From an optimization exercise on the open Yosys and OpenROAD flow, aimed at small area, a short achievable clock period and few clock cycles; shortcuts taken in it are not production practice.
At most, simulation tests tie the RTL to the original design; equivalence was not proved.
Not every run is shown, and edits may drop behaviour that the tests do not exercise.
Function not checked in runs 4, 5, 7 and 8: the RTL went through the layout flow alone.

$ cat flow/run.sh
#!/bin/bash
# synth_recipe.tcl (not shown) runs the flow's synth.tcl, then flattens the netlist and writes it again
# the make line also repeats each setting of config.mk as NAME=value (left out here)
make -C /OpenROAD-flow-scripts/flow DESIGN_CONFIG=/design/flow/config.mk WORK_HOME=/design/flow/orfs CLKGATE_MAP_FILE= SYNTH_SCRIPT=/design/flow/synth_recipe.tcl finish
$ cat flow/config.mk
export PLATFORM = sky130hd
export DESIGN_NAME = UT_TOP
export DESIGN_NICKNAME = UT_TOP
export VERILOG_FILES = /design/flow/design.v
export SDC_FILE = /design/flow/constraint.sdc
export NUM_CORES = 4
export LEC_CHECK = 0
export CAP_MARGIN = 20
export CORE_MARGIN = 2
export CORE_UTILIZATION = 40
export SLEW_MARGIN = 20
$ cat flow/constraint.sdc
create_clock -name core_clock -period 20.0 [get_ports {clk}]
set_input_delay 4.0000 -clock core_clock [delete_from_list [all_inputs] [get_ports {clk}]]
set_output_delay 4.0000 -clock core_clock [all_outputs]
set_load 0.01 [all_outputs]
$ cat flow/design.v
module B2BCD_IP #(parameter WIDTH = 4, parameter DIGIT = 2) (
    Binary_code,
    BCD_code
);
input  [WIDTH-1:0]   Binary_code;
output [DIGIT*4-1:0] BCD_code;
parameter W = WIDTH - 3;
parameter D = DIGIT * 4;
genvar i, j;
integer m;
wire [D-1:0] Binary_code_temp;
assign Binary_code_temp = {{(D - WIDTH){1'b0}}, Binary_code};
assign BCD_code = loop_i[W - 1].BCD_temp;
reg [D-1:0] result;
generate
for(i = 0; i < W; i = i + 1) begin: loop_i
    reg [3:0] result [0:5];
    reg [D-1:0] BCD_temp;
    case(i)
    0: begin
        for(j = 0; j <= i / 3; j = j + 1) begin
            always@ (*) begin
                case(Binary_code_temp[WIDTH - i + j * 4 -: 4])
                0: result[j] = 0;
                1: result[j] = 1;
                2: result[j] = 2;
                3: result[j] = 3;
                4: result[j] = 4;
                5: result[j] = 8;
                6: result[j] = 9;
                7: result[j] = 10;
                8: result[j] = 11;
                9: result[j] = 12;
                default: result[j] = 0;
                endcase
            end
        end
    end
    default: begin  
        for(j = 0; j <= i / 3; j = j + 1) begin
            always@ (*) begin
                case(loop_i[i - 1].BCD_temp[WIDTH - i + j * 4 -: 4])
                0: result[j] = 0;
                1: result[j] = 1;
                2: result[j] = 2;
                3: result[j] = 3;
                4: result[j] = 4;
                5: result[j] = 8;
                6: result[j] = 9;
                7: result[j] = 10;
                8: result[j] = 11;
                9: result[j] = 12;
                default: result[j] = 0;
                endcase
            end
        end
    end
    endcase
    case(i)
    0: begin
        always@ (*) begin
            BCD_temp = Binary_code_temp;
            for(m = 0; m <= i / 3; m = m + 1) begin
                BCD_temp[WIDTH - i + m * 4 -: 4] = result[m];
            end
        end
    end
    default: begin
        always@ (*) begin
            BCD_temp = loop_i[i - 1].BCD_temp;
            for(m = 0; m <= i / 3; m = m + 1) begin
                BCD_temp[WIDTH - i + m * 4 -: 4] = result[m];
            end
        end
    end
    endcase
end
endgenerate
endmodule
module handle_binary(Binary_temp, BCD);
parameter WIDTH = 4;
parameter DIGIT = 2;
input [DIGIT * 4-1:0] Binary_temp;
output [DIGIT * 4-1:0] BCD;
reg [DIGIT * 4-1:0] BCD;
integer k;
always@ (*) begin
    BCD = 0;
    for (k = 0; k < WIDTH; k = k + 1) begin
        case(WIDTH)
        0, 1, 2, 3, 4: begin
            if (BCD[3:0] >= 5) BCD[3:0] = BCD[3:0] + 3;
            if (BCD[7:4] >= 5) BCD[7:4] = BCD[7:4] + 3;
            BCD = {BCD[DIGIT*4-2:0], Binary_temp[WIDTH - 1 - k]};	 
        end
        5, 6, 7, 8: begin
            if (BCD[3:0] >= 5) BCD[3:0] = BCD[3:0] + 3;
            if (BCD[7:4] >= 5) BCD[7:4] = BCD[7:4] + 3;
            BCD = {BCD[DIGIT*4-2:0], Binary_temp[WIDTH - 1 - k]};	 
        end
        9, 10, 11, 12: begin
            if (BCD[3:0] >= 5) BCD[3:0] = BCD[3:0] + 3;
            if (BCD[7:4] >= 5) BCD[7:4] = BCD[7:4] + 3;
            BCD = {BCD[DIGIT*4-2:0], Binary_temp[WIDTH - 1 - k]};	 
        end
        13, 14, 15, 16: begin
            if (BCD[3:0] >= 5) BCD[3:0] = BCD[3:0] + 3;
            if (BCD[7:4] >= 5) BCD[7:4] = BCD[7:4] + 3;
            BCD = {BCD[DIGIT*4-2:0], Binary_temp[WIDTH - 1 - k]};	 
        end
        17, 18, 19, 20: begin
            if (BCD[3:0] >= 5) BCD[3:0] = BCD[3:0] + 3;
            if (BCD[7:4] >= 5) BCD[7:4] = BCD[7:4] + 3;
            BCD = {BCD[DIGIT*4-2:0], Binary_temp[WIDTH - 1 - k]};	 
        end
        endcase
    end
end
endmodule
module UT_TOP (
    clk, rst_n, in_valid, in_time,
    out_valid, out_display, out_day
);
input clk, rst_n, in_valid;
input [30:0] in_time;
output reg out_valid;
output reg [3:0] out_display;
output reg [2:0] out_day;
parameter IDLE = 0;
parameter INPUT = 1;
parameter CAL = 2;
parameter OUTPUT = 3;
reg [1:0] next_state, current_state;
reg [4:0] count;
reg [4:0] four_year_span;
reg [1:0] leap_count;  
reg [30:0] in_time_reg;
reg [26:0] four_year;
reg [24:0] one_year;
reg [21:0] month;
reg [17:0] date;
reg [17:0] hour;
reg [5:0] minute;
reg [5:0] second;
reg [10:0] year_ip_in;
reg [3:0] month_ip_in;
reg [4:0] date_ip_in;
reg [4:0] hour_ip_in;
reg [5:0] minute_ip_in;
reg [5:0] second_ip_in;
reg [11:0] bin;
wire [15:0] bout;
reg [2:0] out_day_reg;  
reg [15:0] year_ip_out;
reg [7:0] month_ip_out, date_ip_out, hour_ip_out, minute_ip_out, second_ip_out;
always@ (posedge clk or negedge rst_n) begin
  if(!rst_n)
    current_state <= IDLE;
  else
    current_state <= next_state;
end
always@ (*) begin
    case(current_state)
    IDLE: begin
        if(in_valid)
            next_state = CAL;
        else
            next_state = IDLE;
    end
    CAL: begin
        if(count == 17)
            next_state = IDLE;
        else
            next_state = CAL;
    end
    default: next_state = current_state;
    endcase
end
B2BCD_IP #(.WIDTH(12), .DIGIT(4)) B0(.Binary_code(bin), .BCD_code(bout));
always@ (*) begin
    if(current_state == CAL) begin
        case(count - 1)
        2: bin = {1'b0, year_ip_in};
        3: bin = {8'b0, month_ip_in};
        4: bin = {7'b0, date_ip_in};
        5: bin = {7'b0, hour_ip_in};
        6: bin = {6'b0, minute_ip_in};
        7: bin = {6'b0, second_ip_in};
        default: bin = 0;
        endcase
    end
    else begin
        bin = 0;
    end
end
always@ (posedge clk or negedge rst_n) begin
    if(!rst_n) begin
        year_ip_out <= 0;
        month_ip_out <= 0;
        date_ip_out <= 0;
        hour_ip_out <= 0;
        minute_ip_out <= 0;
        second_ip_out <= 0;
    end
    else begin
        if(current_state == IDLE) begin
            year_ip_out <= 0;
            month_ip_out <= 0;
            date_ip_out <= 0;
            hour_ip_out <= 0;
            minute_ip_out <= 0;
            second_ip_out <= 0;
        end
        else if(current_state == CAL) begin
            case(count - 1)
            2: year_ip_out <= bout;
            3: month_ip_out <= bout[7:0];
            4: date_ip_out <= bout[7:0];
            5: hour_ip_out <= bout[7:0];
            6: minute_ip_out <= bout[7:0];
            7: second_ip_out <= bout[7:0];
            endcase
        end
    end
end
always@ (posedge clk or negedge rst_n) begin
    if(!rst_n) begin
        in_time_reg <= 0;
    end
    else begin
        if(in_valid) begin
            in_time_reg <= in_time;
        end
        else if(current_state == CAL) begin
            in_time_reg <= in_time_reg;
        end
    end
end
always@ (posedge clk or negedge rst_n) begin
    if(!rst_n) begin
        count <= 0;
    end
    else begin
        if(current_state == IDLE) begin
            count <= 0;
        end
        else if(current_state == CAL) begin
            count <= count + 1;
        end
        else begin
            count <= count;
        end
    end
end
always@ (posedge clk or negedge rst_n) begin
    if(!rst_n) begin
        four_year_span <= 0;
    end
    else begin
        if(current_state == IDLE)
            four_year_span <= 0;
        else if(current_state == CAL) begin
            if(count == 0) begin
                if(in_time_reg >= 0 && in_time_reg < 126230400) four_year_span <= 0;
                else if(in_time_reg < 252460800)  four_year_span <= 1;
                else if(in_time_reg < 378691200)  four_year_span <= 2;
                else if(in_time_reg < 504921600)  four_year_span <= 3;
                else if(in_time_reg < 631152000)  four_year_span <= 4;
                else if(in_time_reg < 757382400)  four_year_span <= 5;
                else if(in_time_reg < 883612800)  four_year_span <= 6;
                else if(in_time_reg < 1009843200) four_year_span <= 7;
                else if(in_time_reg < 1136073600) four_year_span <= 8;
                else if(in_time_reg < 1262304000) four_year_span <= 9;
                else if(in_time_reg < 1388534400) four_year_span <= 10;
                else if(in_time_reg < 1514764800) four_year_span <= 11;
                else if(in_time_reg < 1640995200) four_year_span <= 12;
                else if(in_time_reg < 1767225600) four_year_span <= 13;
                else if(in_time_reg < 1893456000) four_year_span <= 14;
                else if(in_time_reg < 2019686400) four_year_span <= 15;
                else if(in_time_reg < 2145916800) four_year_span <= 16;
                else                              four_year_span <= 17;
            end
            else begin
                four_year_span <= four_year_span;
            end
        end
    end
end
always@ (posedge clk or negedge rst_n) begin
    if(!rst_n) begin
        four_year <= 0;
    end
    else begin
        if(current_state == IDLE)
            four_year <= 0;
        else if(current_state == CAL) begin
            if(in_time_reg >= 0 && in_time_reg < 126230400) four_year <= in_time_reg;
            else if(in_time_reg < 252460800)  four_year <= in_time_reg - 126230400;
            else if(in_time_reg < 378691200)  four_year <= in_time_reg - 252460800;
            else if(in_time_reg < 504921600)  four_year <= in_time_reg - 378691200;
            else if(in_time_reg < 631152000)  four_year <= in_time_reg - 504921600;
            else if(in_time_reg < 757382400)  four_year <= in_time_reg - 631152000;
            else if(in_time_reg < 883612800)  four_year <= in_time_reg - 757382400;
            else if(in_time_reg < 1009843200) four_year <= in_time_reg - 883612800;
            else if(in_time_reg < 1136073600) four_year <= in_time_reg - 1009843200;
            else if(in_time_reg < 1262304000) four_year <= in_time_reg - 1136073600;
            else if(in_time_reg < 1388534400) four_year <= in_time_reg - 1262304000;
            else if(in_time_reg < 1514764800) four_year <= in_time_reg - 1388534400;
            else if(in_time_reg < 1640995200) four_year <= in_time_reg - 1514764800;
            else if(in_time_reg < 1767225600) four_year <= in_time_reg - 1640995200;
            else if(in_time_reg < 1893456000) four_year <= in_time_reg - 1767225600;
            else if(in_time_reg < 2019686400) four_year <= in_time_reg - 1893456000;
            else if(in_time_reg < 2145916800) four_year <= in_time_reg - 2019686400;
            else                              four_year <= in_time_reg - 2145916800;
        end
    end
end
always@ (posedge clk or negedge rst_n) begin
    if(!rst_n) begin
        one_year <= 0;
    end
    else begin
        if(current_state == IDLE)
            one_year <= 0;
        else if(current_state == CAL) begin
            if(four_year >= 0 && four_year < 31536000)
                one_year <= four_year;
            else if(four_year < 63072000)
                one_year <= four_year - 31536000;
            else if(four_year < 94694400)
                one_year <= four_year - 63072000;
            else
                one_year <= four_year - 94694400;
        end
    end
end
always@ (posedge clk or negedge rst_n) begin
    if(!rst_n) begin
        leap_count <= 0;
    end
    else begin
        if(current_state == IDLE) begin
            leap_count <= 0;
        end
        else if (current_state == CAL) begin
            if(four_year >= 0 && four_year < 31536000)
                leap_count <= 0;
            else if(four_year < 63072000)
                leap_count <= 1;
            else if(four_year < 94694400)
                leap_count <= 2;
            else
                leap_count <= 3;
        end
    end
end
always@ (posedge clk) begin
    if(current_state == IDLE) begin
        year_ip_in <= 0;
    end
    else if(current_state == CAL) begin
        if(count == 2)
            year_ip_in <= 1970 + four_year_span * 4 + leap_count;
    end
end
always@ (posedge clk or negedge rst_n) begin
    if(!rst_n) begin
        month <= 0;
        month_ip_in <= 0;
    end
    else begin
        if(current_state == IDLE) begin
            month <= 0;
            month_ip_in <= 0;
        end
        else if(current_state == CAL) begin
            if(count == 2) begin
                if(leap_count == 2) begin  
                    if(one_year >= 0 && one_year < 2678400) begin 
                        month <= one_year;
                        month_ip_in <= 1;
                    end
                    else if(one_year < 5184000) begin 
                        month <= one_year - 2678400;
                        month_ip_in <= 2;
                    end
                    else if(one_year < 7862400) begin 
                        month <= one_year - 5184000;
                        month_ip_in <= 3;
                    end
                    else if(one_year < 10454400) begin 
                        month <= one_year - 7862400;
                        month_ip_in <= 4;
                    end
                    else if(one_year < 13132800) begin 
                        month <= one_year - 10454400;
                        month_ip_in <= 5;
                    end
                    else if(one_year < 15724800) begin 
                        month <= one_year - 13132800;
                        month_ip_in <= 6;
                    end
                    else if(one_year < 18403200) begin 
                        month <= one_year - 15724800;
                        month_ip_in <= 7;
                    end
                    else if(one_year < 21081600) begin 
                        month <= one_year - 18403200;
                        month_ip_in <= 8;
                    end
                    else if(one_year < 23673600) begin 
                        month <= one_year - 21081600;
                        month_ip_in <= 9;
                    end
                    else if(one_year < 26352000) begin 
                        month <= one_year - 23673600;
                        month_ip_in <= 10;
                    end
                    else if(one_year < 28944000) begin 
                        month <= one_year - 26352000;
                        month_ip_in <= 11;
                    end
                    else  begin 
                        month <= one_year - 28944000;
                        month_ip_in <= 12;
                    end
                end
                else begin  
                    if(one_year >= 0 && one_year < 2678400) begin 
                        month <= one_year;
                        month_ip_in <= 1;
                    end
                    else if(one_year < 5097600) begin 
                        month <= one_year - 2678400;
                        month_ip_in <= 2;
                    end
                    else if(one_year < 7776000) begin 
                        month <= one_year - 5097600;
                        month_ip_in <= 3;
                    end
                    else if(one_year < 10368000) begin 
                        month <= one_year - 7776000;
                        month_ip_in <= 4;
                    end
                    else if(one_year < 13046400) begin 
                        month <= one_year - 10368000;
                        month_ip_in <= 5;
                    end
                    else if(one_year < 15638400) begin 
                        month <= one_year - 13046400;
                        month_ip_in <= 6;
                    end
                    else if(one_year < 18316800) begin 
                        month <= one_year - 15638400;
                        month_ip_in <= 7;
                    end
                    else if(one_year < 20995200) begin 
                        month <= one_year - 18316800;
                        month_ip_in <= 8;
                    end
                    else if(one_year < 23587200) begin 
                        month <= one_year - 20995200;
                        month_ip_in <= 9;
                    end
                    else if(one_year < 26265600) begin 
                        month <= one_year - 23587200;
                        month_ip_in <= 10;
                    end
                    else if(one_year < 28857600) begin 
                        month <= one_year - 26265600;
                        month_ip_in <= 11;
                    end
                    else begin 
                        month <= one_year - 28857600;
                        month_ip_in <= 12;
                    end
                end
            end
        end
    end
end
always@ (posedge clk or negedge rst_n) begin
    if(!rst_n) begin
        date <= 0;
        date_ip_in <= 0;
    end
    else begin
        if(current_state == IDLE) begin
            date <= 0;
            date_ip_in <= 0;
        end
        else if(current_state == CAL) begin
            if(count == 3) begin
                if(month >= 0 && month < 86400) begin
                    date <= month;
                    date_ip_in <= 1;
                end
                else if(month < 172800) begin
                    date <= month - 86400;
                    date_ip_in <= 2;
                end
                else if(month < 259200) begin
                    date <= month - 172800;
                    date_ip_in <= 3;
                end
                else if(month < 345600) begin
                    date <= month - 259200;
                    date_ip_in <= 4;
                end
                else if(month < 432000) begin
                    date <= month - 345600;
                    date_ip_in <= 5;
                end
                else if(month < 518400) begin
                    date <= month - 432000;
                    date_ip_in <= 6;
                end
                else if(month < 604800) begin
                    date <= month - 518400;
                    date_ip_in <= 7;
                end
                else if(month < 691200) begin
                    date <= month - 604800;
                    date_ip_in <= 8;
                end
                else if(month < 777600) begin
                    date <= month - 691200;
                    date_ip_in <= 9;
                end
                else if(month < 864000) begin
                    date <= month - 777600;
                    date_ip_in <= 10;
                end
                else if(month < 950400) begin
                    date <= month - 864000;
                    date_ip_in <= 11;
                end
                else if(month < 1036800) begin
                    date <= month - 950400;
                    date_ip_in <= 12;
                end
                else if(month < 1123200) begin
                    date <= month - 1036800;
                    date_ip_in <= 13;
                end
                else if(month < 1209600) begin
                    date <= month - 1123200;
                    date_ip_in <= 14;
                end
                else if(month < 1296000) begin
                    date <= month - 1209600;
                    date_ip_in <= 15;
                end
                else if(month < 1382400) begin
                    date <= month - 1296000;
                    date_ip_in <= 16;
                end
                else if(month < 1468800) begin
                    date <= month - 1382400;
                    date_ip_in <= 17;
                end
                else if(month < 1555200) begin
                    date <= month - 1468800;
                    date_ip_in <= 18;
                end
                else if(month < 1641600) begin
                    date <= month - 1555200;
                    date_ip_in <= 19;
                end
                else if(month < 1728000) begin
                    date <= month - 1641600;
                    date_ip_in <= 20;
                end
                else if(month < 1814400) begin
                    date <= month - 1728000;
                    date_ip_in <= 21;
                end
                else if(month < 1900800) begin
                    date <= month - 1814400;
                    date_ip_in <= 22;
                end
                else if(month < 1987200) begin
                    date <= month - 1900800;
                    date_ip_in <= 23;
                end
                else if(month < 2073600) begin
                    date <= month - 1987200;
                    date_ip_in <= 24;
                end
                else if(month < 2160000) begin
                    date <= month - 2073600;
                    date_ip_in <= 25;
                end
                else if(month < 2246400) begin
                    date <= month - 2160000;
                    date_ip_in <= 26;
                end
                else if(month < 2332800) begin
                    date <= month - 2246400;
                    date_ip_in <= 27;
                end
                else if(month < 2419200) begin
                    date <= month - 2332800;
                    date_ip_in <= 28;
                end
                else if(month < 2505600) begin
                    date <= month - 2419200;
                    date_ip_in <= 29;
                end
                else if(month < 2592000) begin
                    date <= month - 2505600;
                    date_ip_in <= 30;
                end
                else begin
                    date <= month - 2592000;
                    date_ip_in <= 31;
                end
            end
        end
    end
end
always@ (posedge clk or negedge rst_n) begin
    if(!rst_n) begin
        hour <= 0;
        hour_ip_in <= 0;
    end
    else begin
        if(current_state == IDLE) begin
            hour <= 0;
            hour_ip_in <= 0;
        end
        else if(current_state == CAL) begin
            if(date >= 0 && date < 3600) begin
                hour <= date;
                hour_ip_in <= 0;
            end
            else if(date < 7200) begin
                hour <= date - 3600;
                hour_ip_in <= 1;
            end
            else if(date < 10800) begin
                hour <= date - 7200;
                hour_ip_in <= 2;
            end
            else if(date < 14400) begin
                hour <= date - 10800;
                hour_ip_in <= 3;
            end
            else if(date < 18000) begin
                hour <= date - 14400;
                hour_ip_in <= 4;
            end
            else if(date < 21600) begin
                hour <= date - 18000;
                hour_ip_in <= 5;
            end
            else if(date < 25200) begin
                hour <= date - 21600;
                hour_ip_in <= 6;
            end
            else if(date < 28800) begin
                hour <= date - 25200;
                hour_ip_in <= 7;
            end
            else if(date < 32400) begin
                hour <= date - 28800;
                hour_ip_in <= 8;
            end
            else if(date < 36000) begin
                hour <= date - 32400;
                hour_ip_in <= 9;
            end
            else if(date < 39600) begin
                hour <= date - 36000;
                hour_ip_in <= 10;
            end
            else if(date < 43200) begin
                hour <= date - 39600;
                hour_ip_in <= 11;
            end
            else if(date < 46800) begin
                hour <= date - 43200;
                hour_ip_in <= 12;
            end
            else if(date < 50400) begin
                hour <= date - 46800;
                hour_ip_in <= 13;
            end
            else if(date < 54000) begin
                hour <= date - 50400;
                hour_ip_in <= 14;
            end
            else if(date < 57600) begin
                hour <= date - 54000;
                hour_ip_in <= 15;
            end
            else if(date < 61200) begin
                hour <= date - 57600;
                hour_ip_in <= 16;
            end
            else if(date < 64800) begin
                hour <= date - 61200;
                hour_ip_in <= 17;
            end
            else if(date < 68400) begin
                hour <= date - 64800;
                hour_ip_in <= 18;
            end
            else if(date < 72000) begin
                hour <= date - 68400;
                hour_ip_in <= 19;
            end
            else if(date < 75600) begin
                hour <= date - 72000;
                hour_ip_in <= 20;
            end
            else if(date < 79200) begin
                hour <= date - 75600;
                hour_ip_in <= 21;
            end
            else if(date < 82800) begin
                hour <= date - 79200;
                hour_ip_in <= 22;
            end
            else begin
                hour <= date - 82800;
                hour_ip_in <= 23;
            end
        end
    end
end
always@ (posedge clk or negedge rst_n) begin
    if(!rst_n) begin
        minute_ip_in <= 0;
        second_ip_in <= 0;
    end
    else begin
        if(current_state == IDLE) begin
            minute_ip_in <= 0;
            second_ip_in <= 0;
        end
        else if(current_state == CAL) begin
            minute_ip_in <= hour / 'd60;
            second_ip_in <= hour % 'd60;
        end
    end
end
always@ (*) begin
    if(current_state == CAL) begin
        if(count == 4) begin
            if(month_ip_in == 1 || month_ip_in == 2) begin
                out_day_reg = (date_ip_in + (month_ip_in + 12) * 2 + 3 * (month_ip_in + 13) / 5 + (year_ip_in - 1) + (year_ip_in - 1) / 4) % 7;
            end
            else begin
                out_day_reg = (date_ip_in + month_ip_in * 2 + 3 * (month_ip_in + 1) / 5 + year_ip_in + year_ip_in / 4 ) % 7;
            end
        end
        else begin
            out_day_reg = 0;
        end
    end
    else begin
        out_day_reg = 0;
    end
end
always@ (posedge clk or negedge rst_n) begin
    if(!rst_n) begin
        out_valid <= 0;
    end
    else begin
        if(current_state == CAL) begin
            if(count >= 4 && count <= 17)
                out_valid <= 1;
            else
                out_valid <= 0;
        end
        else begin
            out_valid <= 0;
        end
    end
end
always@ (posedge clk or negedge rst_n) begin
    if(!rst_n) begin
        out_day <= 0;
    end
    else begin
        if(current_state == CAL) begin
            if(count == 4) begin
                out_day <= out_day_reg;
            end
            else begin
                out_day <= out_day;
            end
        end
        else begin
            out_day <= 0;
        end
    end
end
always@ (posedge clk or negedge rst_n) begin
    if(!rst_n) begin
        out_display <= 0;
    end
    else begin
        if(current_state == CAL) begin
            case(count)
            4: out_display <= year_ip_out[15:12];
            5: out_display <= year_ip_out[11:8];
            6: out_display <= year_ip_out[7:4];
            7: out_display <= year_ip_out[3:0];
            8: out_display <= month_ip_out[7:4];
            9: out_display <= month_ip_out[3:0];
            10: out_display <= date_ip_out[7:4];
            11: out_display <= date_ip_out[3:0];
            12: out_display <= hour_ip_out[7:4];
            13: out_display <= hour_ip_out[3:0];
            14: out_display <= minute_ip_out[7:4];
            15: out_display <= minute_ip_out[3:0];
            16: out_display <= second_ip_out[7:4];
            17: out_display <= second_ip_out[3:0];
            default: out_display <= 0;
            endcase
        end
        else begin
            out_display <= 0;
        end
    end
end
endmodule
### Metal 1, run 1

Bar = 100 um.
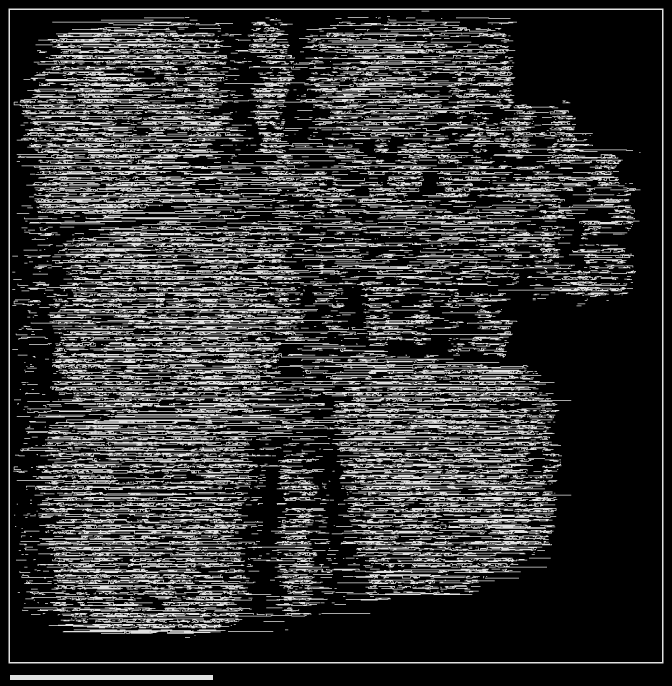
share of all routed wire	42%
main direction	horizontal
nets with wire on the layer	5,646
longest straight run	127 um
wire length after detailed routing: 161,000 um
via count of the routed design: 47,850

### The metal 2 layer, run 1

Bar = 100 um. Cells faint in the background.
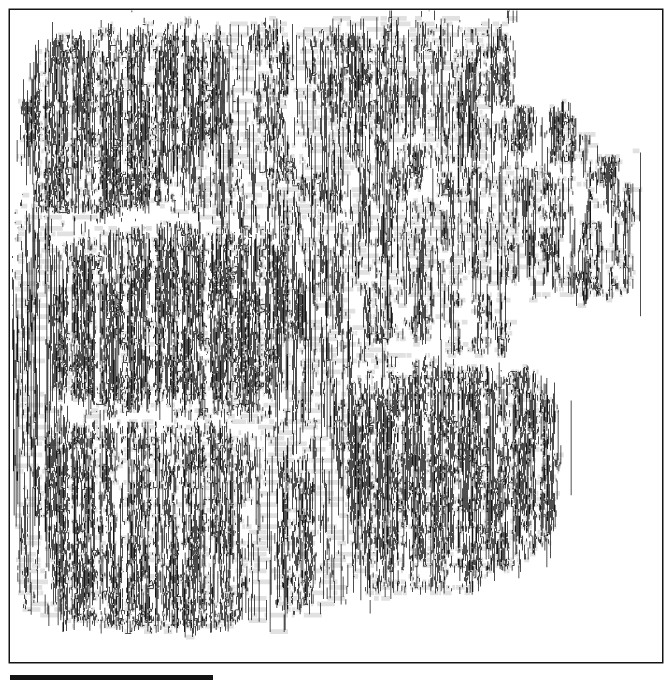
nets with wire on the layer	4,607
wire length on this layer	68.9 mm
share of all routed wire	43%
longest straight run	97.2 um
main direction	vertical
global-route track usage on met2: 45.6%

### The metal 3 layer, run 1

Bar = 100 um. Cells faint in the background.
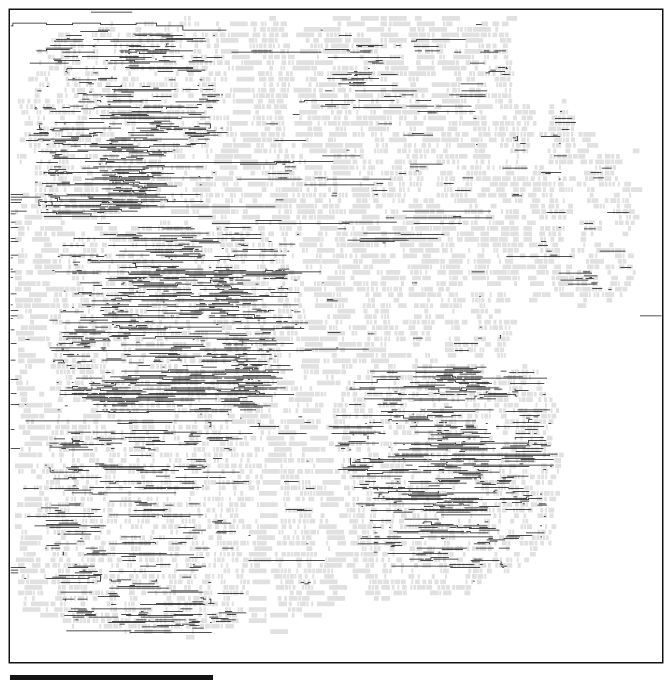
wire length on this layer	17,600 um
main direction	horizontal
longest straight run	128 um
nets with wire on the layer	825
met3 demand-to-capacity share in global routing: 5.29%

==> results.ini, run 1 <==
[timing]
finalCritPeriodShare_pct=83.4
slew_headroom_pct=27.8
grt_setup_unrepaired=false
clock-skew-final_ns=0.0159
worst_margin_slew_ns=1.08
report.final.hold_viol_count=0
finalSetupTns_ns=0
slew_viol_final=0
finalSetupViolations=0
layout_min_cycle_time_ns=16.67
timing.fmax_ghz=0.0600

[clock_network]
postCtsSetupBuffers=0
number_of_buffers_inserted_by_hold_repair_at_cts=0
path_clk_slew_ns=0.06
insertion_delay_ns=0.60
tritoncts.num_buffers=29
numClockSinks=253
cts_tree=built
cts.root.buffer_cell=clkbuf_16
clock_path_buffers=3
ctsHtreeMaxLevel=1
post_cts_resized=0

[placement]
place.port_buffers=41
finalWeightedCongestion=1.03
post_dp_cell_area_sq_um=41400
placed_insts=7029
place_hpwl_um=116000

[synth]
synth.cell_area_sq_um=40200
synthesis.instances=6071
syn-mean-instance-area_sq_um=6.62
synth-seq-cells=253
synth_top_cells_by_area=dfrtp_1, a21oi_1, o21ai_0
yosysWarningCount=11
synthDominantAreaCellType=dfrtp_1
area_fraction_of_the_dominant_cell_type_after_synthesis_pct=15.1
synth_cell_types=111
synth-async-reset-ratio_pct=95.7
synth_seq_area_share_pct=15.6
post_synth_edffs=0
dominantRegCellSynth=dfrtp_1
post_synthesis_net_count=6318

[worst_hold_path]
hold-path-endpoint=second_ip_in[1]
timing.hold.worst_path_depth=1
worstHoldStart=hour[1]
timing.hold.worst.class=reg -> reg

[setup_path]
crit_buf_inv=9
worst_path_most_repeated_cell=inv_1
cpMaxStageDelayCell=dfrtp_1
reg2reg_setup_slack_ns=3.33
worst_path_dominant_cell_family=compound AO/OA/AOI/OAI gates
worstPathMaxFanout=12
cp_data_arrival_time_ns=17.16
crit_path_end_kind=register
slowest_delay_ns=0.64
critPathRequiredTime_ns=20.48
reg2reg_to=out_day[1]
r2r_cells=66
startpoint_type=register
timing.setup.critical_path_class=reg -> reg
regToRegStartpoint=month_ip_in[0]

[outcome]
status=timing/DRC/antenna clean

[drt]
post_drt_via_cell_ratio=6.75
met3WireLength_um=17600
highest_routed_metal_layer=met4
wl_met2_um=68900
wl_per_cell_um=22.8
drt_drc_violations_left=0
final_antenna_net_count=0
drt_first_pass_iters=9
met1_wire_length_um=68400
detailedRoute.firstIterationViolations=6972

[floorplan]
die_y_um=321
core_sq_um=99900
dieArea_sq_um=103000
rows=116
floorplan.initialDensity_pct=40.2
io_pins=42
die_x_um=321

[cells_and_area]
largest_register_ffs=31
final_core_utilization_pct=42.3
layout.cell_area.non_filler_sq_um=42300
synthToLayoutAreaGrowth_pct=5.21
layout.cells.most_common_list=nand2_1, a21oi_1, nor2_1
final_common_cell=nand2_1
design.final.nets=6009
fraction_of_final_layout_cells_with_drive_strength_greater_than_1_pct=5.70
post_layout_nonfiller_instances=7084

[global_route]
grt_overflow_total=0
first_global_vias=43704
grt_usage_pct=29.9
grt_antenna_before_repair=1
grt_pass1_wl_um=252000
pin_count_of_the_biggest_net_entering_global_routing=109

[flow_run]
timing.max_cap.violations=0

Testbench counts for the RTL of run 1, summed over its fixed seeds: cycles 6,392.
## run 1: synthesized netlist by cell type, drive strengths merged, types with 66 or more instances
master	n
a211oi	116
a21o	66
a21oi	656
a221oi	73
a31oi	149
and2	85
clkbuf	479
dfrtp	242
ha	182
inv	148
nand2	740
nand3	213
nor2	625
nor3	160
o211ai	135
o21ai	602
o221ai	71
o22ai	74
xnor2	137
## run 1: cells by family (layout without fill, tap and decap cells)
family / Yosys count / after routing / synth area share [%]
XOR/XNOR: 176 / 176 / 3.84
flip-flops: 253 / 253 / 15.6
buffers and inverters: 682 / 396 / 6.44
adder cells (fa/ha/maj): 219 / 219 / 7.37
multiplexers: 74 / 74 / 1.95
AND/OR/NAND/NOR: 2178 / 2178 / 24.6
AO/OA/AOI/OAI: 2489 / 2489 / 40.2
other: 0 / 1 / 0
## run 1: worst reg2reg max path: cells and delay by family (launching register included)
kind	cells	cell delay, ns
AOI/OAI and AO/OA	29	7.40
adders and majority gates	12	3.83
and+or+nand+nor	13	2.69
buffers and inverters	9	1.06
muxes	2	0.67
DFF	1	0.64
xor gates and xnor gates	1	0.26
## run 1: metrics by stage
stage          setup WS (ns)  hold slack [ns]
2_1_floorplan           5.27            0.434
3_3_place_gp            3.71            0.442
3_5_place_dp            3.47            0.444
4_1_cts                 3.40            0.452
5_1_grt                 1.84            0.488
6_report                3.33            0.450
## run 1: final cells by class
cell class,instances,area (sq um)
antenna,1,2.50
clock buffer,48,857
clock inverter,6,52.6
fill,10517,57600
inverter,160,603
multi-input combinational,5136,31400
sequential,253,6280
tap,1298,1620
timing repair buffer,182,1470
## run 1: how the worst max path moves through the flow
stage | to | slack, ns | cells past startpoint | startpoint
floorplan | out_day[1] | 5.27 | 68 | month_ip_in[0]
global placement | out_day[1] | 3.71 | 66 | month_ip_in[0]
detailed placement | out_day[1] | 3.47 | 66 | month_ip_in[0]
CTS | out_day[1] | 3.40 | 66 | month_ip_in[0]
global route | out_day[1] | 1.84 | 66 | month_ip_in[0]
finish | out_day[1] | 3.33 | 66 | month_ip_in[0]
## run 1: per-layer routing
metal / global-route usage (%) / vias up
met3: 5.29 / 517
met4: 11.0 / 0
met1: 41.9 / 22341
met2: 45.6 / 2979
met5: 0 / -
li1: - / 22013
--- run 2 (changed files replaced; the others as in run 1) ---
==> flow/design.v <==
module B2BCD_IP #(parameter WIDTH = 4, parameter DIGIT = 2) (
    Binary_code,
    BCD_code
);
input  [WIDTH-1:0]   Binary_code;
output reg [DIGIT*4-1:0] BCD_code;
integer i, j;
always @(*) begin
    BCD_code = 0;
    for (i = WIDTH - 1; i >= 0; i = i - 1) begin
        for (j = 0; j < DIGIT; j = j + 1)
            if (BCD_code[j*4 +: 4] >= 5) BCD_code[j*4 +: 4] = BCD_code[j*4 +: 4] + 4'd3;
        BCD_code = {BCD_code[DIGIT*4-2:0], Binary_code[i]};
    end
end
endmodule
module UT_TOP (
    clk, rst_n, in_valid, in_time,
    out_valid, out_display, out_day
);
input clk, rst_n, in_valid;
input [30:0] in_time;
output reg out_valid;
output reg [3:0] out_display;
output reg [2:0] out_day;
reg [4:0] cnt;
reg [10:0] R;       
reg [15:0] S;       
reg [13:0] HS;      
reg [1:0] h1; reg [3:0] h0;
reg [2:0] m1; reg [3:0] m0;
reg [2:0] s1; reg [3:0] s0;
reg y2k;
wire ph_b = cnt[2] & cnt[0] | cnt[2] & cnt[1];    
wire [11:0] C = ph_b ? 12'd1461 : 12'd675;
reg [10:0] r_t; reg [15:0] s_t; reg [11:0] x; reg q;
integer k;
always @(*) begin
    r_t = R; s_t = S;
    for (k = 0; k < 4; k = k + 1) begin
        x = {r_t, s_t[15]};
        q = (x >= C);
        r_t = q ? (x - C) : x[10:0];
        s_t = {s_t[14:0], q};
    end
end
function [19:0] dd;    
    input [19:0] v; input b;
    reg [1:0] a1; reg [3:0] a0; reg [2:0] b1; reg [3:0] b0; reg [2:0] c1; reg [3:0] c0;
    reg k0, k1, k2, k3, k4;
    begin
        {a1, a0, b1, b0, c1, c0} = v;
        k0 = c0 >= 5; k1 = c1 >= 3; k2 = b0 >= 5; k3 = b1 >= 3; k4 = a0 >= 5;
        c0 = {(k0 ? c0 - 4'd5 : c0), b} ;
        c1 = {(k1 ? c1 - 3'd3 : c1), k0};
        b0 = {(k2 ? b0 - 4'd5 : b0), k1};
        b1 = {(k3 ? b1 - 3'd3 : b1), k2};
        a0 = {(k4 ? a0 - 4'd5 : a0), k3};
        a1 = {a1[0], k4};
        dd = {a1, a0, b1, b0, c1, c0};
    end
endfunction
wire [19:0] dd1 = dd({h1,h0,m1,m0,s1,s0}, HS[13]);
wire [19:0] dd2 = dd(dd1, HS[12]);
wire [15:0] Dd = {R[9:0], S[15:10]};        
wire [2:0] wd = (Dd + 16'd4) % 7;
wire y2k_n = Dd >= 16'd10957;
wire [6:0] yo = S[6:0];                      
wire [8:0] doy = R[10:2];
wire leap = (yo[1:0] == 2'b10);
reg [6:0] yv; reg [3:0] yt, yn;
always @(*) begin
    yv = (yo < 30) ? yo + 7'd70 : yo - 7'd30;
    yt = yv / 10; yn = yv % 10;
end
reg [3:0] mon; reg [8:0] dm; reg [8:0] d2;
always @(*) begin
    d2 = doy - leap;
    if (doy < 31) begin mon = 1; dm = doy; end
    else if (doy < 59 + leap) begin mon = 2; dm = doy - 31; end
    else if (d2 < 90)  begin mon = 3;  dm = d2 - 59;  end
    else if (d2 < 120) begin mon = 4;  dm = d2 - 90;  end
    else if (d2 < 151) begin mon = 5;  dm = d2 - 120; end
    else if (d2 < 181) begin mon = 6;  dm = d2 - 151; end
    else if (d2 < 212) begin mon = 7;  dm = d2 - 181; end
    else if (d2 < 243) begin mon = 8;  dm = d2 - 212; end
    else if (d2 < 273) begin mon = 9;  dm = d2 - 243; end
    else if (d2 < 304) begin mon = 10; dm = d2 - 273; end
    else if (d2 < 334) begin mon = 11; dm = d2 - 304; end
    else               begin mon = 12; dm = d2 - 334; end
end
wire [4:0] dom = dm[4:0] + 5'd1;
wire [3:0] dt = dom / 10;
wire [3:0] dn = dom % 10;
always @(posedge clk or negedge rst_n) begin
    if (!rst_n) cnt <= 0;
    else if (in_valid) cnt <= 1;
    else if (cnt == 18) cnt <= 0;
    else if (cnt != 0) cnt <= cnt + 1;
end
always @(posedge clk) begin
    if (in_valid) begin
        R <= {3'b0, in_time[30:23]};
        S <= in_time[22:7];
    end else if (cnt == 4) begin
        R <= {1'b0, s_t[15:6]};
        S <= {s_t[5:0], 2'b10, 8'b0};
    end else if (cnt >= 1 && cnt <= 6) begin
        R <= r_t;
        S <= s_t;
    end
end
always @(posedge clk) begin
    if (in_valid) HS[6:0] <= in_time[6:0];
    else if (cnt == 4) begin
        HS[13:7] <= r_t[6:0];
        {h1, h0, m1, m0, s1} <= 0;
        s0 <= {1'b0, r_t[9:7]};
    end else if (cnt >= 5 && cnt <= 11) begin
        HS <= {HS[11:0], 2'b00};
        {h1, h0, m1, m0, s1, s0} <= dd2;
    end
end
always @(posedge clk) if (cnt == 5) y2k <= y2k_n;
always @(posedge clk or negedge rst_n) begin
    if (!rst_n) begin
        out_valid <= 0; out_display <= 0; out_day <= 0;
    end else begin
        out_valid <= (cnt >= 5 && cnt <= 18);
        if (cnt == 5) out_day <= wd;
        else if (!(cnt >= 6 && cnt <= 18)) out_day <= 0;
        case (cnt)
        5:  out_display <= y2k_n ? 4'd2 : 4'd1;
        6:  out_display <= y2k ? 4'd0 : 4'd9;
        7:  out_display <= yt;
        8:  out_display <= yn;
        9:  out_display <= {3'b0, mon >= 10};
        10: out_display <= (mon >= 10) ? mon - 4'd10 : mon;
        11: out_display <= dt;
        12: out_display <= dn;
        13: out_display <= {2'b0, h1};
        14: out_display <= h0;
        15: out_display <= {1'b0, m1};
        16: out_display <= m0;
        17: out_display <= {1'b0, s1};
        18: out_display <= s0;
        default: out_display <= 0;
        endcase
    end
end
endmodule
==> run 2 against run 1 <==
Against the previous run:
- wire length decreased by 81%
- synthesized cell count decreased by 78%
- highest routed layer unchanged
- register-to-register slack improved by 5.7 ns
- still clean on timing, DRC and antenna
- critical path depth decreased by 27
- flip-flop and latch count decreased by 178
- setup slack improved by 5.7 ns
- critical path type unchanged
- fmax increased by 51%
- critical endpoint is now R[7]
==> results.ini, run 2 <==
[timing]
finalSetupTns_ns=0
slew_headroom_pct=30.0
worst_margin_slew_ns=1.05
clock-skew-final_ns=0.00996
grt_setup_unrepaired=false
layout_min_cycle_time_ns=11.01
finalCritPeriodShare_pct=55.0
slew_viol_final=0
report.final.hold_viol_count=0
timing.fmax_ghz=0.0908
finalSetupViolations=0
fin_worst_hold_slack_ns=0.522

[global_route]
pin_count_of_the_biggest_net_entering_global_routing=62
grt_antenna_before_repair=0
first_global_vias=9589
grt_usage_pct=21.9
grt_overflow_total=0
grt_pass1_wl_um=50200

[setup_path]
crit_path_end_kind=register
worstPathMaxFanout=17
timing.setup.critical_path_class=reg -> reg
worst_path_most_repeated_cell=o21a_1
critPathRequiredTime_ns=20.06
cp_data_arrival_time_ns=11.07
cpMaxStageDelayCell=o31ai_4
slowest_delay_ns=0.69
startpoint_type=register

[synth]
synth-async-reset-ratio_pct=17.3
syn-mean-instance-area_sq_um=7.94
synthDominantAreaCellType=edfxtp_1
synthesis.instances=1323
post_synthesis_net_count=1446
dominantRegCellSynth=edfxtp_1
synth_top_cells_by_area=edfxtp_1, ha_1, xnor2_1
post_synth_edffs=59
synth-seq-cells=75
synth_seq_area_share_pct=20.5
yosysWarningCount=1
area_fraction_of_the_dominant_cell_type_after_synthesis_pct=16.9
synthMostInstantiatedCell=nand2_1
synth_cell_types=104
synth.cell_area_sq_um=10500
synth.top_cells.by_count=nand2_1, a21oi_1, nor2_1

[flow_run]
timing.max_cap.violations=0

[clock_network]
number_of_buffers_inserted_by_hold_repair_at_cts=0
postCtsSetupBuffers=0
insertion_delay_ns=0.35
cts_tree=built
numClockSinks=75
ctsHtreeMaxLevel=3
cts.root.buffer_cell=clkbuf_16
post_cts_resized=0
clock_path_buffers=2
path_clk_slew_ns=0.07
tritoncts.num_buffers=9

[floorplan]
die_x_um=166
dieArea_sq_um=27600
die_y_um=166
core_sq_um=25900
floorplan.initialDensity_pct=40.5
io_pins=42
rows=59

[drt]
detailedRoute.firstIterationViolations=919
drt_first_pass_iters=6
drt_drc_violations_left=0
final_antenna_net_count=0
wl_per_cell_um=18.4
post_drt_via_cell_ratio=6.12

[cells_and_area]
design.final.nets=1457
fillCellCount=2563
area.sequential_sq_um=2160
largest_register_ffs=16
post_layout_nonfiller_instances=1674
synthToLayoutAreaGrowth_pct=9.76
final_common_cell=nand2_1
n_antenna_cell=0
multi_input_area_sq_um=7840
fraction_of_final_layout_cells_with_drive_strength_greater_than_1_pct=6.50
layout.cells.most_common_list=nand2_1, a21oi_1, nor2_1

[outcome]
status=timing/DRC/antenna clean

[worst_hold_path]
timing.hold.worst.class=reg -> reg

[placement]
placed_insts=1658
place.port_buffers=41
finalWeightedCongestion=0.900
place_hpwl_um=23400

Testbench counts for the RTL of run 2, summed over its fixed seeds: cycles 6,392.
-- run 2: cell count changes in the layout (fill, tap and decap cells not counted), sizes merged, moves of 75 or more --
cell    before  now
a211oi     116   19
ha         182   85
nor3       160   46
xnor2      137   62
nor2       625  101
buf        143   16
inv        150   65
a31oi      149   25
nand2      740  128
a21oi      656  104
o21ai      602  109
o211ai     135   10
nand3      213   46
dfrtp      242   13
-- run 2: cell type report --
type                       instances  area share (%)
timing repair buffer              56            4.50
sequential                        75            18.7
tap                              335            3.64
clock buffer                       9            1.95
multi-input combinational       1127            68.0
clock inverter                     7            1.07
inverter                          65            2.12
-- run 2: cell families after synthesis --
logic type	count (synthesis)	synth area share (%)
and+or+nand+nor	454	21.5
AOI/OAI and AO/OA	449	29.8
buffers and inverters	121	4.87
adders and majority gates	91	11.1
xor gates and xnor gates	87	7.53
DFF	75	20.5
muxes	46	4.61
-- run 2: final timing paths --
kind / startpoint / end / slack [ns] / cells after the start
setup / recovery: cnt[2] / R[7] / 8.99 / 39
hold / removal: HS[7] / HS[9] / 0.52 / 2
setup reg to reg: cnt[2] / R[7] / 8.99 / 39
hold reg to reg: HS[7] / HS[9] / 0.52 / 2
max in group asynchronous: rst_n / cnt[4] / 15.46 / 1
min in group asynchronous: rst_n / cnt[0] / 4.08 / 1
-- run 2: routing by layer --
metal / track usage, % / vias to the layer above / wire, um
met1: 29.8 / 4873 / 14100
li1: - / 4985 / -
met4: 5.94 / 0 / 525
met3: 2.50 / 38 / 1750
met5: 0 / - / 0
met2: 36.7 / 342 / 14400
-- run 2: per-stage QoR --
stage	setup slack (ns)	area, sq um	utilization, %
2_1_floorplan	10.72	10500	-
3_3_place_gp	9.34	11200	43.1
3_5_place_dp	9.12	11200	43.1
4_1_cts	9.09	11500	44.5
5_1_grt	8.15	11500	44.5
6_report	8.99	11500	44.5
-- run 2: critical path, delay by kind of cell (launching register included) --
kind,cells,cell delay [ns]
flops,1,0.61
buf+inv,4,0.91
simple gates,7,1.32
compound gates,20,5.34
mux,2,0.51
fa+ha+maj,4,1.65
xor+xnor,2,0.40
### Cell placement, run 2

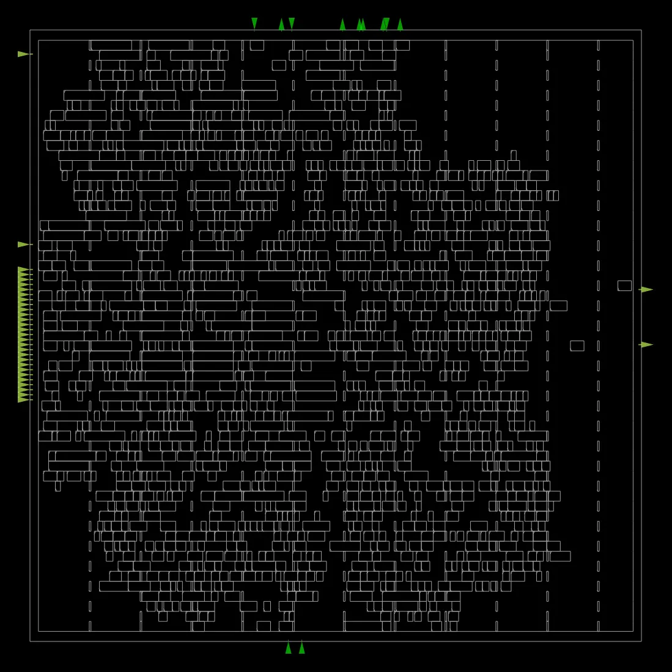
number of flip-flops and latches: 75
Tap Count: 335

### The metal 2 layer, run 2

Bar = 50 um. Cells faint in the background.
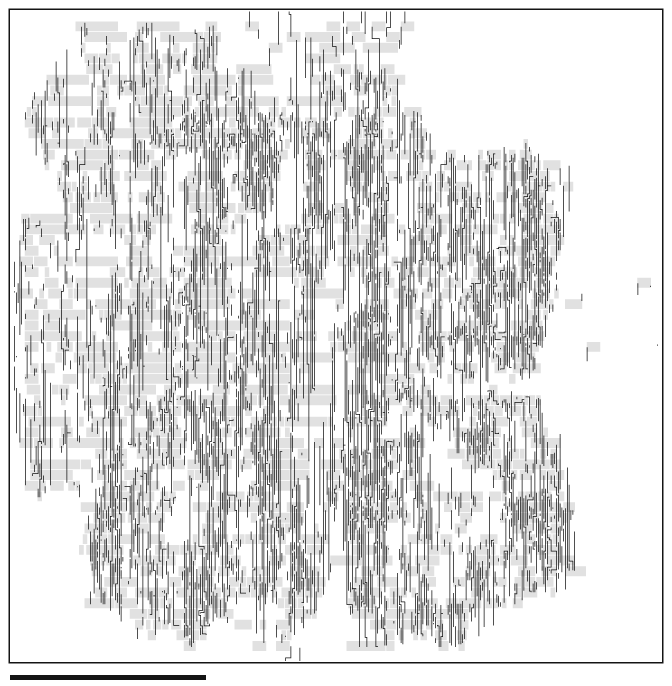
main direction	vertical
longest straight run	53.7 um
nets with wire on the layer	1,190
wire length on this layer	14,400 um
share of all routed wire	47%
global-route track usage on met2: 36.7%
via count of the routed design: 10,238
wire length after detailed routing: 30,900 um

## Run 3: files that changed since run 2, shown whole
==> flow/design.v <==
module B2BCD_IP #(parameter WIDTH = 4, parameter DIGIT = 2) (
    Binary_code,
    BCD_code
);
input  [WIDTH-1:0]   Binary_code;
output reg [DIGIT*4-1:0] BCD_code;
integer i, j;
always @(*) begin
    BCD_code = 0;
    for (i = WIDTH - 1; i >= 0; i = i - 1) begin
        for (j = 0; j < DIGIT; j = j + 1)
            if (BCD_code[j*4 +: 4] >= 5) BCD_code[j*4 +: 4] = BCD_code[j*4 +: 4] + 4'd3;
        BCD_code = {BCD_code[DIGIT*4-2:0], Binary_code[i]};
    end
end
endmodule
module UT_TOP (
    clk, rst_n, in_valid, in_time,
    out_valid, out_display, out_day
);
input clk, rst_n, in_valid;
input [30:0] in_time;
output reg out_valid;
output reg [3:0] out_display;
output reg [2:0] out_day;
reg [4:0] cnt;
reg [27:0] S;                  
reg [4:0] hh;                  
reg [2:0] m1; reg [3:0] m0;    
reg [2:0] s1; reg [3:0] s0;    
reg [2:0] w;                   
reg [10:0] RB;                 
reg [6:0] Y;                   
function [3:0] dec10; input [3:0] d;
    case (d)
    4'd5: dec10 = 4'b1000; 4'd6: dec10 = 4'b1001; 4'd7: dec10 = 4'b1010;
    4'd8: dec10 = 4'b1011; 4'd9: dec10 = 4'b1100;
    default: dec10 = {1'b0, d[2:0]};
    endcase
endfunction
function [2:0] dec6; input [2:0] d;
    case (d)
    3'd3: dec6 = 3'b100; 3'd4: dec6 = 3'b101; 3'd5: dec6 = 3'b110;
    default: dec6 = {1'b0, d[1:0]};
    endcase
endfunction
reg [4:0] th; reg [2:0] tm1; reg [3:0] tm0; reg [2:0] ts1; reg [3:0] ts0;
reg [27:0] tS; reg [6:0] qd;
reg [3:0] e0, e2; reg [2:0] e1, e3; reg c4;
integer k;
always @(*) begin
    th = hh; tm1 = m1; tm0 = m0; ts1 = s1; ts0 = s0; tS = S;
    for (k = 6; k >= 0; k = k - 1) begin
        e0 = dec10(ts0); e1 = dec6(ts1); e2 = dec10(tm0); e3 = dec6(tm1);
        c4 = th[4] | (th[3] & th[2]);
        ts0 = {e0[2:0], tS[27]};
        ts1 = {e1[1:0], e0[3]};
        tm0 = {e2[2:0], e1[2]};
        tm1 = {e3[1:0], e2[3]};
        th  = {c4 ? {th[4] & th[2], th[4] & ~th[2]} : th[3:2], th[1:0], e3[2]};
        tS  = {tS[26:0], c4};
        qd[k] = c4;
    end
end
wire [2:0] w_n = ({w, 1'b0} + qd[6] + qd[5:3] + qd[2:0]) % 7;   
reg [1:0] bb;
always @(*) begin
    case (cnt[1:0])
    2'd1: bb = S[5:4];
    2'd2: bb = S[3:2];
    2'd3: bb = S[1:0];
    default: bb = 2'b10;
    endcase
end
wire [11:0] x1 = {RB, bb[1]};
wire q1 = x1 >= 12'd1461;
wire [10:0] r1 = q1 ? x1 - 12'd1461 : x1[10:0];
wire [11:0] x2 = {r1, bb[0]};
wire q2 = x2 >= 12'd1461;
wire [10:0] r2 = q2 ? x2 - 12'd1461 : x2[10:0];
wire [14:0] D = S[14:0];
wire y2k = D >= 15'd10957;
wire [6:0] yv = (Y < 30) ? Y + 7'd70 : Y - 7'd30;
wire [3:0] yt = yv / 10;
wire [3:0] yn = yv % 10;
wire [8:0] doy = RB[10:2];
wire leap = (Y[1:0] == 2'b10);
wire late = doy >= (leap ? 9'd60 : 9'd59);
wire [8:0] d2 = doy + (late ? (leap ? 9'd1 : 9'd2) : 9'd0);
wire hi = d2 >= 214;
wire [7:0] r = hi ? d2 - 9'd214 : d2;
wire [1:0] pair = r >= 183 ? 2'd3 : r >= 122 ? 2'd2 : r >= 61 ? 2'd1 : 2'd0;
wire [5:0] rr = r - pair * 6'd61;
wire sec = rr >= 31;
wire [4:0] d0 = sec ? rr - 6'd31 : rr;       
wire [3:0] mon = (hi ? 4'd8 : 4'd1) + {pair, sec};
wire [4:0] dom = d0 + 5'd1;
always @(posedge clk or negedge rst_n) begin
    if (!rst_n) cnt <= 0;
    else if (in_valid) cnt <= 1;
    else if (cnt == 20) cnt <= 0;
    else if (cnt != 0) cnt <= cnt + 1;
end
always @(posedge clk) begin
    if (in_valid) begin
        S <= in_time[27:0];
        hh <= 0; m1 <= 0; m0 <= 0; s1 <= 0; s0 <= {1'b0, in_time[30:28]};
        w <= 0;
    end else if (cnt >= 1 && cnt <= 4) begin
        S <= tS; hh <= th; m1 <= tm1; m0 <= tm0; s1 <= ts1; s0 <= ts0;
        w <= w_n;
    end
end
always @(posedge clk) begin
    if (cnt == 4) RB <= {2'b0, tS[14:6]};
    else if (cnt >= 5 && cnt <= 8) begin
        RB <= r2;
        Y <= {Y[4:0], q1, q2};
    end
end
always @(posedge clk or negedge rst_n) begin
    if (!rst_n) begin
        out_valid <= 0; out_display <= 0; out_day <= 0;
    end else begin
        out_valid <= (cnt >= 7 && cnt <= 20);
        out_day <= (cnt >= 7 && cnt <= 20) ? ((w + 3'd4) % 7) : 3'd0;
        case (cnt)
        7:  out_display <= y2k ? 4'd2 : 4'd1;
        8:  out_display <= y2k ? 4'd0 : 4'd9;
        9:  out_display <= yt;
        10: out_display <= yn;
        11: out_display <= {3'b0, mon >= 10};
        12: out_display <= (mon >= 10) ? mon - 4'd10 : mon;
        13: out_display <= dom / 10;
        14: out_display <= dom % 10;
        15: out_display <= hh / 10;
        16: out_display <= hh % 10;
        17: out_display <= {1'b0, m1};
        18: out_display <= m0;
        19: out_display <= {1'b0, s1};
        20: out_display <= s0;
        default: out_display <= 0;
        endcase
    end
end
endmodule
==> flow/config.mk <==
export PLATFORM = sky130hd
export DESIGN_NAME = UT_TOP
export DESIGN_NICKNAME = UT_TOP
export VERILOG_FILES = /design/flow/design.v
export SDC_FILE = /design/flow/constraint.sdc
export NUM_CORES = 4
export LEC_CHECK = 0
export ABC_AREA = 1
export CAP_MARGIN = 20
export CORE_MARGIN = 2
export CORE_UTILIZATION = 40
export SLEW_MARGIN = 20
==> run 3 against run 2 <==
Against the previous run:
- fmax grew 17%
- setup slack gained 1.6 ns
- critical path depth grew 24
- flip-flop and latch count grew 6
- non-clock buffer count shrank 13
- critical path type unchanged
- largest cell class unchanged
==> results.ini, run 3 <==
[outcome]
status=timing/DRC/antenna clean

[timing]
finalSetupViolations=0
clock-skew-final_ns=0.00573
report.final.hold_viol_count=0
finalWorstSetupSlack_ns=10.62
slew_headroom_pct=44.1
timing.fmax_ghz=0.107
slew_viol_final=0
finalCritPeriodShare_pct=46.9
fin_worst_hold_slack_ns=0.484
layout_min_cycle_time_ns=9.38
grt_setup_unrepaired=false
finalSetupTns_ns=0
worst_margin_slew_ns=0.838

[cells_and_area]
fraction_of_final_layout_cells_with_drive_strength_greater_than_1_pct=9.69
largest_register_ffs=28
design.final.nets=1482
area.sequential_sq_um=2160
fillCellCount=2279
synthToLayoutAreaGrowth_pct=10.8
n_antenna_cell=0
post_layout_nonfiller_instances=1684
final_common_cell=nand2_1
layout.cells.most_common_list=nand2_1, inv_1, nor2_1
multi_input_area_sq_um=5520

[clock_network]
tritoncts.num_buffers=9
number_of_buffers_inserted_by_hold_repair_at_cts=0
cts.root.buffer_cell=clkbuf_16
clock_path_buffers=2
postCtsSetupBuffers=0
numClockSinks=81
cts_tree=built
insertion_delay_ns=0.35
ctsHtreeMaxLevel=3
path_clk_slew_ns=0.06
post_cts_resized=0

[drt]
wl_per_cell_um=12.9
drt_first_pass_iters=5
final_antenna_net_count=0
drt_drc_violations_left=0
detailedRoute.firstIterationViolations=567
post_drt_via_cell_ratio=5.01

[global_route]
gr-max-usage-layer=met2
groute.layer.met1.usage_pct=26.8
grt_pass1_wl_um=35700
first_global_vias=7559
grt_usage_pct=19.3
grt_antenna_before_repair=0
grt_overflow_total=0
pin_count_of_the_biggest_net_entering_global_routing=53

[setup_path]
worstPathMaxFanout=11
timing.setup.critical_path_class=reg -> reg
critPathRequiredTime_ns=20.28
slowest_delay_ns=0.56
startpoint_type=register
crit_path_end_kind=register
cp_data_arrival_time_ns=9.66
cpMaxStageDelayCell=o21ai_0
worst_path_most_repeated_cell=nand2_1

[synth]
synth-async-reset-ratio_pct=16.0
synth_cell_types=61
syn-mean-instance-area_sq_um=6.38
post_synth_edffs=47
post_synthesis_net_count=1448
synthMostInstantiatedCell=nand2_1
synth_top_cells_by_area=nand2_1, edfxtp_1, inv_1
area_fraction_of_the_dominant_cell_type_after_synthesis_pct=16.3
synth-seq-cells=81
synth.cell_area_sq_um=8710
synth_seq_area_share_pct=24.8
synthDominantAreaCellType=nand2_1
dominantRegCellSynth=edfxtp_1
synthesis.instances=1366
synth.top_cells.by_count=nand2_1, inv_1, nor2_1
yosysWarningCount=1

[placement]
place_hpwl_um=17700
place.port_buffers=41
placed_insts=1669
dp_slack_ns=10.59
finalWeightedCongestion=0.886

[floorplan]
rows=54
floorplan.initialDensity_pct=40.3
die_x_um=152
dieArea_sq_um=23000
io_pins=42
core_sq_um=21600
die_y_um=152

[flow_run]
timing.max_cap.violations=0

[worst_hold_path]
timing.hold.worst.class=reg -> reg

Testbench counts for the RTL of run 3, summed over its fixed seeds: cycles 7,032.
[run 3: worst paths after layout]
path                       slack [ns]  cells after the start        endpoint  startpoint
setup / recovery                10.62                     63  out_display[3]        Y[1]
hold / removal                   0.48                      0            Y[3]        Y[1]
setup reg to reg                10.62                     63  out_display[3]        Y[1]
hold reg to reg                  0.48                      0            Y[3]        Y[1]
max in group asynchronous       15.46                      1       out_valid       rst_n
min in group asynchronous        4.08                      1  out_display[2]       rst_n
[run 3: layout make-up]
cell class	instances	area share, %
multi-input combinational	1015	57.1
sequential	81	22.3
inverter	250	9.72
timing repair buffer	43	4.40
tap	280	3.63
clock buffer	9	2.33
clock inverter	6	0.453
[run 3: critical path: cells and delay by family (launching register included)]
family / cells / cell delay, ns
and+or+nand+nor: 34 / 3.46
adders and majority gates: 9 / 2.51
buffers and inverters: 9 / 0.91
DFF: 1 / 0.36
xor gates and xnor gates: 2 / 0.42
AOI/OAI and AO/OA: 9 / 1.63
[run 3: cells by family (layout without fill, tap and decap cells)]
group                    count (synthesis)  in the layout  share of synthesized area [%]
AO/OA/AOI/OAI                          244            244                           16.7
XOR/XNOR                                39             39                           4.14
AND/OR/NAND/NOR                        684            684                           34.9
flip-flops                              81             81                           24.8
buffers and inverters                  270            308                           11.9
adder cells (fa/ha/maj)                 48             48                           7.58
[run 3: metrics by stage]
| stage | instance area, sq um | utilization (%) |
|---|---|---|
| after CTS | 9660 | 44.7 |
| after detailed placement | 9390 | 43.4 |
| final | 9660 | 44.7 |
| after global placement | 9390 | 43.4 |
| after global routing | 9660 | 44.7 |
| after floorplan | 8710 | - |
[run 3: per-layer routing]
layer / up-vias / part of all wire (%)
met5: - / 0
met1: 3786 / 49
met3: 19 / 3.8
met2: 158 / 45
li1: 4470 / -
met4: 0 / 1.4
### The metal 3 layer, run 3

Bar = 50 um. Cells faint in the background.
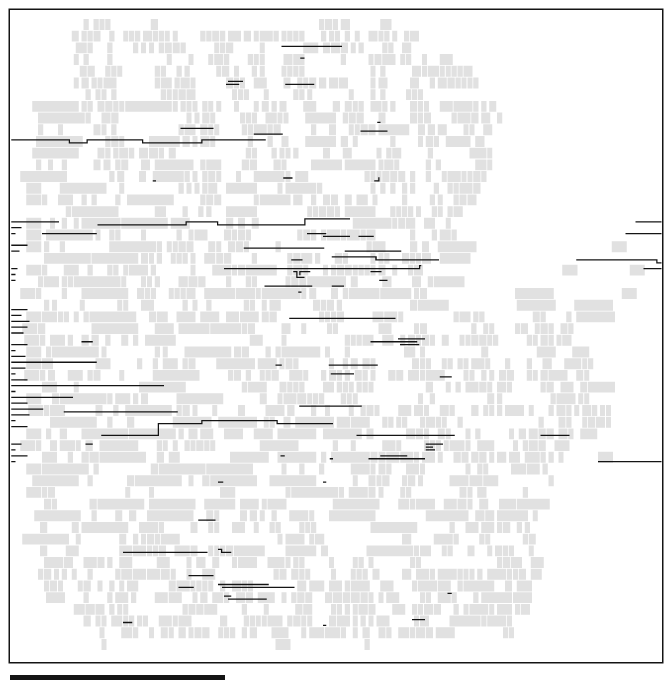
longest straight run	45.3 um
nets with wire on the layer	92
share of all routed wire	3.8%
main direction	horizontal
via count of the routed design: 8,433
wire length after detailed routing: 21,700 um
met3 demand-to-capacity share in global routing: 3.11%

### The metal 2 layer, run 3

Bar = 50 um. Cells faint in the background.
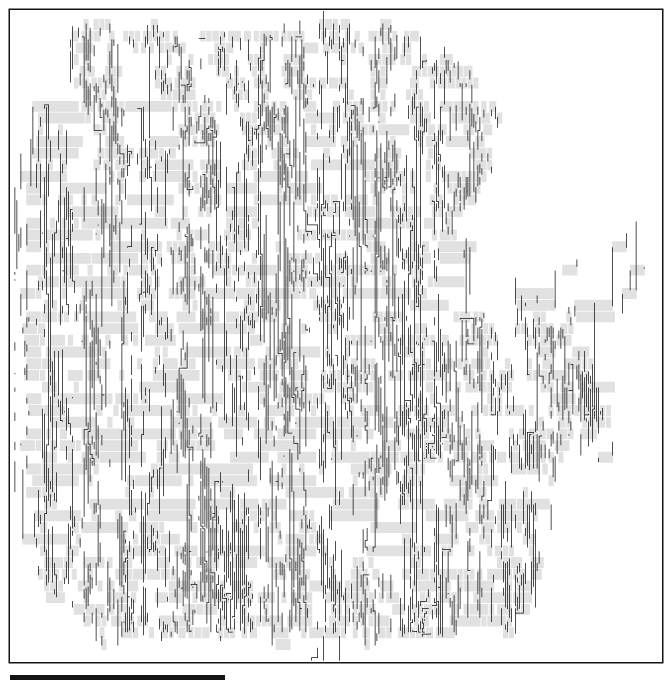
nets with wire on the layer	1,167
main direction	vertical
longest straight run	51.7 um
wire length on this layer	9,810 um
global-route track usage on met2: 32.0%

## Run 4: files that changed since run 3, shown whole
removed: flow/run.sh
==> flow/design.v <==
module B2BCD_IP #(parameter WIDTH = 4, parameter DIGIT = 2) (
    Binary_code,
    BCD_code
);
input  [WIDTH-1:0]   Binary_code;
output reg [DIGIT*4-1:0] BCD_code;
integer i, j;
always @(*) begin
    BCD_code = 0;
    for (i = WIDTH - 1; i >= 0; i = i - 1) begin
        for (j = 0; j < DIGIT; j = j + 1)
            if (BCD_code[j*4 +: 4] >= 5) BCD_code[j*4 +: 4] = BCD_code[j*4 +: 4] + 4'd3;
        BCD_code = {BCD_code[DIGIT*4-2:0], Binary_code[i]};
    end
end
endmodule
module UT_TOP (
    clk, rst_n, in_valid, in_time,
    out_valid, out_display, out_day
);
input clk, rst_n, in_valid;
input [30:0] in_time;
output reg out_valid;
output reg [3:0] out_display;
output reg [2:0] out_day;
reg [4:0] cnt;                 
reg [27:0] S;                  
reg [4:0] hh;                  
reg [2:0] m1; reg [3:0] m0;    
reg [2:0] s1; reg [3:0] s0;    
reg [2:0] w;                   
reg [10:0] RB;                 
reg [2:0] yt; reg [3:0] yn;    
wire idle = (cnt == 5'd0);
wire ph_a = (cnt >= 5'd1) && (cnt <= 5'd4);
wire ph_b = (cnt >= 5'd5) && (cnt <= 5'd8);
function [3:0] dec10; input [3:0] d;
    reg c;
    begin
        c = d[3] | d[2] & (d[1] | d[0]);
        dec10 = {c, d[3] & d[0] | ~c & d[2], d[1] & (~d[2] | d[0]) | d[3] & ~d[0], d[0] ^ c};
    end
endfunction
function [2:0] dec6; input [2:0] d;
    reg c;
    begin
        c = d[2] | d[1] & d[0];
        dec6 = {c, d[2] & d[0] | ~d[2] & d[1] & ~d[0], d[0] ^ c};
    end
endfunction
reg [4:0] th; reg [2:0] tm1; reg [3:0] tm0; reg [2:0] ts1; reg [3:0] ts0;
reg [27:0] tS; reg [6:0] qd;
reg [3:0] e0, e2; reg [2:0] e1, e3; reg c4;
integer k;
always @(*) begin
    th = hh; tm1 = m1; tm0 = m0; ts1 = s1; ts0 = s0; tS = S;
    for (k = 6; k >= 0; k = k - 1) begin
        e0 = dec10(ts0); e1 = dec6(ts1); e2 = dec10(tm0); e3 = dec6(tm1);
        c4 = th[4] | (th[3] & th[2]);
        ts0 = {e0[2:0], tS[27]};
        ts1 = {e1[1:0], e0[3]};
        tm0 = {e2[2:0], e1[2]};
        tm1 = {e3[1:0], e2[3]};
        th  = {th[4] & th[2] | ~c4 & th[3], c4 ? th[4] & ~th[2] : th[2], th[1:0], e3[2]};
        tS  = {tS[26:0], c4};
        qd[k] = c4;
    end
end
function [2:0] wstep; input [2:0] v; input b;
    reg [2:0] t;
    begin
        t = {v[1:0], v[2]};
        wstep = b ? ((t == 3'd7) ? 3'd1 : t + 3'd1) : t;
    end
endfunction
reg [2:0] w_n;
integer j;
always @(*) begin
    w_n = w;
    for (j = 6; j >= 0; j = j - 1) w_n = wstep(w_n, S[j]);
end
reg [1:0] bb;
always @(*) begin
    case (cnt[1:0])
    2'd1: bb = S[5:4];
    2'd2: bb = S[3:2];
    2'd3: bb = S[1:0];
    default: bb = 2'b10;
    endcase
end
wire [11:0] x1 = {RB, bb[1]};
wire q1 = x1 >= 12'd1461;
wire [10:0] r1 = q1 ? x1 - 12'd1461 : x1[10:0];
wire [11:0] x2 = {r1, bb[0]};
wire q2 = x2 >= 12'd1461;
wire [10:0] r2 = q2 ? x2 - 12'd1461 : x2[10:0];
wire [3:0] ya = dec10({1'b0, yt});
wire [3:0] yb = dec10(yn);
wire [3:0] yc = dec10({ya[2:0], yb[3]});
wire [3:0] yd = dec10({yb[2:0], q1});
wire [2:0] yt_n = {yc[1:0], yd[3]};
wire [3:0] yn_n = {yd[2:0], q2};
wire y2k = S[14:0] >= 15'd10957;
wire leap = ~yn[0] & (yn[1] ^ yt[0]);         
wire [8:0] doy = RB[10:2];
wire late = doy >= (leap ? 9'd60 : 9'd59);
wire [8:0] d2 = doy + (late ? (leap ? 9'd1 : 9'd2) : 9'd0);
wire hi = d2 >= 9'd214;
wire [7:0] r = hi ? d2 - 9'd214 : d2;
wire [7:0] rs = RB[7:0];
wire [1:0] pair = rs >= 8'd183 ? 2'd3 : rs >= 8'd122 ? 2'd2 : rs >= 8'd61 ? 2'd1 : 2'd0;
wire [5:0] rr = rs - pair * 6'd61;
wire sec = rr >= 6'd31;
wire [4:0] d0 = sec ? rr - 6'd31 : rr;       
wire [3:0] mon = (RB[10] ? 4'd8 : 4'd1) + RB[9:7];
reg [3:0] dt, dn;
always @(*) begin
    if (RB[4:0] >= 5'd29)      begin dt = 3; dn = RB[4:0] - 5'd29; end
    else if (RB[4:0] >= 5'd19) begin dt = 2; dn = RB[4:0] - 5'd19; end
    else if (RB[4:0] >= 5'd9)  begin dt = 1; dn = RB[4:0] - 5'd9;  end
    else                       begin dt = 0; dn = RB[4:0] + 5'd1;  end
end
always @(posedge clk or negedge rst_n) begin
    if (!rst_n) cnt <= 0;
    else if (idle) cnt <= in_valid ? 5'd1 : 5'd0;
    else if (cnt == 5'd20) cnt <= 0;
    else cnt <= cnt + 1;
end
always @(posedge clk) begin
    if (idle) begin
        S <= in_time[27:0];
        hh <= 0; m1 <= 0; m0 <= 0; s1 <= 0; s0 <= {1'b0, in_time[30:28]};
    end else if (ph_a) begin
        S <= tS; hh <= th; m1 <= tm1; m0 <= tm0; s1 <= ts1; s0 <= ts0;
    end
end
always @(posedge clk) begin
    if (idle) w <= 3'd2;
    else if (cnt >= 5'd2 && cnt <= 5'd5) w <= w_n;
end
always @(posedge clk) begin
    if (cnt == 5'd4) begin
        RB <= {2'b0, tS[14:6]};
        yt <= 0; yn <= 0;
    end else if (ph_b) begin
        RB <= r2;
        yt <= yt_n; yn <= yn_n;
    end else if (cnt == 5'd9)  RB <= {3'b0, r[7:0]} | {hi, 10'b0};
    else if (cnt == 5'd10) RB <= {RB[10], pair, sec, 2'b0, d0};
end
always @(posedge clk or negedge rst_n) begin
    if (!rst_n) begin
        out_valid <= 0; out_display <= 0; out_day <= 0;
    end else begin
        out_valid <= (cnt >= 5'd7);
        out_day <= (cnt >= 5'd7 && w != 3'd7) ? w : 3'd0;
        case (cnt)
        7:  out_display <= y2k ? 4'd2 : 4'd1;
        8:  out_display <= y2k ? 4'd0 : 4'd9;
        9:  out_display <= (yt >= 3'd3) ? {1'b0, yt} - 4'd3 : {1'b0, yt} + 4'd7;
        10: out_display <= yn;
        11: out_display <= {3'b0, RB[10] & (RB[9:8] != 2'b00)};
        12: out_display <= (mon >= 4'd10) ? mon - 4'd10 : mon;
        13: out_display <= dt;
        14: out_display <= dn;
        15: out_display <= (hh >= 5'd20) ? 4'd2 : (hh >= 5'd10) ? 4'd1 : 4'd0;
        16: out_display <= (hh >= 5'd20) ? hh - 5'd20 : (hh >= 5'd10) ? hh - 5'd10 : hh;
        17: out_display <= {1'b0, m1};
        18: out_display <= m0;
        19: out_display <= {1'b0, s1};
        20: out_display <= s0;
        default: out_display <= 0;
        endcase
    end
end
endmodule
==> flow/flow/run.sh <==
#!/bin/bash
# Standard ORFS flow (standard.sh), with the port buffers the standard flow's flow
# inserts on every input and output made from buf_2 cells instead of the
# default delay-buffer cell.
set -e
export BUFFER_PORTS_ARGS="-buffer_cell sky130_fd_sc_hd__buf_2"
ls -la > listing.log 2>&1
bash standard.sh > standard.log 2>&1
==> flow/standard.sh <==
#!/bin/bash
# synth_recipe.tcl (not shown) runs the flow's synth.tcl, then flattens the netlist and writes it again
# the make line also repeats each setting of config.mk as NAME=value (left out here)
make -C /OpenROAD-flow-scripts/flow DESIGN_CONFIG=/design/flow/config.mk WORK_HOME=/design/flow/orfs CLKGATE_MAP_FILE= SYNTH_SCRIPT=/design/flow/synth_recipe.tcl "${@:-finish}"
==> run 4 against run 3 <==
Against the previous run:
- register-to-register slack better by 3.7 ns
- utilization down 0.27 points
- non-clock buffer count up 2
==> results.ini, run 4 <==
[outcome]
status=timing/DRC/antenna clean

[synth]
synth-seq-cells=81
yosysWarningCount=1
synth_cell_types=57
post_synth_edffs=40
synthMostInstantiatedCell=nand2_1
synth.cell_area_sq_um=7780
post_synthesis_net_count=1258
dominantRegCellSynth=edfxtp_1

[timing]
report.final.hold_viol_count=0
layout_min_cycle_time_ns=5.65
clock-skew-final_ns=0.0142
slew_headroom_pct=30.4
finalSetupTns_ns=0
finalCritPeriodShare_pct=28.2
grt_setup_unrepaired=false
timing.fmax_ghz=0.177
finalSetupViolations=0

[clock_network]
post_cts_resized=0
cts.root.buffer_cell=clkbuf_16
numClockSinks=81
ctsHtreeMaxLevel=3
clock_path_buffers=2
cts_tree=built
path_clk_slew_ns=0.06
number_of_buffers_inserted_by_hold_repair_at_cts=0
insertion_delay_ns=0.36

[drt]
drt_drc_violations_left=0
wl_per_cell_um=14.7
detailedRoute.firstIterationViolations=581
drt_first_pass_iters=5

[floorplan]
core_sq_um=19300
die_x_um=143
rows=51

[setup_path]
slowest_delay_ns=0.35
cp_data_arrival_time_ns=5.86
crit_path_end_kind=register
critPathRequiredTime_ns=20.21
startpoint_type=register
worst_path_most_repeated_cell=ha_1
timing.setup.critical_path_class=reg -> reg

[global_route]
grt_pass1_wl_um=35500
first_global_vias=7004

[placement]
place.port_buffers=41
place_hpwl_um=17100
placed_insts=1459
finalWeightedCongestion=0.925

[cells_and_area]
largest_register_ffs=28
layout.cells.most_common_list=nand2_1, inv_1, o21ai_0
fraction_of_final_layout_cells_with_drive_strength_greater_than_1_pct=10.8
n_antenna_cell=0
final_common_cell=nand2_1

[flow_run]
timing.max_cap.violations=0

## run 4: worst paths after layout
kind | from | end | slack [ns] | cells after the start
setup / recovery | w[2] | w[2] | 14.35 | 31
max in group asynchronous | rst_n | out_display[1] | 16.22 | 1
hold / removal | w[0] | w[0] | 0.49 | 2
hold reg to reg | w[0] | w[0] | 0.49 | 2
min in group asynchronous | rst_n | cnt[2] | 3.53 | 1
setup reg to reg | w[2] | w[2] | 14.35 | 31
## run 4: per-stage QoR
stage | hold slack, ns | cell area [sq um]
floorplan | 0.458 | 7780
global placement | 0.480 | 8270
detailed placement | 0.477 | 8270
CTS | 0.487 | 8560
global route | 0.531 | 8560
finish | 0.489 | 8560
## run 4: final cells by class
cell class / count / area share, %
multi-input cells: 880 / 57.3
repair buffers: 45 / 2.75
well taps: 265 / 3.87
flip-flops and latches: 81 / 24.4
inverters: 188 / 8.29
clock inverters: 5 / 0.643
clock buffers: 11 / 2.72
## run 4: cells by family after synthesis
family	after synthesis	synth area share [%]
DFF	81	26.8
and+or+nand+nor	505	27.3
adders and majority gates	55	9.33
buffers and inverters	208	10.2
xor gates and xnor gates	35	3.94
AOI/OAI and AO/OA	285	22.4
## run 4: metal layers
metal	vias up	wire, um	track usage, %
li1	3953	-	-
met1	3490	10500	30.7
met2	184	9660	35.2
met3	29	1090	2.70
met4	0	413	6.81
met5	-	0	0
## run 4: critical path, delay by kind of cell, from the launching register on
kind	cells	cell delay (ns)
adder cells (fa/ha/maj)	14	3.14
AO/OA/AOI/OAI	10	1.26
AND/OR/NAND/NOR	7	0.75
flip-flops	1	0.35
### M4 wires, run 4

Bar = 50 um.
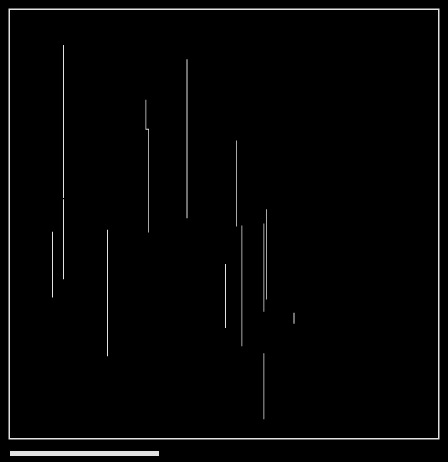
nets with wire on the layer	10
longest straight run	53.0 um
via count of the routed design: 7,656
wire length after detailed routing: 21,700 um

### Cell placement, run 4

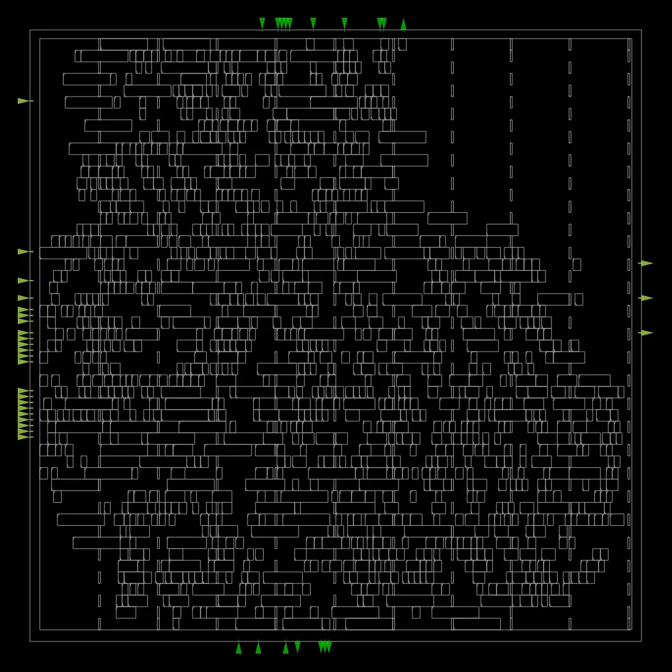
fin cells: 1,475
number of flip-flops and latches: 81
Tap Count: 265
Final Util: 44.4%
fraction of area in registers: 24.4%

==> run 4 -> run 5 <==
==> flow/run.sh (new file) <==
#!/bin/bash
# synth_recipe.tcl (not shown) runs the flow's synth.tcl, then flattens the netlist and writes it again
# the make line also repeats each setting of config.mk as NAME=value (left out here)
make -C /OpenROAD-flow-scripts/flow DESIGN_CONFIG=/design/flow/config.mk WORK_HOME=/design/flow/orfs CLKGATE_MAP_FILE= SYNTH_SCRIPT=/design/flow/synth_recipe.tcl finish
--- a/flow/config.mk
+++ b/flow/config.mk
@@ -8,5 +8,5 @@
 export ABC_AREA = 1
 export CAP_MARGIN = 20
 export CORE_MARGIN = 2
-export CORE_UTILIZATION = 40
+export CORE_UTILIZATION = 70
 export SLEW_MARGIN = 20
removed: flow/flow/run.sh
removed: flow/standard.sh
==> run 5 against run 4 <==
Against the previous run:
- still clean
- synthesized area unchanged
- synthesized cell count stayed put
- cell count shrank 8.5%
- die area shrank 42%
- via count rose by 4.2%
- setup slack lost 0.20 ns
- highest routed layer unchanged
==> results.ini, run 5 <==
[outcome]
status=timing/DRC/antenna clean

[clock_network]
clock_path_buffers=2
tritoncts.num_buffers=9
postCtsSetupBuffers=0
insertion_delay_ns=0.39
number_of_buffers_inserted_by_hold_repair_at_cts=0
post_cts_resized=0
numClockSinks=81
path_clk_slew_ns=0.09
cts_tree=built
cts.root.buffer_cell=clkbuf_8
ctsHtreeMaxLevel=3

[synth]
synth-async-reset-ratio_pct=16.0
synth-compound-area-share_pct=22.4
synthMostInstantiatedCell=nand2_1
post_synth_edffs=40
synth_cell_types=57
dominantRegCellSynth=edfxtp_1
post_synthesis_net_count=1258
synth.top_cells.by_count=nand2_1, inv_1, o21ai_0
yosysWarningCount=1
largest_family_of_logic_cells_by_synthesized_area=simple AND/OR/NAND/NOR gates
syn-mean-instance-area_sq_um=6.66
synthDominantAreaCellType=edfxtp_1
synth_seq_area_share_pct=26.8
post_synth_xor_area_fraction_pct=3.94
synthAdderAreaFrac_pct=9.33
synth.cell_area_sq_um=7780
synthesis.instances=1169
area_fraction_of_the_dominant_cell_type_after_synthesis_pct=15.4
synthMuxAreaShare_pct=0
synth-seq-cells=81
synth_simple_gate_area_share_pct=27.3
synth_top_cells_by_area=edfxtp_1, nand2_1, ha_1

[cells_and_area]
final_common_cell=nand2_1
fraction_of_final_layout_cells_with_drive_strength_greater_than_1_pct=7.52
post_layout_nonfiller_instances=1350
layout.cells.most_common_list=nand2_1, inv_1, o21ai_0
fillCellCount=858
design.final.nets=1294
largest_register_ffs=28
area.sequential_sq_um=2090
synthToLayoutAreaGrowth_pct=9.41
multi_input_area_sq_um=4910
n_antenna_cell=0

[setup_path]
reg2reg_setup_slack_ns=14.15
cpMaxStageDelayCell=dfxtp_1
startpoint_type=register
worstPathMaxFanout=5
cp_data_arrival_time_ns=6.11
crit_buf_inv=0
r2r_cells=31
worst_path_most_repeated_cell=ha_1
slowest_delay_ns=0.36
critPathRequiredTime_ns=20.26
regToRegStartpoint=w[2]
crit_path_end_kind=register
reg2reg_to=w[2]
timing.setup.critical_path_class=reg -> reg
worst_path_dominant_cell_family=adder cells

[worst_hold_path]
timing.hold.worst_path_depth=2
worstHoldStart=w[0]
hold-path-endpoint=w[0]
timing.hold.worst.class=reg -> reg

[global_route]
grt_pass1_wl_um=34000
grt_antenna_before_repair=0
grt_overflow_total=0
grt_usage_pct=36.6
first_global_vias=7202
pin_count_of_the_biggest_net_entering_global_routing=55

[timing]
finalWorstSetupSlack_ns=14.15
slew_viol_final=0
worst_margin_slew_ns=0.930
timing.fmax_ghz=0.171
finalSetupTns_ns=0
slew_headroom_pct=37.8
report.final.hold_viol_count=0
fin_worst_hold_slack_ns=0.501
clock-skew-final_ns=0.0159
layout_min_cycle_time_ns=5.85
grt_setup_unrepaired=false
finalSetupViolations=0
finalCritPeriodShare_pct=29.2

[floorplan]
io_pins=42
core_sq_um=10800
dieArea_sq_um=12000
rows=38
die_y_um=109
die_x_um=109
floorplan.initialDensity_pct=71.8

[drt]
post_drt_via_cell_ratio=5.91
detailedRoute.firstIterationViolations=818
drt_first_pass_iters=5
wl_per_cell_um=15.7
final_antenna_net_count=0
drt_drc_violations_left=0

[placement]
placed_insts=1334
finalWeightedCongestion=0.986
dp_slack_ns=14.30
place.port_buffers=41
place_hpwl_um=16400

[flow_run]
timing.max_cap.violations=0

## run 5: worst max-delay path by stage
stage,from,to,slack [ns],cells after the start
global placement,w[2],w[2],14.68,31
global route,w[2],w[2],13.72,31
finish,w[2],w[2],14.15,31
floorplan,w[2],w[2],14.93,31
detailed placement,w[2],w[2],14.30,31
CTS,w[2],w[2],14.23,31
## run 5: cells by family (layout without fill, tap and decap cells)
group / Yosys count / count (layout)
and+or+nand+nor: 505 / 505
AOI/OAI and AO/OA: 285 / 285
buffers and inverters: 208 / 249
DFF: 81 / 81
adders and majority gates: 55 / 55
xor gates and xnor gates: 35 / 35
## run 5: metal layers
metal  routed length, um  vias to the layer above  share of wire, %  global-route usage [%]
li1                    -                     3964                 -                       -
met1                8900                     3565                42                    46.6
met2                9620                      378                45                    58.8
met3                1910                       72               9.0                    8.18
met4                 801                        0               3.8                    17.5
met5                   0                        -                 0                       0
## run 5: cell type report
cell class / count / area share (%)
clock buffer: 10 / 1.50
clock inverter: 6 / 0.779
inverter: 188 / 8.33
multi-input combinational: 880 / 57.6
sequential: 81 / 24.5
tap: 140 / 2.06
timing repair buffer: 45 / 5.17
## run 5: through the flow
step           area, sq um  utilization, %
6_report              8510            78.5
5_1_grt               8510            78.5
4_1_cts               8510            78.5
3_5_place_dp          8320            76.7
3_3_place_gp          8320            76.7
2_1_floorplan         7780               -
## run 5: worst reg2reg max path, delay by kind of cell, from the launching register on
family / cells / cell delay (ns)
adders and majority gates: 14 / 3.19
AOI/OAI and AO/OA: 10 / 1.35
and+or+nand+nor: 7 / 0.81
DFF: 1 / 0.36
### The metal 3 layer, run 5

Bar = 20 um. Cells faint in the background.
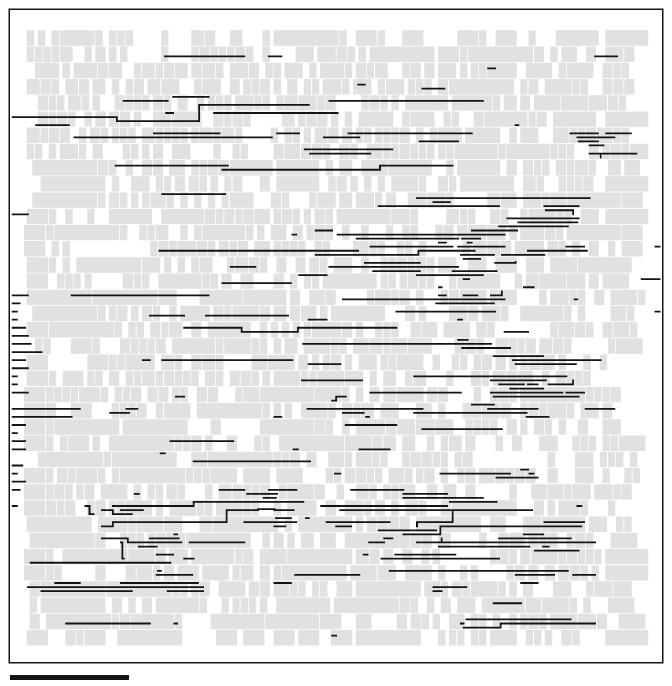
longest straight run	33.4 um
wire length on this layer	1,910 um
share of all routed wire	9.0%
met3 demand-to-capacity share in global routing: 8.18%
via count of the routed design: 7,979
wire length after detailed routing: 21,200 um

### M4 wires, run 5

Bar = 20 um.
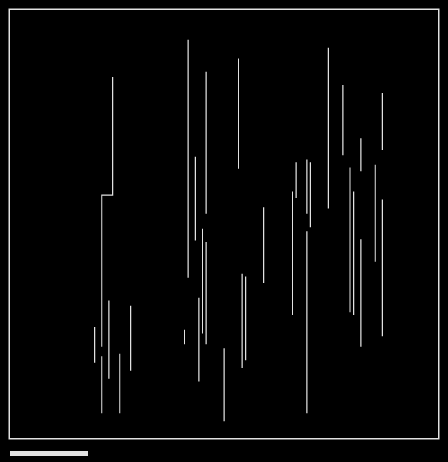
wire length on this layer	802 um
share of all routed wire	3.8%

==> run 5 -> run 6 <==
--- a/flow/design.v
+++ b/flow/design.v
@@ -66,19 +66,7 @@
         qd[k] = c4;
     end
 end
-function [2:0] wstep; input [2:0] v; input b;
-    reg [2:0] t;
-    begin
-        t = {v[1:0], v[2]};
-        wstep = b ? ((t == 3'd7) ? 3'd1 : t + 3'd1) : t;
-    end
-endfunction
-reg [2:0] w_n;
-integer j;
-always @(*) begin
-    w_n = w;
-    for (j = 6; j >= 0; j = j - 1) w_n = wstep(w_n, S[j]);
-end
+wire [2:0] w_n = ({w, 1'b0} + S[6] + S[5:3] + S[2:0]) % 7;   
 reg [1:0] bb;
 always @(*) begin
     case (cnt[1:0])
@@ -153,7 +141,7 @@
         out_valid <= 0; out_display <= 0; out_day <= 0;
     end else begin
         out_valid <= (cnt >= 5'd7);
-        out_day <= (cnt >= 5'd7 && w != 3'd7) ? w : 3'd0;
+        out_day <= (cnt >= 5'd7) ? w : 3'd0;
         case (cnt)
         7:  out_display <= y2k ? 4'd2 : 4'd1;
         8:  out_display <= y2k ? 4'd0 : 4'd9;
--- a/flow/config.mk
+++ b/flow/config.mk
@@ -8,5 +8,5 @@
 export ABC_AREA = 1
 export CAP_MARGIN = 20
 export CORE_MARGIN = 2
-export CORE_UTILIZATION = 70
+export CORE_UTILIZATION = 40
 export SLEW_MARGIN = 20
==> run 6 against run 5 <==
Against the previous run:
- non-clock buffer count fell by 1
- sequential share of layout area fell by 0.94 points
- design area rose by 4.0%
- clock-buffer cell count fell by 1
==> results.ini, run 6 <==
[outcome]
status=timing/DRC/antenna clean

[timing]
layout_min_cycle_time_ns=5.22
finalSetupTns_ns=0
finalCritPeriodShare_pct=26.1
slew_viol_final=0
clock-skew-final_ns=0.0101
worst_margin_slew_ns=0.734
finalSetupViolations=0
slew_headroom_pct=50.9
grt_setup_unrepaired=false
timing.fmax_ghz=0.191
fin_worst_hold_slack_ns=0.455
report.final.hold_viol_count=0

[cells_and_area]
layout.cells.most_common_list=nand2_1, inv_1, o21ai_0
n_antenna_cell=0
design.final.nets=1264
synthToLayoutAreaGrowth_pct=12.7
area.sequential_sq_um=2090
multi_input_area_sq_um=4910
largest_register_ffs=28
final_common_cell=nand2_1
post_layout_nonfiller_instances=1449
fraction_of_final_layout_cells_with_drive_strength_greater_than_1_pct=9.63

[synth]
post_synthesis_net_count=1228
synth.cell_area_sq_um=7850
dominantRegCellSynth=edfxtp_1
synth_seq_area_share_pct=26.6
synthAdderAreaFrac_pct=8.99
syn-mean-instance-area_sq_um=6.87
synth-async-reset-ratio_pct=16.0
synth-seq-cells=81
post_synth_edffs=40
synth.top_cells.by_count=nand2_1, inv_1, o21ai_0
synth_top_cells_by_area=edfxtp_1, nand2_1, inv_1
synth_simple_gate_area_share_pct=26.0
area_fraction_of_the_dominant_cell_type_after_synthesis_pct=15.3
synthDominantAreaCellType=edfxtp_1
synthMostInstantiatedCell=nand2_1
synth-compound-area-share_pct=22.4
yosysWarningCount=1
synthesis.instances=1143
synthMuxAreaShare_pct=0.271
synth_cell_types=67
largest_family_of_logic_cells_by_synthesized_area=simple AND/OR/NAND/NOR gates
post_synth_xor_area_fraction_pct=4.78

[setup_path]
worstPathMaxFanout=1
beginning_of_the_critical_path=out_day[0]
crit_buf_inv=1
critical_path_depth=1
regToRegStartpoint=yt[0]
slowest_delay_ns=0.53
critPathRequiredTime_ns=16.00
crit_path_end_kind=primary output
timing.setup.critical_path_class=reg -> out
worst_path_dominant_cell_family=buffers and inverters
cp_cell_sequence=clkdlybuf4s50_1
cp_data_arrival_time_ns=1.22
cpMaxStageDelayCell=clkdlybuf4s50_1
startpoint_type=register
r2r_cells=25

[floorplan]
die_x_um=144
io_pins=42
dieArea_sq_um=20800
floorplan.initialDensity_pct=40.6
die_y_um=144

[worst_hold_path]
worstHoldStart=w[2]
timing.hold.worst.class=reg -> reg
timing.hold.worst_path_depth=2

[flow_run]
timing.max_cap.violations=0

[drt]
drt_drc_violations_left=0
detailedRoute.firstIterationViolations=592
drt_first_pass_iters=6
wl_per_cell_um=14.9
final_antenna_net_count=0
post_drt_via_cell_ratio=5.14

[global_route]
grt_usage_pct=21.4
grt_pass1_wl_um=34900
grt_overflow_total=0
first_global_vias=6889
pin_count_of_the_biggest_net_entering_global_routing=47
grt_antenna_before_repair=0

[clock_network]
postCtsSetupBuffers=0
number_of_buffers_inserted_by_hold_repair_at_cts=0
cts.root.buffer_cell=clkbuf_16
cts_tree=built
numClockSinks=81
clock_path_buffers=2
post_cts_resized=0
insertion_delay_ns=0.35
path_clk_slew_ns=0.07
ctsHtreeMaxLevel=3
tritoncts.num_buffers=9

[placement]
finalWeightedCongestion=0.916
placed_insts=1433
place.port_buffers=41
place_hpwl_um=17000

Testbench counts for the RTL of run 6, summed over its fixed seeds: cycles 7,032.
==> run 6: changes by cell type after synthesis, sizes merged, moves of 6 or more <==
cell / delta
a31oi: -7
ha: -8
inv: +12
nand2: -18
nand3: +9
nor2: -10
nor3: -9
o21ai: -8
or2: -6
==> run 6: path summary, 6_finish.rpt <==
check                             end  slack, ns
max                        out_day[0]      14.78
min                        out_day[2]       0.45
max reg2reg                     RB[6]      15.13
min reg2reg                out_day[2]       0.45
max in group asynchronous      cnt[3]      15.45
min in group asynchronous  out_day[1]       4.08
==> run 6: cell type report <==
| class | count | share of cell area (%) |
|---|---|---|
| sequential | 81 | 23.6 |
| tap | 265 | 3.75 |
| timing repair buffer | 44 | 4.89 |
| multi-input combinational | 841 | 55.5 |
| clock inverter | 7 | 1.12 |
| clock buffer | 9 | 2.54 |
| inverter | 202 | 8.62 |
==> run 6: logic make-up (layout without fill, tap and decap cells) <==
group | after synthesis | count (layout)
simple gates | 469 | 469
mux | 2 | 2
buf+inv | 221 | 262
compound gates | 277 | 277
flops | 81 | 81
fa+ha+maj | 51 | 51
xor+xnor | 42 | 42
==> run 6: per-layer routing <==
layer / vias to the layer above / routed length [um] / global-route usage, %
li1: 3850 / - / -
met1: 3413 / 10000 / 28.3
met2: 159 / 10300 / 37.2
met3: 20 / 906 / 2.28
met4: 0 / 318 / 6.04
met5: - / 0 / 0
==> run 6: metrics by stage <==
stage,utilization (%),instance area (sq um),worst slack [ns]
detailed placement,44.1,8530,15.03
finish,45.8,8850,14.78
global placement,44.1,8530,15.05
CTS,45.8,8850,14.75
floorplan,-,7850,15.57
global route,45.8,8850,14.66
### Cell placement, run 6

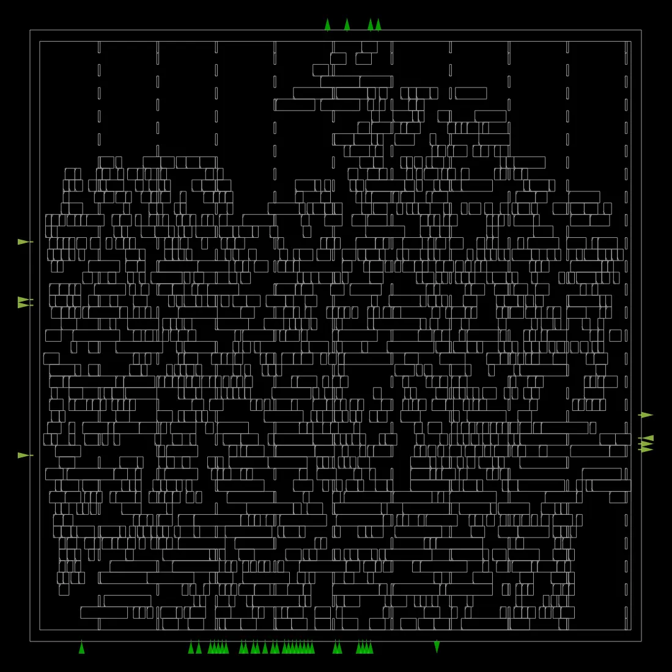
Core Footprint: 19,300 sq um
Final Util: 45.8%
number of fill cells in the layout: 2,015
floorplan row count: 51

### The metal 2 layer, run 6

Bar = 50 um. Cells faint in the background.
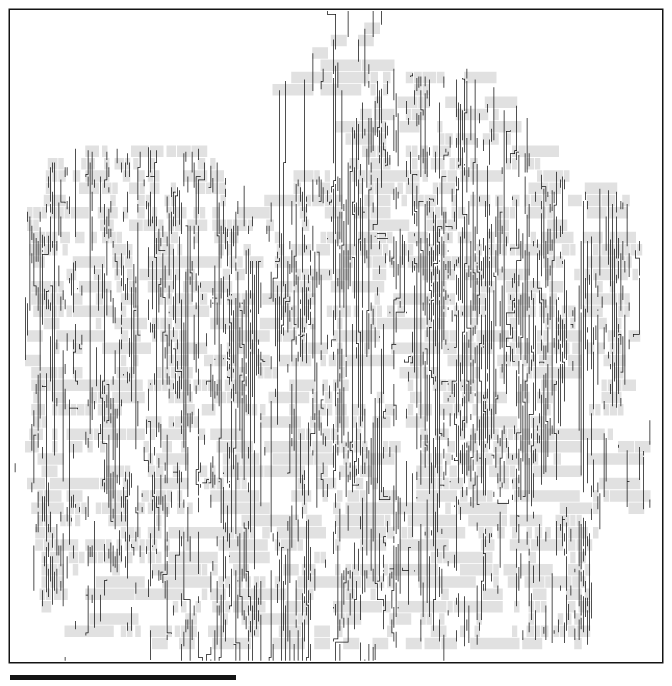
longest straight run	64.6 um
share of all routed wire	48%
global-route track usage on met2: 37.2%
wire length after detailed routing: 21,500 um
via count of the routed design: 7,442

==> run 7: a larger rewrite; changed files in full <==
removed: flow/run.sh
==> flow/design.v <==
module B2BCD_IP #(parameter WIDTH = 4, parameter DIGIT = 2) (
    Binary_code,
    BCD_code
);
input  [WIDTH-1:0]   Binary_code;
output reg [DIGIT*4-1:0] BCD_code;
integer i, j;
always @(*) begin
    BCD_code = 0;
    for (i = WIDTH - 1; i >= 0; i = i - 1) begin
        for (j = 0; j < DIGIT; j = j + 1)
            if (BCD_code[j*4 +: 4] >= 5) BCD_code[j*4 +: 4] = BCD_code[j*4 +: 4] + 4'd3;
        BCD_code = {BCD_code[DIGIT*4-2:0], Binary_code[i]};
    end
end
endmodule
module UT_TOP (
    clk, rst_n, in_valid, in_time,
    out_valid, out_display, out_day
);
input clk, rst_n, in_valid;
input [30:0] in_time;
output reg out_valid;
output reg [3:0] out_display;
output reg [2:0] out_day;
reg [4:0] cnt;                 
reg [27:0] S;                  
reg [4:0] hh;                  
reg [2:0] m1; reg [3:0] m0;    
reg [2:0] s1; reg [3:0] s0;    
reg [2:0] w;                   
reg [10:0] RB;                 
reg [2:0] yt; reg [3:0] yn;    
wire idle = (cnt == 5'd0);
wire ph_a = (cnt >= 5'd1) && (cnt <= 5'd4);
wire ph_b = (cnt >= 5'd5) && (cnt <= 5'd8);    
function [3:0] dec10; input [3:0] d;
    reg c;
    begin
        c = d[3] | d[2] & (d[1] | d[0]);
        dec10 = {c, d[3] & d[0] | ~c & d[2], d[1] & (~d[2] | d[0]) | d[3] & ~d[0], d[0] ^ c};
    end
endfunction
function [2:0] dec6; input [2:0] d;
    reg c;
    begin
        c = d[2] | d[1] & d[0];
        dec6 = {c, d[2] & d[0] | ~d[2] & d[1] & ~d[0], d[0] ^ c};
    end
endfunction
reg [4:0] th; reg [2:0] tm1; reg [3:0] tm0; reg [2:0] ts1; reg [3:0] ts0;
reg [27:0] tS; reg [6:0] qd;
reg [3:0] e0, e2; reg [2:0] e1, e3; reg c4;
integer k;
always @(*) begin
    th = hh; tm1 = m1; tm0 = m0; ts1 = s1; ts0 = s0; tS = S;
    for (k = 6; k >= 0; k = k - 1) begin
        e0 = dec10(ts0); e1 = dec6(ts1); e2 = dec10(tm0); e3 = dec6(tm1);
        c4 = th[4] | (th[3] & th[2]);
        ts0 = {e0[2:0], tS[27]};
        ts1 = {e1[1:0], e0[3]};
        tm0 = {e2[2:0], e1[2]};
        tm1 = {e3[1:0], e2[3]};
        th  = {th[4] & th[2] | ~c4 & th[3], c4 ? th[4] & ~th[2] : th[2], th[1:0], e3[2]};
        tS  = {tS[26:0], c4};
        qd[k] = c4;
    end
end
function [2:0] add7; input [2:0] a; input [2:0] b;
    reg [3:0] t;
    begin
        t = a + b;
        add7 = t[2:0] + t[3];
    end
endfunction
wire [2:0] w_n = add7(add7({w[1:0], w[2]}, S[5:3]), add7(S[2:0], {2'b0, S[6]}));
reg [1:0] bb;
always @(*) begin
    case (cnt[1:0])
    2'd1: bb = S[4:3];
    2'd2: bb = S[2:1];
    2'd3: bb = {S[0], 1'b1};
    default: bb = 2'b00;
    endcase
end
wire [11:0] x1 = {RB, bb[1]};
wire q1 = x1 >= 12'd1461;
wire [10:0] r1a = q1 ? x1 - 12'd1461 : x1[10:0];
wire [11:0] x2 = {r1a, bb[0]};
wire q2 = x2 >= 12'd1461;
wire [10:0] r2 = q2 ? x2 - 12'd1461 : x2[10:0];
wire [12:0] z = {RB, 1'b0};
wire [13:0] za1 = {1'b0, z} - 14'd1461;
wire q1s = ~za1[13];
wire [10:0] r1 = q1s ? za1[10:0] : z[10:0];
wire [3:0] ya = dec10({1'b0, yt});
wire [3:0] yb = dec10(yn);
wire [3:0] yc = dec10({ya[2:0], yb[3]});
wire [3:0] yd = dec10({yb[2:0], q1});
wire [2:0] yt_n = {yc[1:0], yd[3]};
wire [3:0] yn_n = {yd[2:0], q2};
wire y2k = S[14:0] >= 15'd10957;
wire [3:0] ytf = {yt, yn >= 4'd5};
wire leap = ~yn[0] & (yn[1] ^ yt[0]);         
wire [8:0] doy = RB[10:2];
wire late = doy >= (leap ? 9'd60 : 9'd59);
wire [8:0] d2 = doy + (late ? (leap ? 9'd1 : 9'd2) : 9'd0);
wire hi = d2 >= 9'd214;
wire [7:0] r = hi ? d2 - 9'd214 : d2;
wire [7:0] rs = RB[7:0];
wire [1:0] pair = rs >= 8'd183 ? 2'd3 : rs >= 8'd122 ? 2'd2 : rs >= 8'd61 ? 2'd1 : 2'd0;
wire [5:0] rr = rs - pair * 6'd61;
wire sec = rr >= 6'd31;
wire [4:0] d0 = sec ? rr - 6'd31 : rr;       
wire [3:0] mon = (RB[10] ? 4'd8 : 4'd1) + RB[9:7];
reg [3:0] dt, dn;
always @(*) begin
    if (RB[4:0] >= 5'd29)      begin dt = 3; dn = RB[4:0] - 5'd29; end
    else if (RB[4:0] >= 5'd19) begin dt = 2; dn = RB[4:0] - 5'd19; end
    else if (RB[4:0] >= 5'd9)  begin dt = 1; dn = RB[4:0] - 5'd9;  end
    else                       begin dt = 0; dn = RB[4:0] + 5'd1;  end
end
always @(posedge clk or negedge rst_n) begin
    if (!rst_n) cnt <= 0;
    else if (idle) cnt <= in_valid ? 5'd1 : 5'd0;
    else if (cnt == 5'd19) cnt <= 0;
    else cnt <= cnt + 1;
end
always @(posedge clk) begin
    if (idle) begin
        S <= in_time[27:0];
        hh <= 0; m1 <= 0; m0 <= 0; s1 <= 0; s0 <= {1'b0, in_time[30:28]};
    end else if (ph_a) begin
        S <= tS; hh <= th; m1 <= tm1; m0 <= tm0; s1 <= ts1; s0 <= ts0;
    end
end
always @(posedge clk) begin
    if (idle) w <= 3'd2;
    else if (cnt >= 5'd2 && cnt <= 5'd5) w <= w_n;
end
always @(posedge clk) begin
    if (cnt == 5'd4) begin
        RB <= {1'b0, tS[14:5]};
        yt <= 0; yn <= 0;
    end else if (ph_b && cnt != 5'd8) begin
        RB <= r2;
        yt <= yt_n; yn <= yn_n;
    end else if (ph_b) begin
        RB <= r1;
        yt <= {ya[1:0], yb[3]}; yn <= {yb[2:0], q1s};
    end else if (cnt == 5'd9)  RB <= {3'b0, r[7:0]} | {hi, 10'b0};
    else if (cnt == 5'd10) RB <= {RB[10], pair, sec, 2'b0, d0};
end
always @(posedge clk or negedge rst_n) begin
    if (!rst_n) begin
        out_valid <= 0; out_display <= 0; out_day <= 0;
    end else begin
        out_valid <= (cnt >= 5'd6);
        out_day <= (cnt >= 5'd6 && w != 3'd7) ? w : 3'd0;
        case (cnt)
        6:  out_display <= y2k ? 4'd2 : 4'd1;
        7:  out_display <= y2k ? 4'd0 : 4'd9;
        8:  out_display <= (ytf >= 4'd3) ? ytf - 4'd3 : ytf + 4'd7;
        9:  out_display <= yn;
        10: out_display <= {3'b0, RB[10] & (RB[7:0] >= 8'd61)};
        11: out_display <= (mon >= 4'd10) ? mon - 4'd10 : mon;
        12: out_display <= dt;
        13: out_display <= dn;
        14: out_display <= (hh >= 5'd20) ? 4'd2 : (hh >= 5'd10) ? 4'd1 : 4'd0;
        15: out_display <= (hh >= 5'd20) ? hh - 5'd20 : (hh >= 5'd10) ? hh - 5'd10 : hh;
        16: out_display <= {1'b0, m1};
        17: out_display <= m0;
        18: out_display <= {1'b0, s1};
        19: out_display <= s0;
        default: out_display <= 0;
        endcase
    end
end
endmodule
==> flow/flow/run.sh <==
#!/bin/bash
# Standard ORFS flow (standard.sh), with the port buffers the standard flow's flow
# inserts on every input and output made from buf_2 cells instead of the
# default delay-buffer cell.
set -e
export BUFFER_PORTS_ARGS="-buffer_cell sky130_fd_sc_hd__buf_2"
bash standard.sh > standard.log 2>&1
==> flow/standard.sh <==
#!/bin/bash
# synth_recipe.tcl (not shown) runs the flow's synth.tcl, then flattens the netlist and writes it again
# the make line also repeats each setting of config.mk as NAME=value (left out here)
make -C /OpenROAD-flow-scripts/flow DESIGN_CONFIG=/design/flow/config.mk WORK_HOME=/design/flow/orfs CLKGATE_MAP_FILE= SYNTH_SCRIPT=/design/flow/synth_recipe.tcl "${@:-finish}"
==> flow/config.mk <==
export PLATFORM = sky130hd
export DESIGN_NAME = UT_TOP
export DESIGN_NICKNAME = UT_TOP
export VERILOG_FILES = /design/flow/design.v
export SDC_FILE = /design/flow/constraint.sdc
export NUM_CORES = 4
export LEC_CHECK = 0
export ABC_AREA = 1
export CAP_MARGIN = 20
export CORE_MARGIN = 2
export CORE_UTILIZATION = 70
export SLEW_MARGIN = 20
==> run 7 against run 6 <==
Against the previous run:
- utilization rose by 31 points
- die area decreased by 39%
- clock-buffer cell count grew 1
- register-to-register slack got worse by 0.16 ns
- critical path depth is 27 higher
- fmax is 3.9% higher
- global-route usage grew 16 points
- synthesized cell count increased by 9.4%
- worst hold slack better by 0.048 ns
- cell count is 1.2% lower
==> results.ini, run 7 <==
[setup_path]
regToRegStartpoint=yt[0]
slowest_delay_ns=0.46
critPathRequiredTime_ns=20.18
worstPathMaxFanout=9
timing.setup.critical_path_class=reg -> reg
worst_path_most_repeated_cell=nand2_1
crit_path_end_kind=register
cp_data_arrival_time_ns=5.21
beginning_of_the_critical_path=yt[0]
cpMaxStageDelayCell=a311oi_1
startpoint_type=register

[synth]
synthMostInstantiatedCell=nand2_1
synthDominantAreaCellType=edfxtp_1
synthesis.instances=1251
synth_cell_types=71
largest_family_of_logic_cells_by_synthesized_area=simple AND/OR/NAND/NOR gates
synth-seq-cells=81
synth_seq_area_share_pct=25.4
syn-mean-instance-area_sq_um=6.59
synth_simple_gate_area_share_pct=28.0
post_synthesis_net_count=1345
post_synth_xor_area_fraction_pct=4.23
dominantRegCellSynth=edfxtp_1
synthMuxAreaShare_pct=0.243
area_fraction_of_the_dominant_cell_type_after_synthesis_pct=14.9
synth.top_cells.by_count=nand2_1, inv_1, nor2_1
synth-async-reset-ratio_pct=16.0
post_synth_edffs=41
yosysWarningCount=1
synth_top_cells_by_area=edfxtp_1, nand2_1, inv_1
synth.cell_area_sq_um=8250
synth-compound-area-share_pct=21.1
synthAdderAreaFrac_pct=9.74

[timing]
slew_viol_final=0
report.final.hold_viol_count=0
finalSetupTns_ns=0
finalWorstSetupSlack_ns=14.97
layout_min_cycle_time_ns=5.03
fin_worst_hold_slack_ns=0.503
timing.fmax_ghz=0.199
finalCritPeriodShare_pct=25.1
finalSetupViolations=0
clock-skew-final_ns=0.00898
grt_setup_unrepaired=false
slew_headroom_pct=32.9
worst_margin_slew_ns=1.00

[clock_network]
insertion_delay_ns=0.36
post_cts_resized=0
number_of_buffers_inserted_by_hold_repair_at_cts=0
cts_tree=built
ctsHtreeMaxLevel=3
numClockSinks=81
tritoncts.num_buffers=9
postCtsSetupBuffers=0
clock_path_buffers=2
cts.root.buffer_cell=clkbuf_16
path_clk_slew_ns=0.07

[global_route]
groute.layer.met1.usage_pct=52.2
gr-max-usage-layer=met2
grt_antenna_before_repair=0
grt_usage_pct=37.6
groute.layer.met2.usage_pct=57.4
first_global_vias=8039
pin_count_of_the_biggest_net_entering_global_routing=41
grt_pass1_wl_um=38200
grt_overflow_total=0

[cells_and_area]
design.final.nets=1377
largest_register_ffs=28
layout.cells.most_common_list=nand2_1, inv_1, nor2_1
synthToLayoutAreaGrowth_pct=7.33
multi_input_area_sq_um=5220
area.sequential_sq_um=2100
final_common_cell=nand2_1
fraction_of_final_layout_cells_with_drive_strength_greater_than_1_pct=10.8
n_antenna_cell=0

[floorplan]
floorplan.initialDensity_pct=71.9
io_pins=42
die_x_um=113
dieArea_sq_um=12700
rows=39
die_y_um=113
core_sq_um=11500

[drt]
detailedRoute.firstIterationViolations=985
drt_first_pass_iters=7
final_antenna_net_count=0
wl_per_cell_um=16.6
drt_drc_violations_left=0
post_drt_via_cell_ratio=6.05

[placement]
place.port_buffers=41
finalWeightedCongestion=1.04
placed_insts=1415
place_hpwl_um=18200
dp_slack_ns=15.14

[worst_hold_path]
timing.hold.worst.class=reg -> reg
worstHoldStart=w[1]

[outcome]
status=timing/DRC/antenna clean

[flow_run]
timing.max_cap.violations=0

## run 7: cell types whose count changed after synthesis, sizes merged, moves of 8 or more
cell    previous run  this run
nand2            299       338
ha                42        53
nand3             62        70
nor2              89       107
clkbuf            12        20
inv              199       210
## run 7: cell families after synthesis
logic type,after synthesis
flops,81
mux,2
simple gates,547
fa+ha+maj,60
buf+inv,240
xor+xnor,39
compound gates,282
## run 7: critical path: cells and delay by family (launching register included)
kind	cells	cell delay (ns)
AND/OR/NAND/NOR	11	1.33
buffers and inverters	4	0.32
adder cells (fa/ha/maj)	4	1.08
flip-flops	1	0.45
AO/OA/AOI/OAI	9	1.68
## run 7: final cells by class
class / count / area share [%]
multi-input cells: 930 / 59.0
well taps: 143 / 2.02
repair buffers: 47 / 2.83
inverters: 214 / 9.07
clock inverters: 6 / 0.820
flip-flops and latches: 81 / 23.7
clock buffers: 10 / 2.59
## run 7: through the flow
stage / area [sq um]
2_1_floorplan: 8250
3_3_place_gp: 8550
3_5_place_dp: 8550
4_1_cts: 8850
5_1_grt: 8850
6_report: 8850
## run 7: routing by layer
layer | share of wire (%) | wire length, um
met4 | 2.3 | 543
met2 | 43 | 10300
met3 | 12 | 2970
met1 | 42 | 9940
met5 | 0 | 0
## run 7: path summary, 6_finish.rpt
| kind | depth (start not counted) | slack, ns | endpoint |
|---|---|---|---|
| setup / recovery | 28 | 14.97 | RB[4] |
| hold / removal | 2 | 0.50 | out_day[1] |
| setup reg to reg | 28 | 14.97 | RB[4] |
| hold reg to reg | 2 | 0.50 | out_day[1] |
| max in group asynchronous | 1 | 16.18 | out_display[2] |
| min in group asynchronous | 1 | 3.55 | out_day[2] |
### The metal 3 layer, run 7

Bar = 20 um. Cells faint in the background.
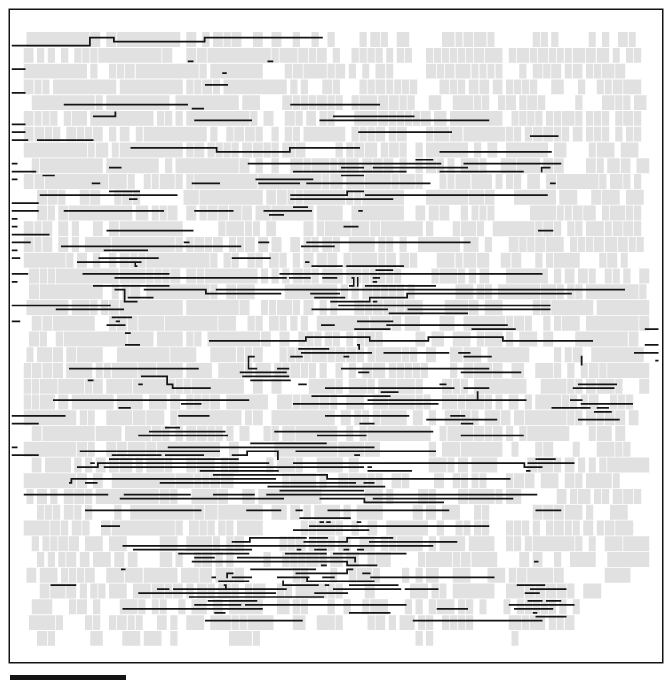
wire length on this layer	2,970 um
main direction	horizontal
met3 demand-to-capacity share in global routing: 11.3%
wire length after detailed routing: 23,700 um
via count of the routed design: 8,653

### Cell placement, run 7

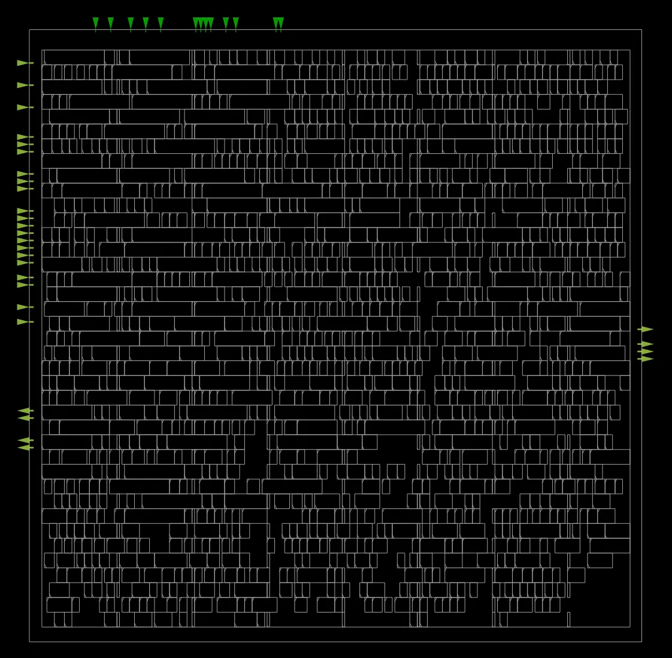
fraction of area in registers: 23.7%
Final Util: 77.2%
Tap Count: 143
fin cells: 1,431
number of fill cells in the layout: 890

==> run 7 -> run 8 <==
--- a/flow/design.v
+++ b/flow/design.v
@@ -83,12 +83,13 @@
     default: bb = 2'b00;
     endcase
 end
-wire [11:0] x1 = {RB, bb[1]};
-wire q1 = x1 >= 12'd1461;
-wire [10:0] r1a = q1 ? x1 - 12'd1461 : x1[10:0];
-wire [11:0] x2 = {r1a, bb[0]};
-wire q2 = x2 >= 12'd1461;
-wire [10:0] r2 = q2 ? x2 - 12'd1461 : x2[10:0];
+wire [12:0] y = {RB, bb};
+wire [13:0] ya1 = {1'b0, y} - 14'd1461;
+wire [13:0] ya2 = {1'b0, y} - 14'd2922;
+wire [13:0] ya3 = {1'b0, y} - 14'd4383;
+wire q1 = ~ya2[13];
+wire q2 = q1 ? ~ya3[13] : ~ya1[13];
+wire [10:0] r2 = q1 ? (q2 ? ya3[10:0] : ya2[10:0]) : (q2 ? ya1[10:0] : y[10:0]);
 wire [12:0] z = {RB, 1'b0};
 wire [13:0] za1 = {1'b0, z} - 14'd1461;
 wire q1s = ~za1[13];
==> run 8 against run 7 <==
Against the previous run:
- fmax down 3.8%
- clock-buffer cell count is 3 higher
- die area shrank 0.47%
- synthesized area down 0.49%
- synthesized cell count shrank 1.7%
- clock skew barely moved
- non-clock buffer count up 1
- sequential share of layout area rose by 0.13 points
- via count increased by 0.44%
- critical path depth is 1 lower
- critical path type unchanged
- critical endpoint is now RB[6]
- largest cell class unchanged
- highest routed layer unchanged
==> results.ini, run 8 <==
[setup_path]
crit_path_end_kind=register
timing.setup.critical_path_class=reg -> reg
critPathRequiredTime_ns=20.08
r2r_cells=27
critical_path_depth=27
worst_path_most_repeated_cell=inv_1
cp_data_arrival_time_ns=5.31
worst_path_dominant_cell_family=adder cells
startpoint_type=register
crit_buf_inv=6
worstPathMaxFanout=11
cpMaxStageDelayCell=edfxtp_1
slowest_delay_ns=0.62

[synth]
syn-mean-instance-area_sq_um=6.67
area_fraction_of_the_dominant_cell_type_after_synthesis_pct=15.0
synth-seq-cells=81
synth_cell_types=59
synthDominantAreaCellType=edfxtp_1
synth.cell_area_sq_um=8210
synth_top_cells_by_area=edfxtp_1, nand2_1, inv_1
synthesis.instances=1230
synthMostInstantiatedCell=nand2_1
post_synthesis_net_count=1325
dominantRegCellSynth=edfxtp_1
yosysWarningCount=1
synth-async-reset-ratio_pct=16.0
synth.top_cells.by_count=nand2_1, inv_1, nor2_1, o21ai_0, a21oi_1
post_synth_edffs=41
synth_seq_area_share_pct=25.5

[floorplan]
io_pins=42
floorplan.initialDensity_pct=71.9
rows=39
dieArea_sq_um=12600
die_y_um=112
die_x_um=112
core_sq_um=11400

[clock_network]
postCtsSetupBuffers=0
number_of_buffers_inserted_by_hold_repair_at_cts=0
clock_path_buffers=2
cts.root.buffer_cell=clkbuf_16
ctsHtreeMaxLevel=3
cts_tree=built
numClockSinks=81
path_clk_slew_ns=0.06
post_cts_resized=0
insertion_delay_ns=0.35
tritoncts.num_buffers=9

[timing]
timing.fmax_ghz=0.191
finalCritPeriodShare_pct=26.1
slew_viol_final=0
finalSetupViolations=0
clock-skew-final_ns=0.00934
slew_headroom_pct=39.7
finalSetupTns_ns=0
report.final.hold_viol_count=0
grt_setup_unrepaired=false
layout_min_cycle_time_ns=5.23
worst_margin_slew_ns=0.898
finalWorstSetupSlack_ns=14.77

[cells_and_area]
final_core_utilization_pct=77.1
largest_register_ffs=28
final_common_cell=nand2_1
layout.cells.most_common_list=nand2_1, inv_1, nor2_1, o21ai_0, a21oi_1
synthToLayoutAreaGrowth_pct=7.24
fraction_of_final_layout_cells_with_drive_strength_greater_than_1_pct=11.1
design.final.nets=1355

[drt]
drt_first_pass_iters=6
final_antenna_net_count=0
detailedRoute.firstIterationViolations=1321
drt_drc_violations_left=0
wl_per_cell_um=17.3
post_drt_via_cell_ratio=6.17

[global_route]
grt_overflow_total=0
first_global_vias=8084
grt_antenna_before_repair=1
grt_usage_pct=39.5
pin_count_of_the_biggest_net_entering_global_routing=49
grt_pass1_wl_um=39900

[placement]
finalWeightedCongestion=1.02
dp_slack_ns=15.00
place_hpwl_um=18700
place.port_buffers=41

[worst_hold_path]
timing.hold.worst.class=reg -> reg
timing.hold.worst_path_depth=2

[outcome]
status=timing/DRC/antenna clean

[flow_run]
timing.max_cap.violations=0

run 8: worst paths after layout:
path / startpoint / endpoint / slack (ns)
min: w[2] / out_day[2] / 0.49
min in group asynchronous: rst_n / cnt[2] / 3.54
max reg2reg: RB[2] / RB[6] / 14.77
min reg2reg: w[2] / out_day[2] / 0.49
max in group asynchronous: rst_n / out_display[0] / 16.21
max: RB[2] / RB[6] / 14.77
run 8: area by class of cell:
cell class | count | area, sq um
fill | 890 | 2620
timing repair buffer | 48 | 258
antenna | 1 | 2.50
clock buffer | 13 | 250
inverter | 204 | 777
clock inverter | 3 | 18.8
multi-input combinational | 916 | 5220
tap | 143 | 179
sequential | 81 | 2100
run 8: logic make-up (layout without fill, tap and decap cells):
kind of cell,count (synthesis),after routing,synth area share (%)
and+or+nand+nor,505,505,26.5
AOI/OAI and AO/OA,310,310,22.9
buffers and inverters,233,268,10.9
DFF,81,81,25.5
adders and majority gates,61,61,9.94
xor gates and xnor gates,37,37,3.95
muxes,3,3,0.366
other,0,1,0
run 8: metrics by stage:
stage / hold slack [ns] / area (sq um) / std cells
final: 0.485 / 8800 / 1409
after global routing: 0.516 / 8800 / 1408
after CTS: 0.487 / 8800 / 1408
after detailed placement: 0.479 / 8530 / 1392
after global placement: 0.467 / 8530 / 1392
after floorplan: 0.438 / 8210 / 1230
run 8: worst min-delay path: cells and delay by family (launching register included):
kind,cells,cell delay [ns]
buffers and inverters,1,0.08
DFF,1,0.32
and+or+nand+nor,1,0.05
run 8: metal layers:
| metal | wire length (um) | track usage [%] | vias up |
|---|---|---|---|
| li1 | - | - | 4180 |
| met1 | 9930 | 55.3 | 3904 |
| met2 | 10800 | 62.1 | 541 |
| met3 | 2910 | 7.51 | 66 |
| met4 | 687 | 12.8 | 0 |
| met5 | 0 | 0 | - |
### The metal 3 layer, run 8

Bar = 20 um. Cells faint in the background.
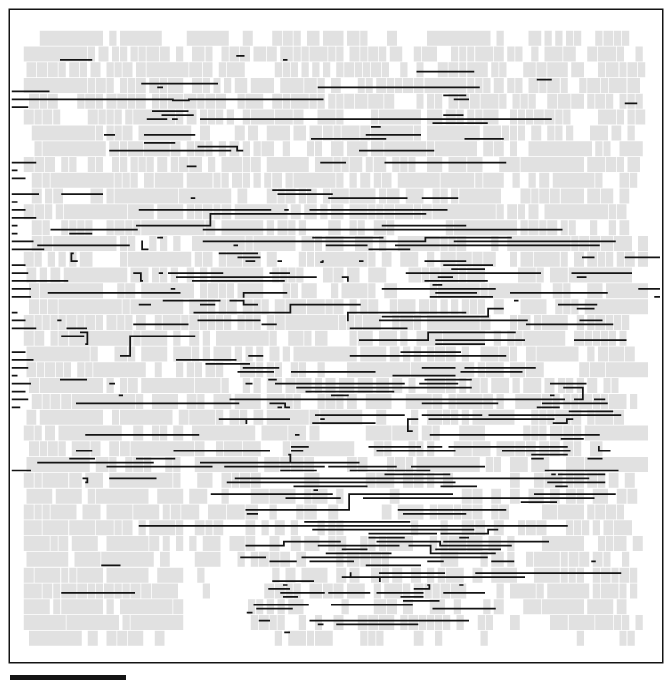
main direction	horizontal
share of all routed wire	12%
met3 demand-to-capacity share in global routing: 7.51%
wire length after detailed routing: 24,300 um
via count of the routed design: 8,691

### The metal 2 layer, run 8

Bar = 20 um. Cells faint in the background.
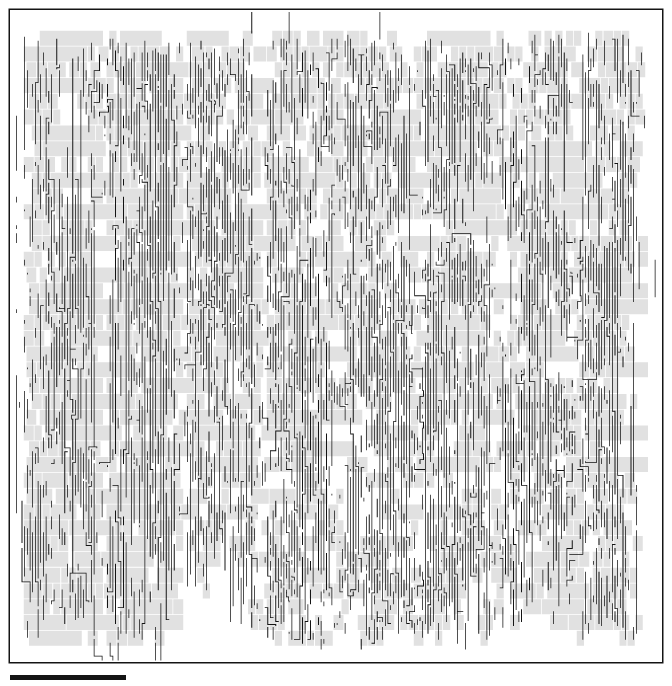
longest straight run	45.9 um
share of all routed wire	44%
nets with wire on the layer	1,109
global-route track usage on met2: 62.1%

[separate check: timing with driven ports]
In the flow no input, the clock included, has a driving cell. The finished layouts below were timed again as built, in two steps. Step 1 assumes that a clkbuf_16 drives the clock port and a buf_2 every other input. Step 2 moves the port delays by t, midway between the first and last clock arrival at a register: inputs arrive t later, outputs are due t later. That takes back most of the time a late clock gives input paths. Slacks: ideal ports / drivers / drivers and shift; pairs: ideal ports / drivers.
run | shift t [ns] | slack for setup (ns) | worst setup path at the end | worst slew at a driven data input, ns
run 1 | 0.659 | 3.326 / 3.326 / 3.326 | register to register | 0.13
run 2 | 0.388 | 8.991 / 8.991 / 8.991 | register to register | 0.06
run 3 | 0.385 | 10.620 / 10.620 / 10.620 | register to register | 0.05
run 4 | 0.392 | 14.350 / 14.350 / 14.350 | register to register | 0.06
run 5 | 0.420 | 14.150 / 14.150 / 14.150 | register to register | 0.04
run 6 | 0.389 | 14.775 / 14.731 / 15.079 | input, reset recovery | 0.05
run 7 | 0.391 | 14.972 / 14.972 / 14.972 | register to register | 0.04
run 8 | 0.384 | 14.771 / 14.771 / 14.771 | register to register | 0.04
After both steps every run listed still meets setup and hold. Setup slack includes reset recovery checks.
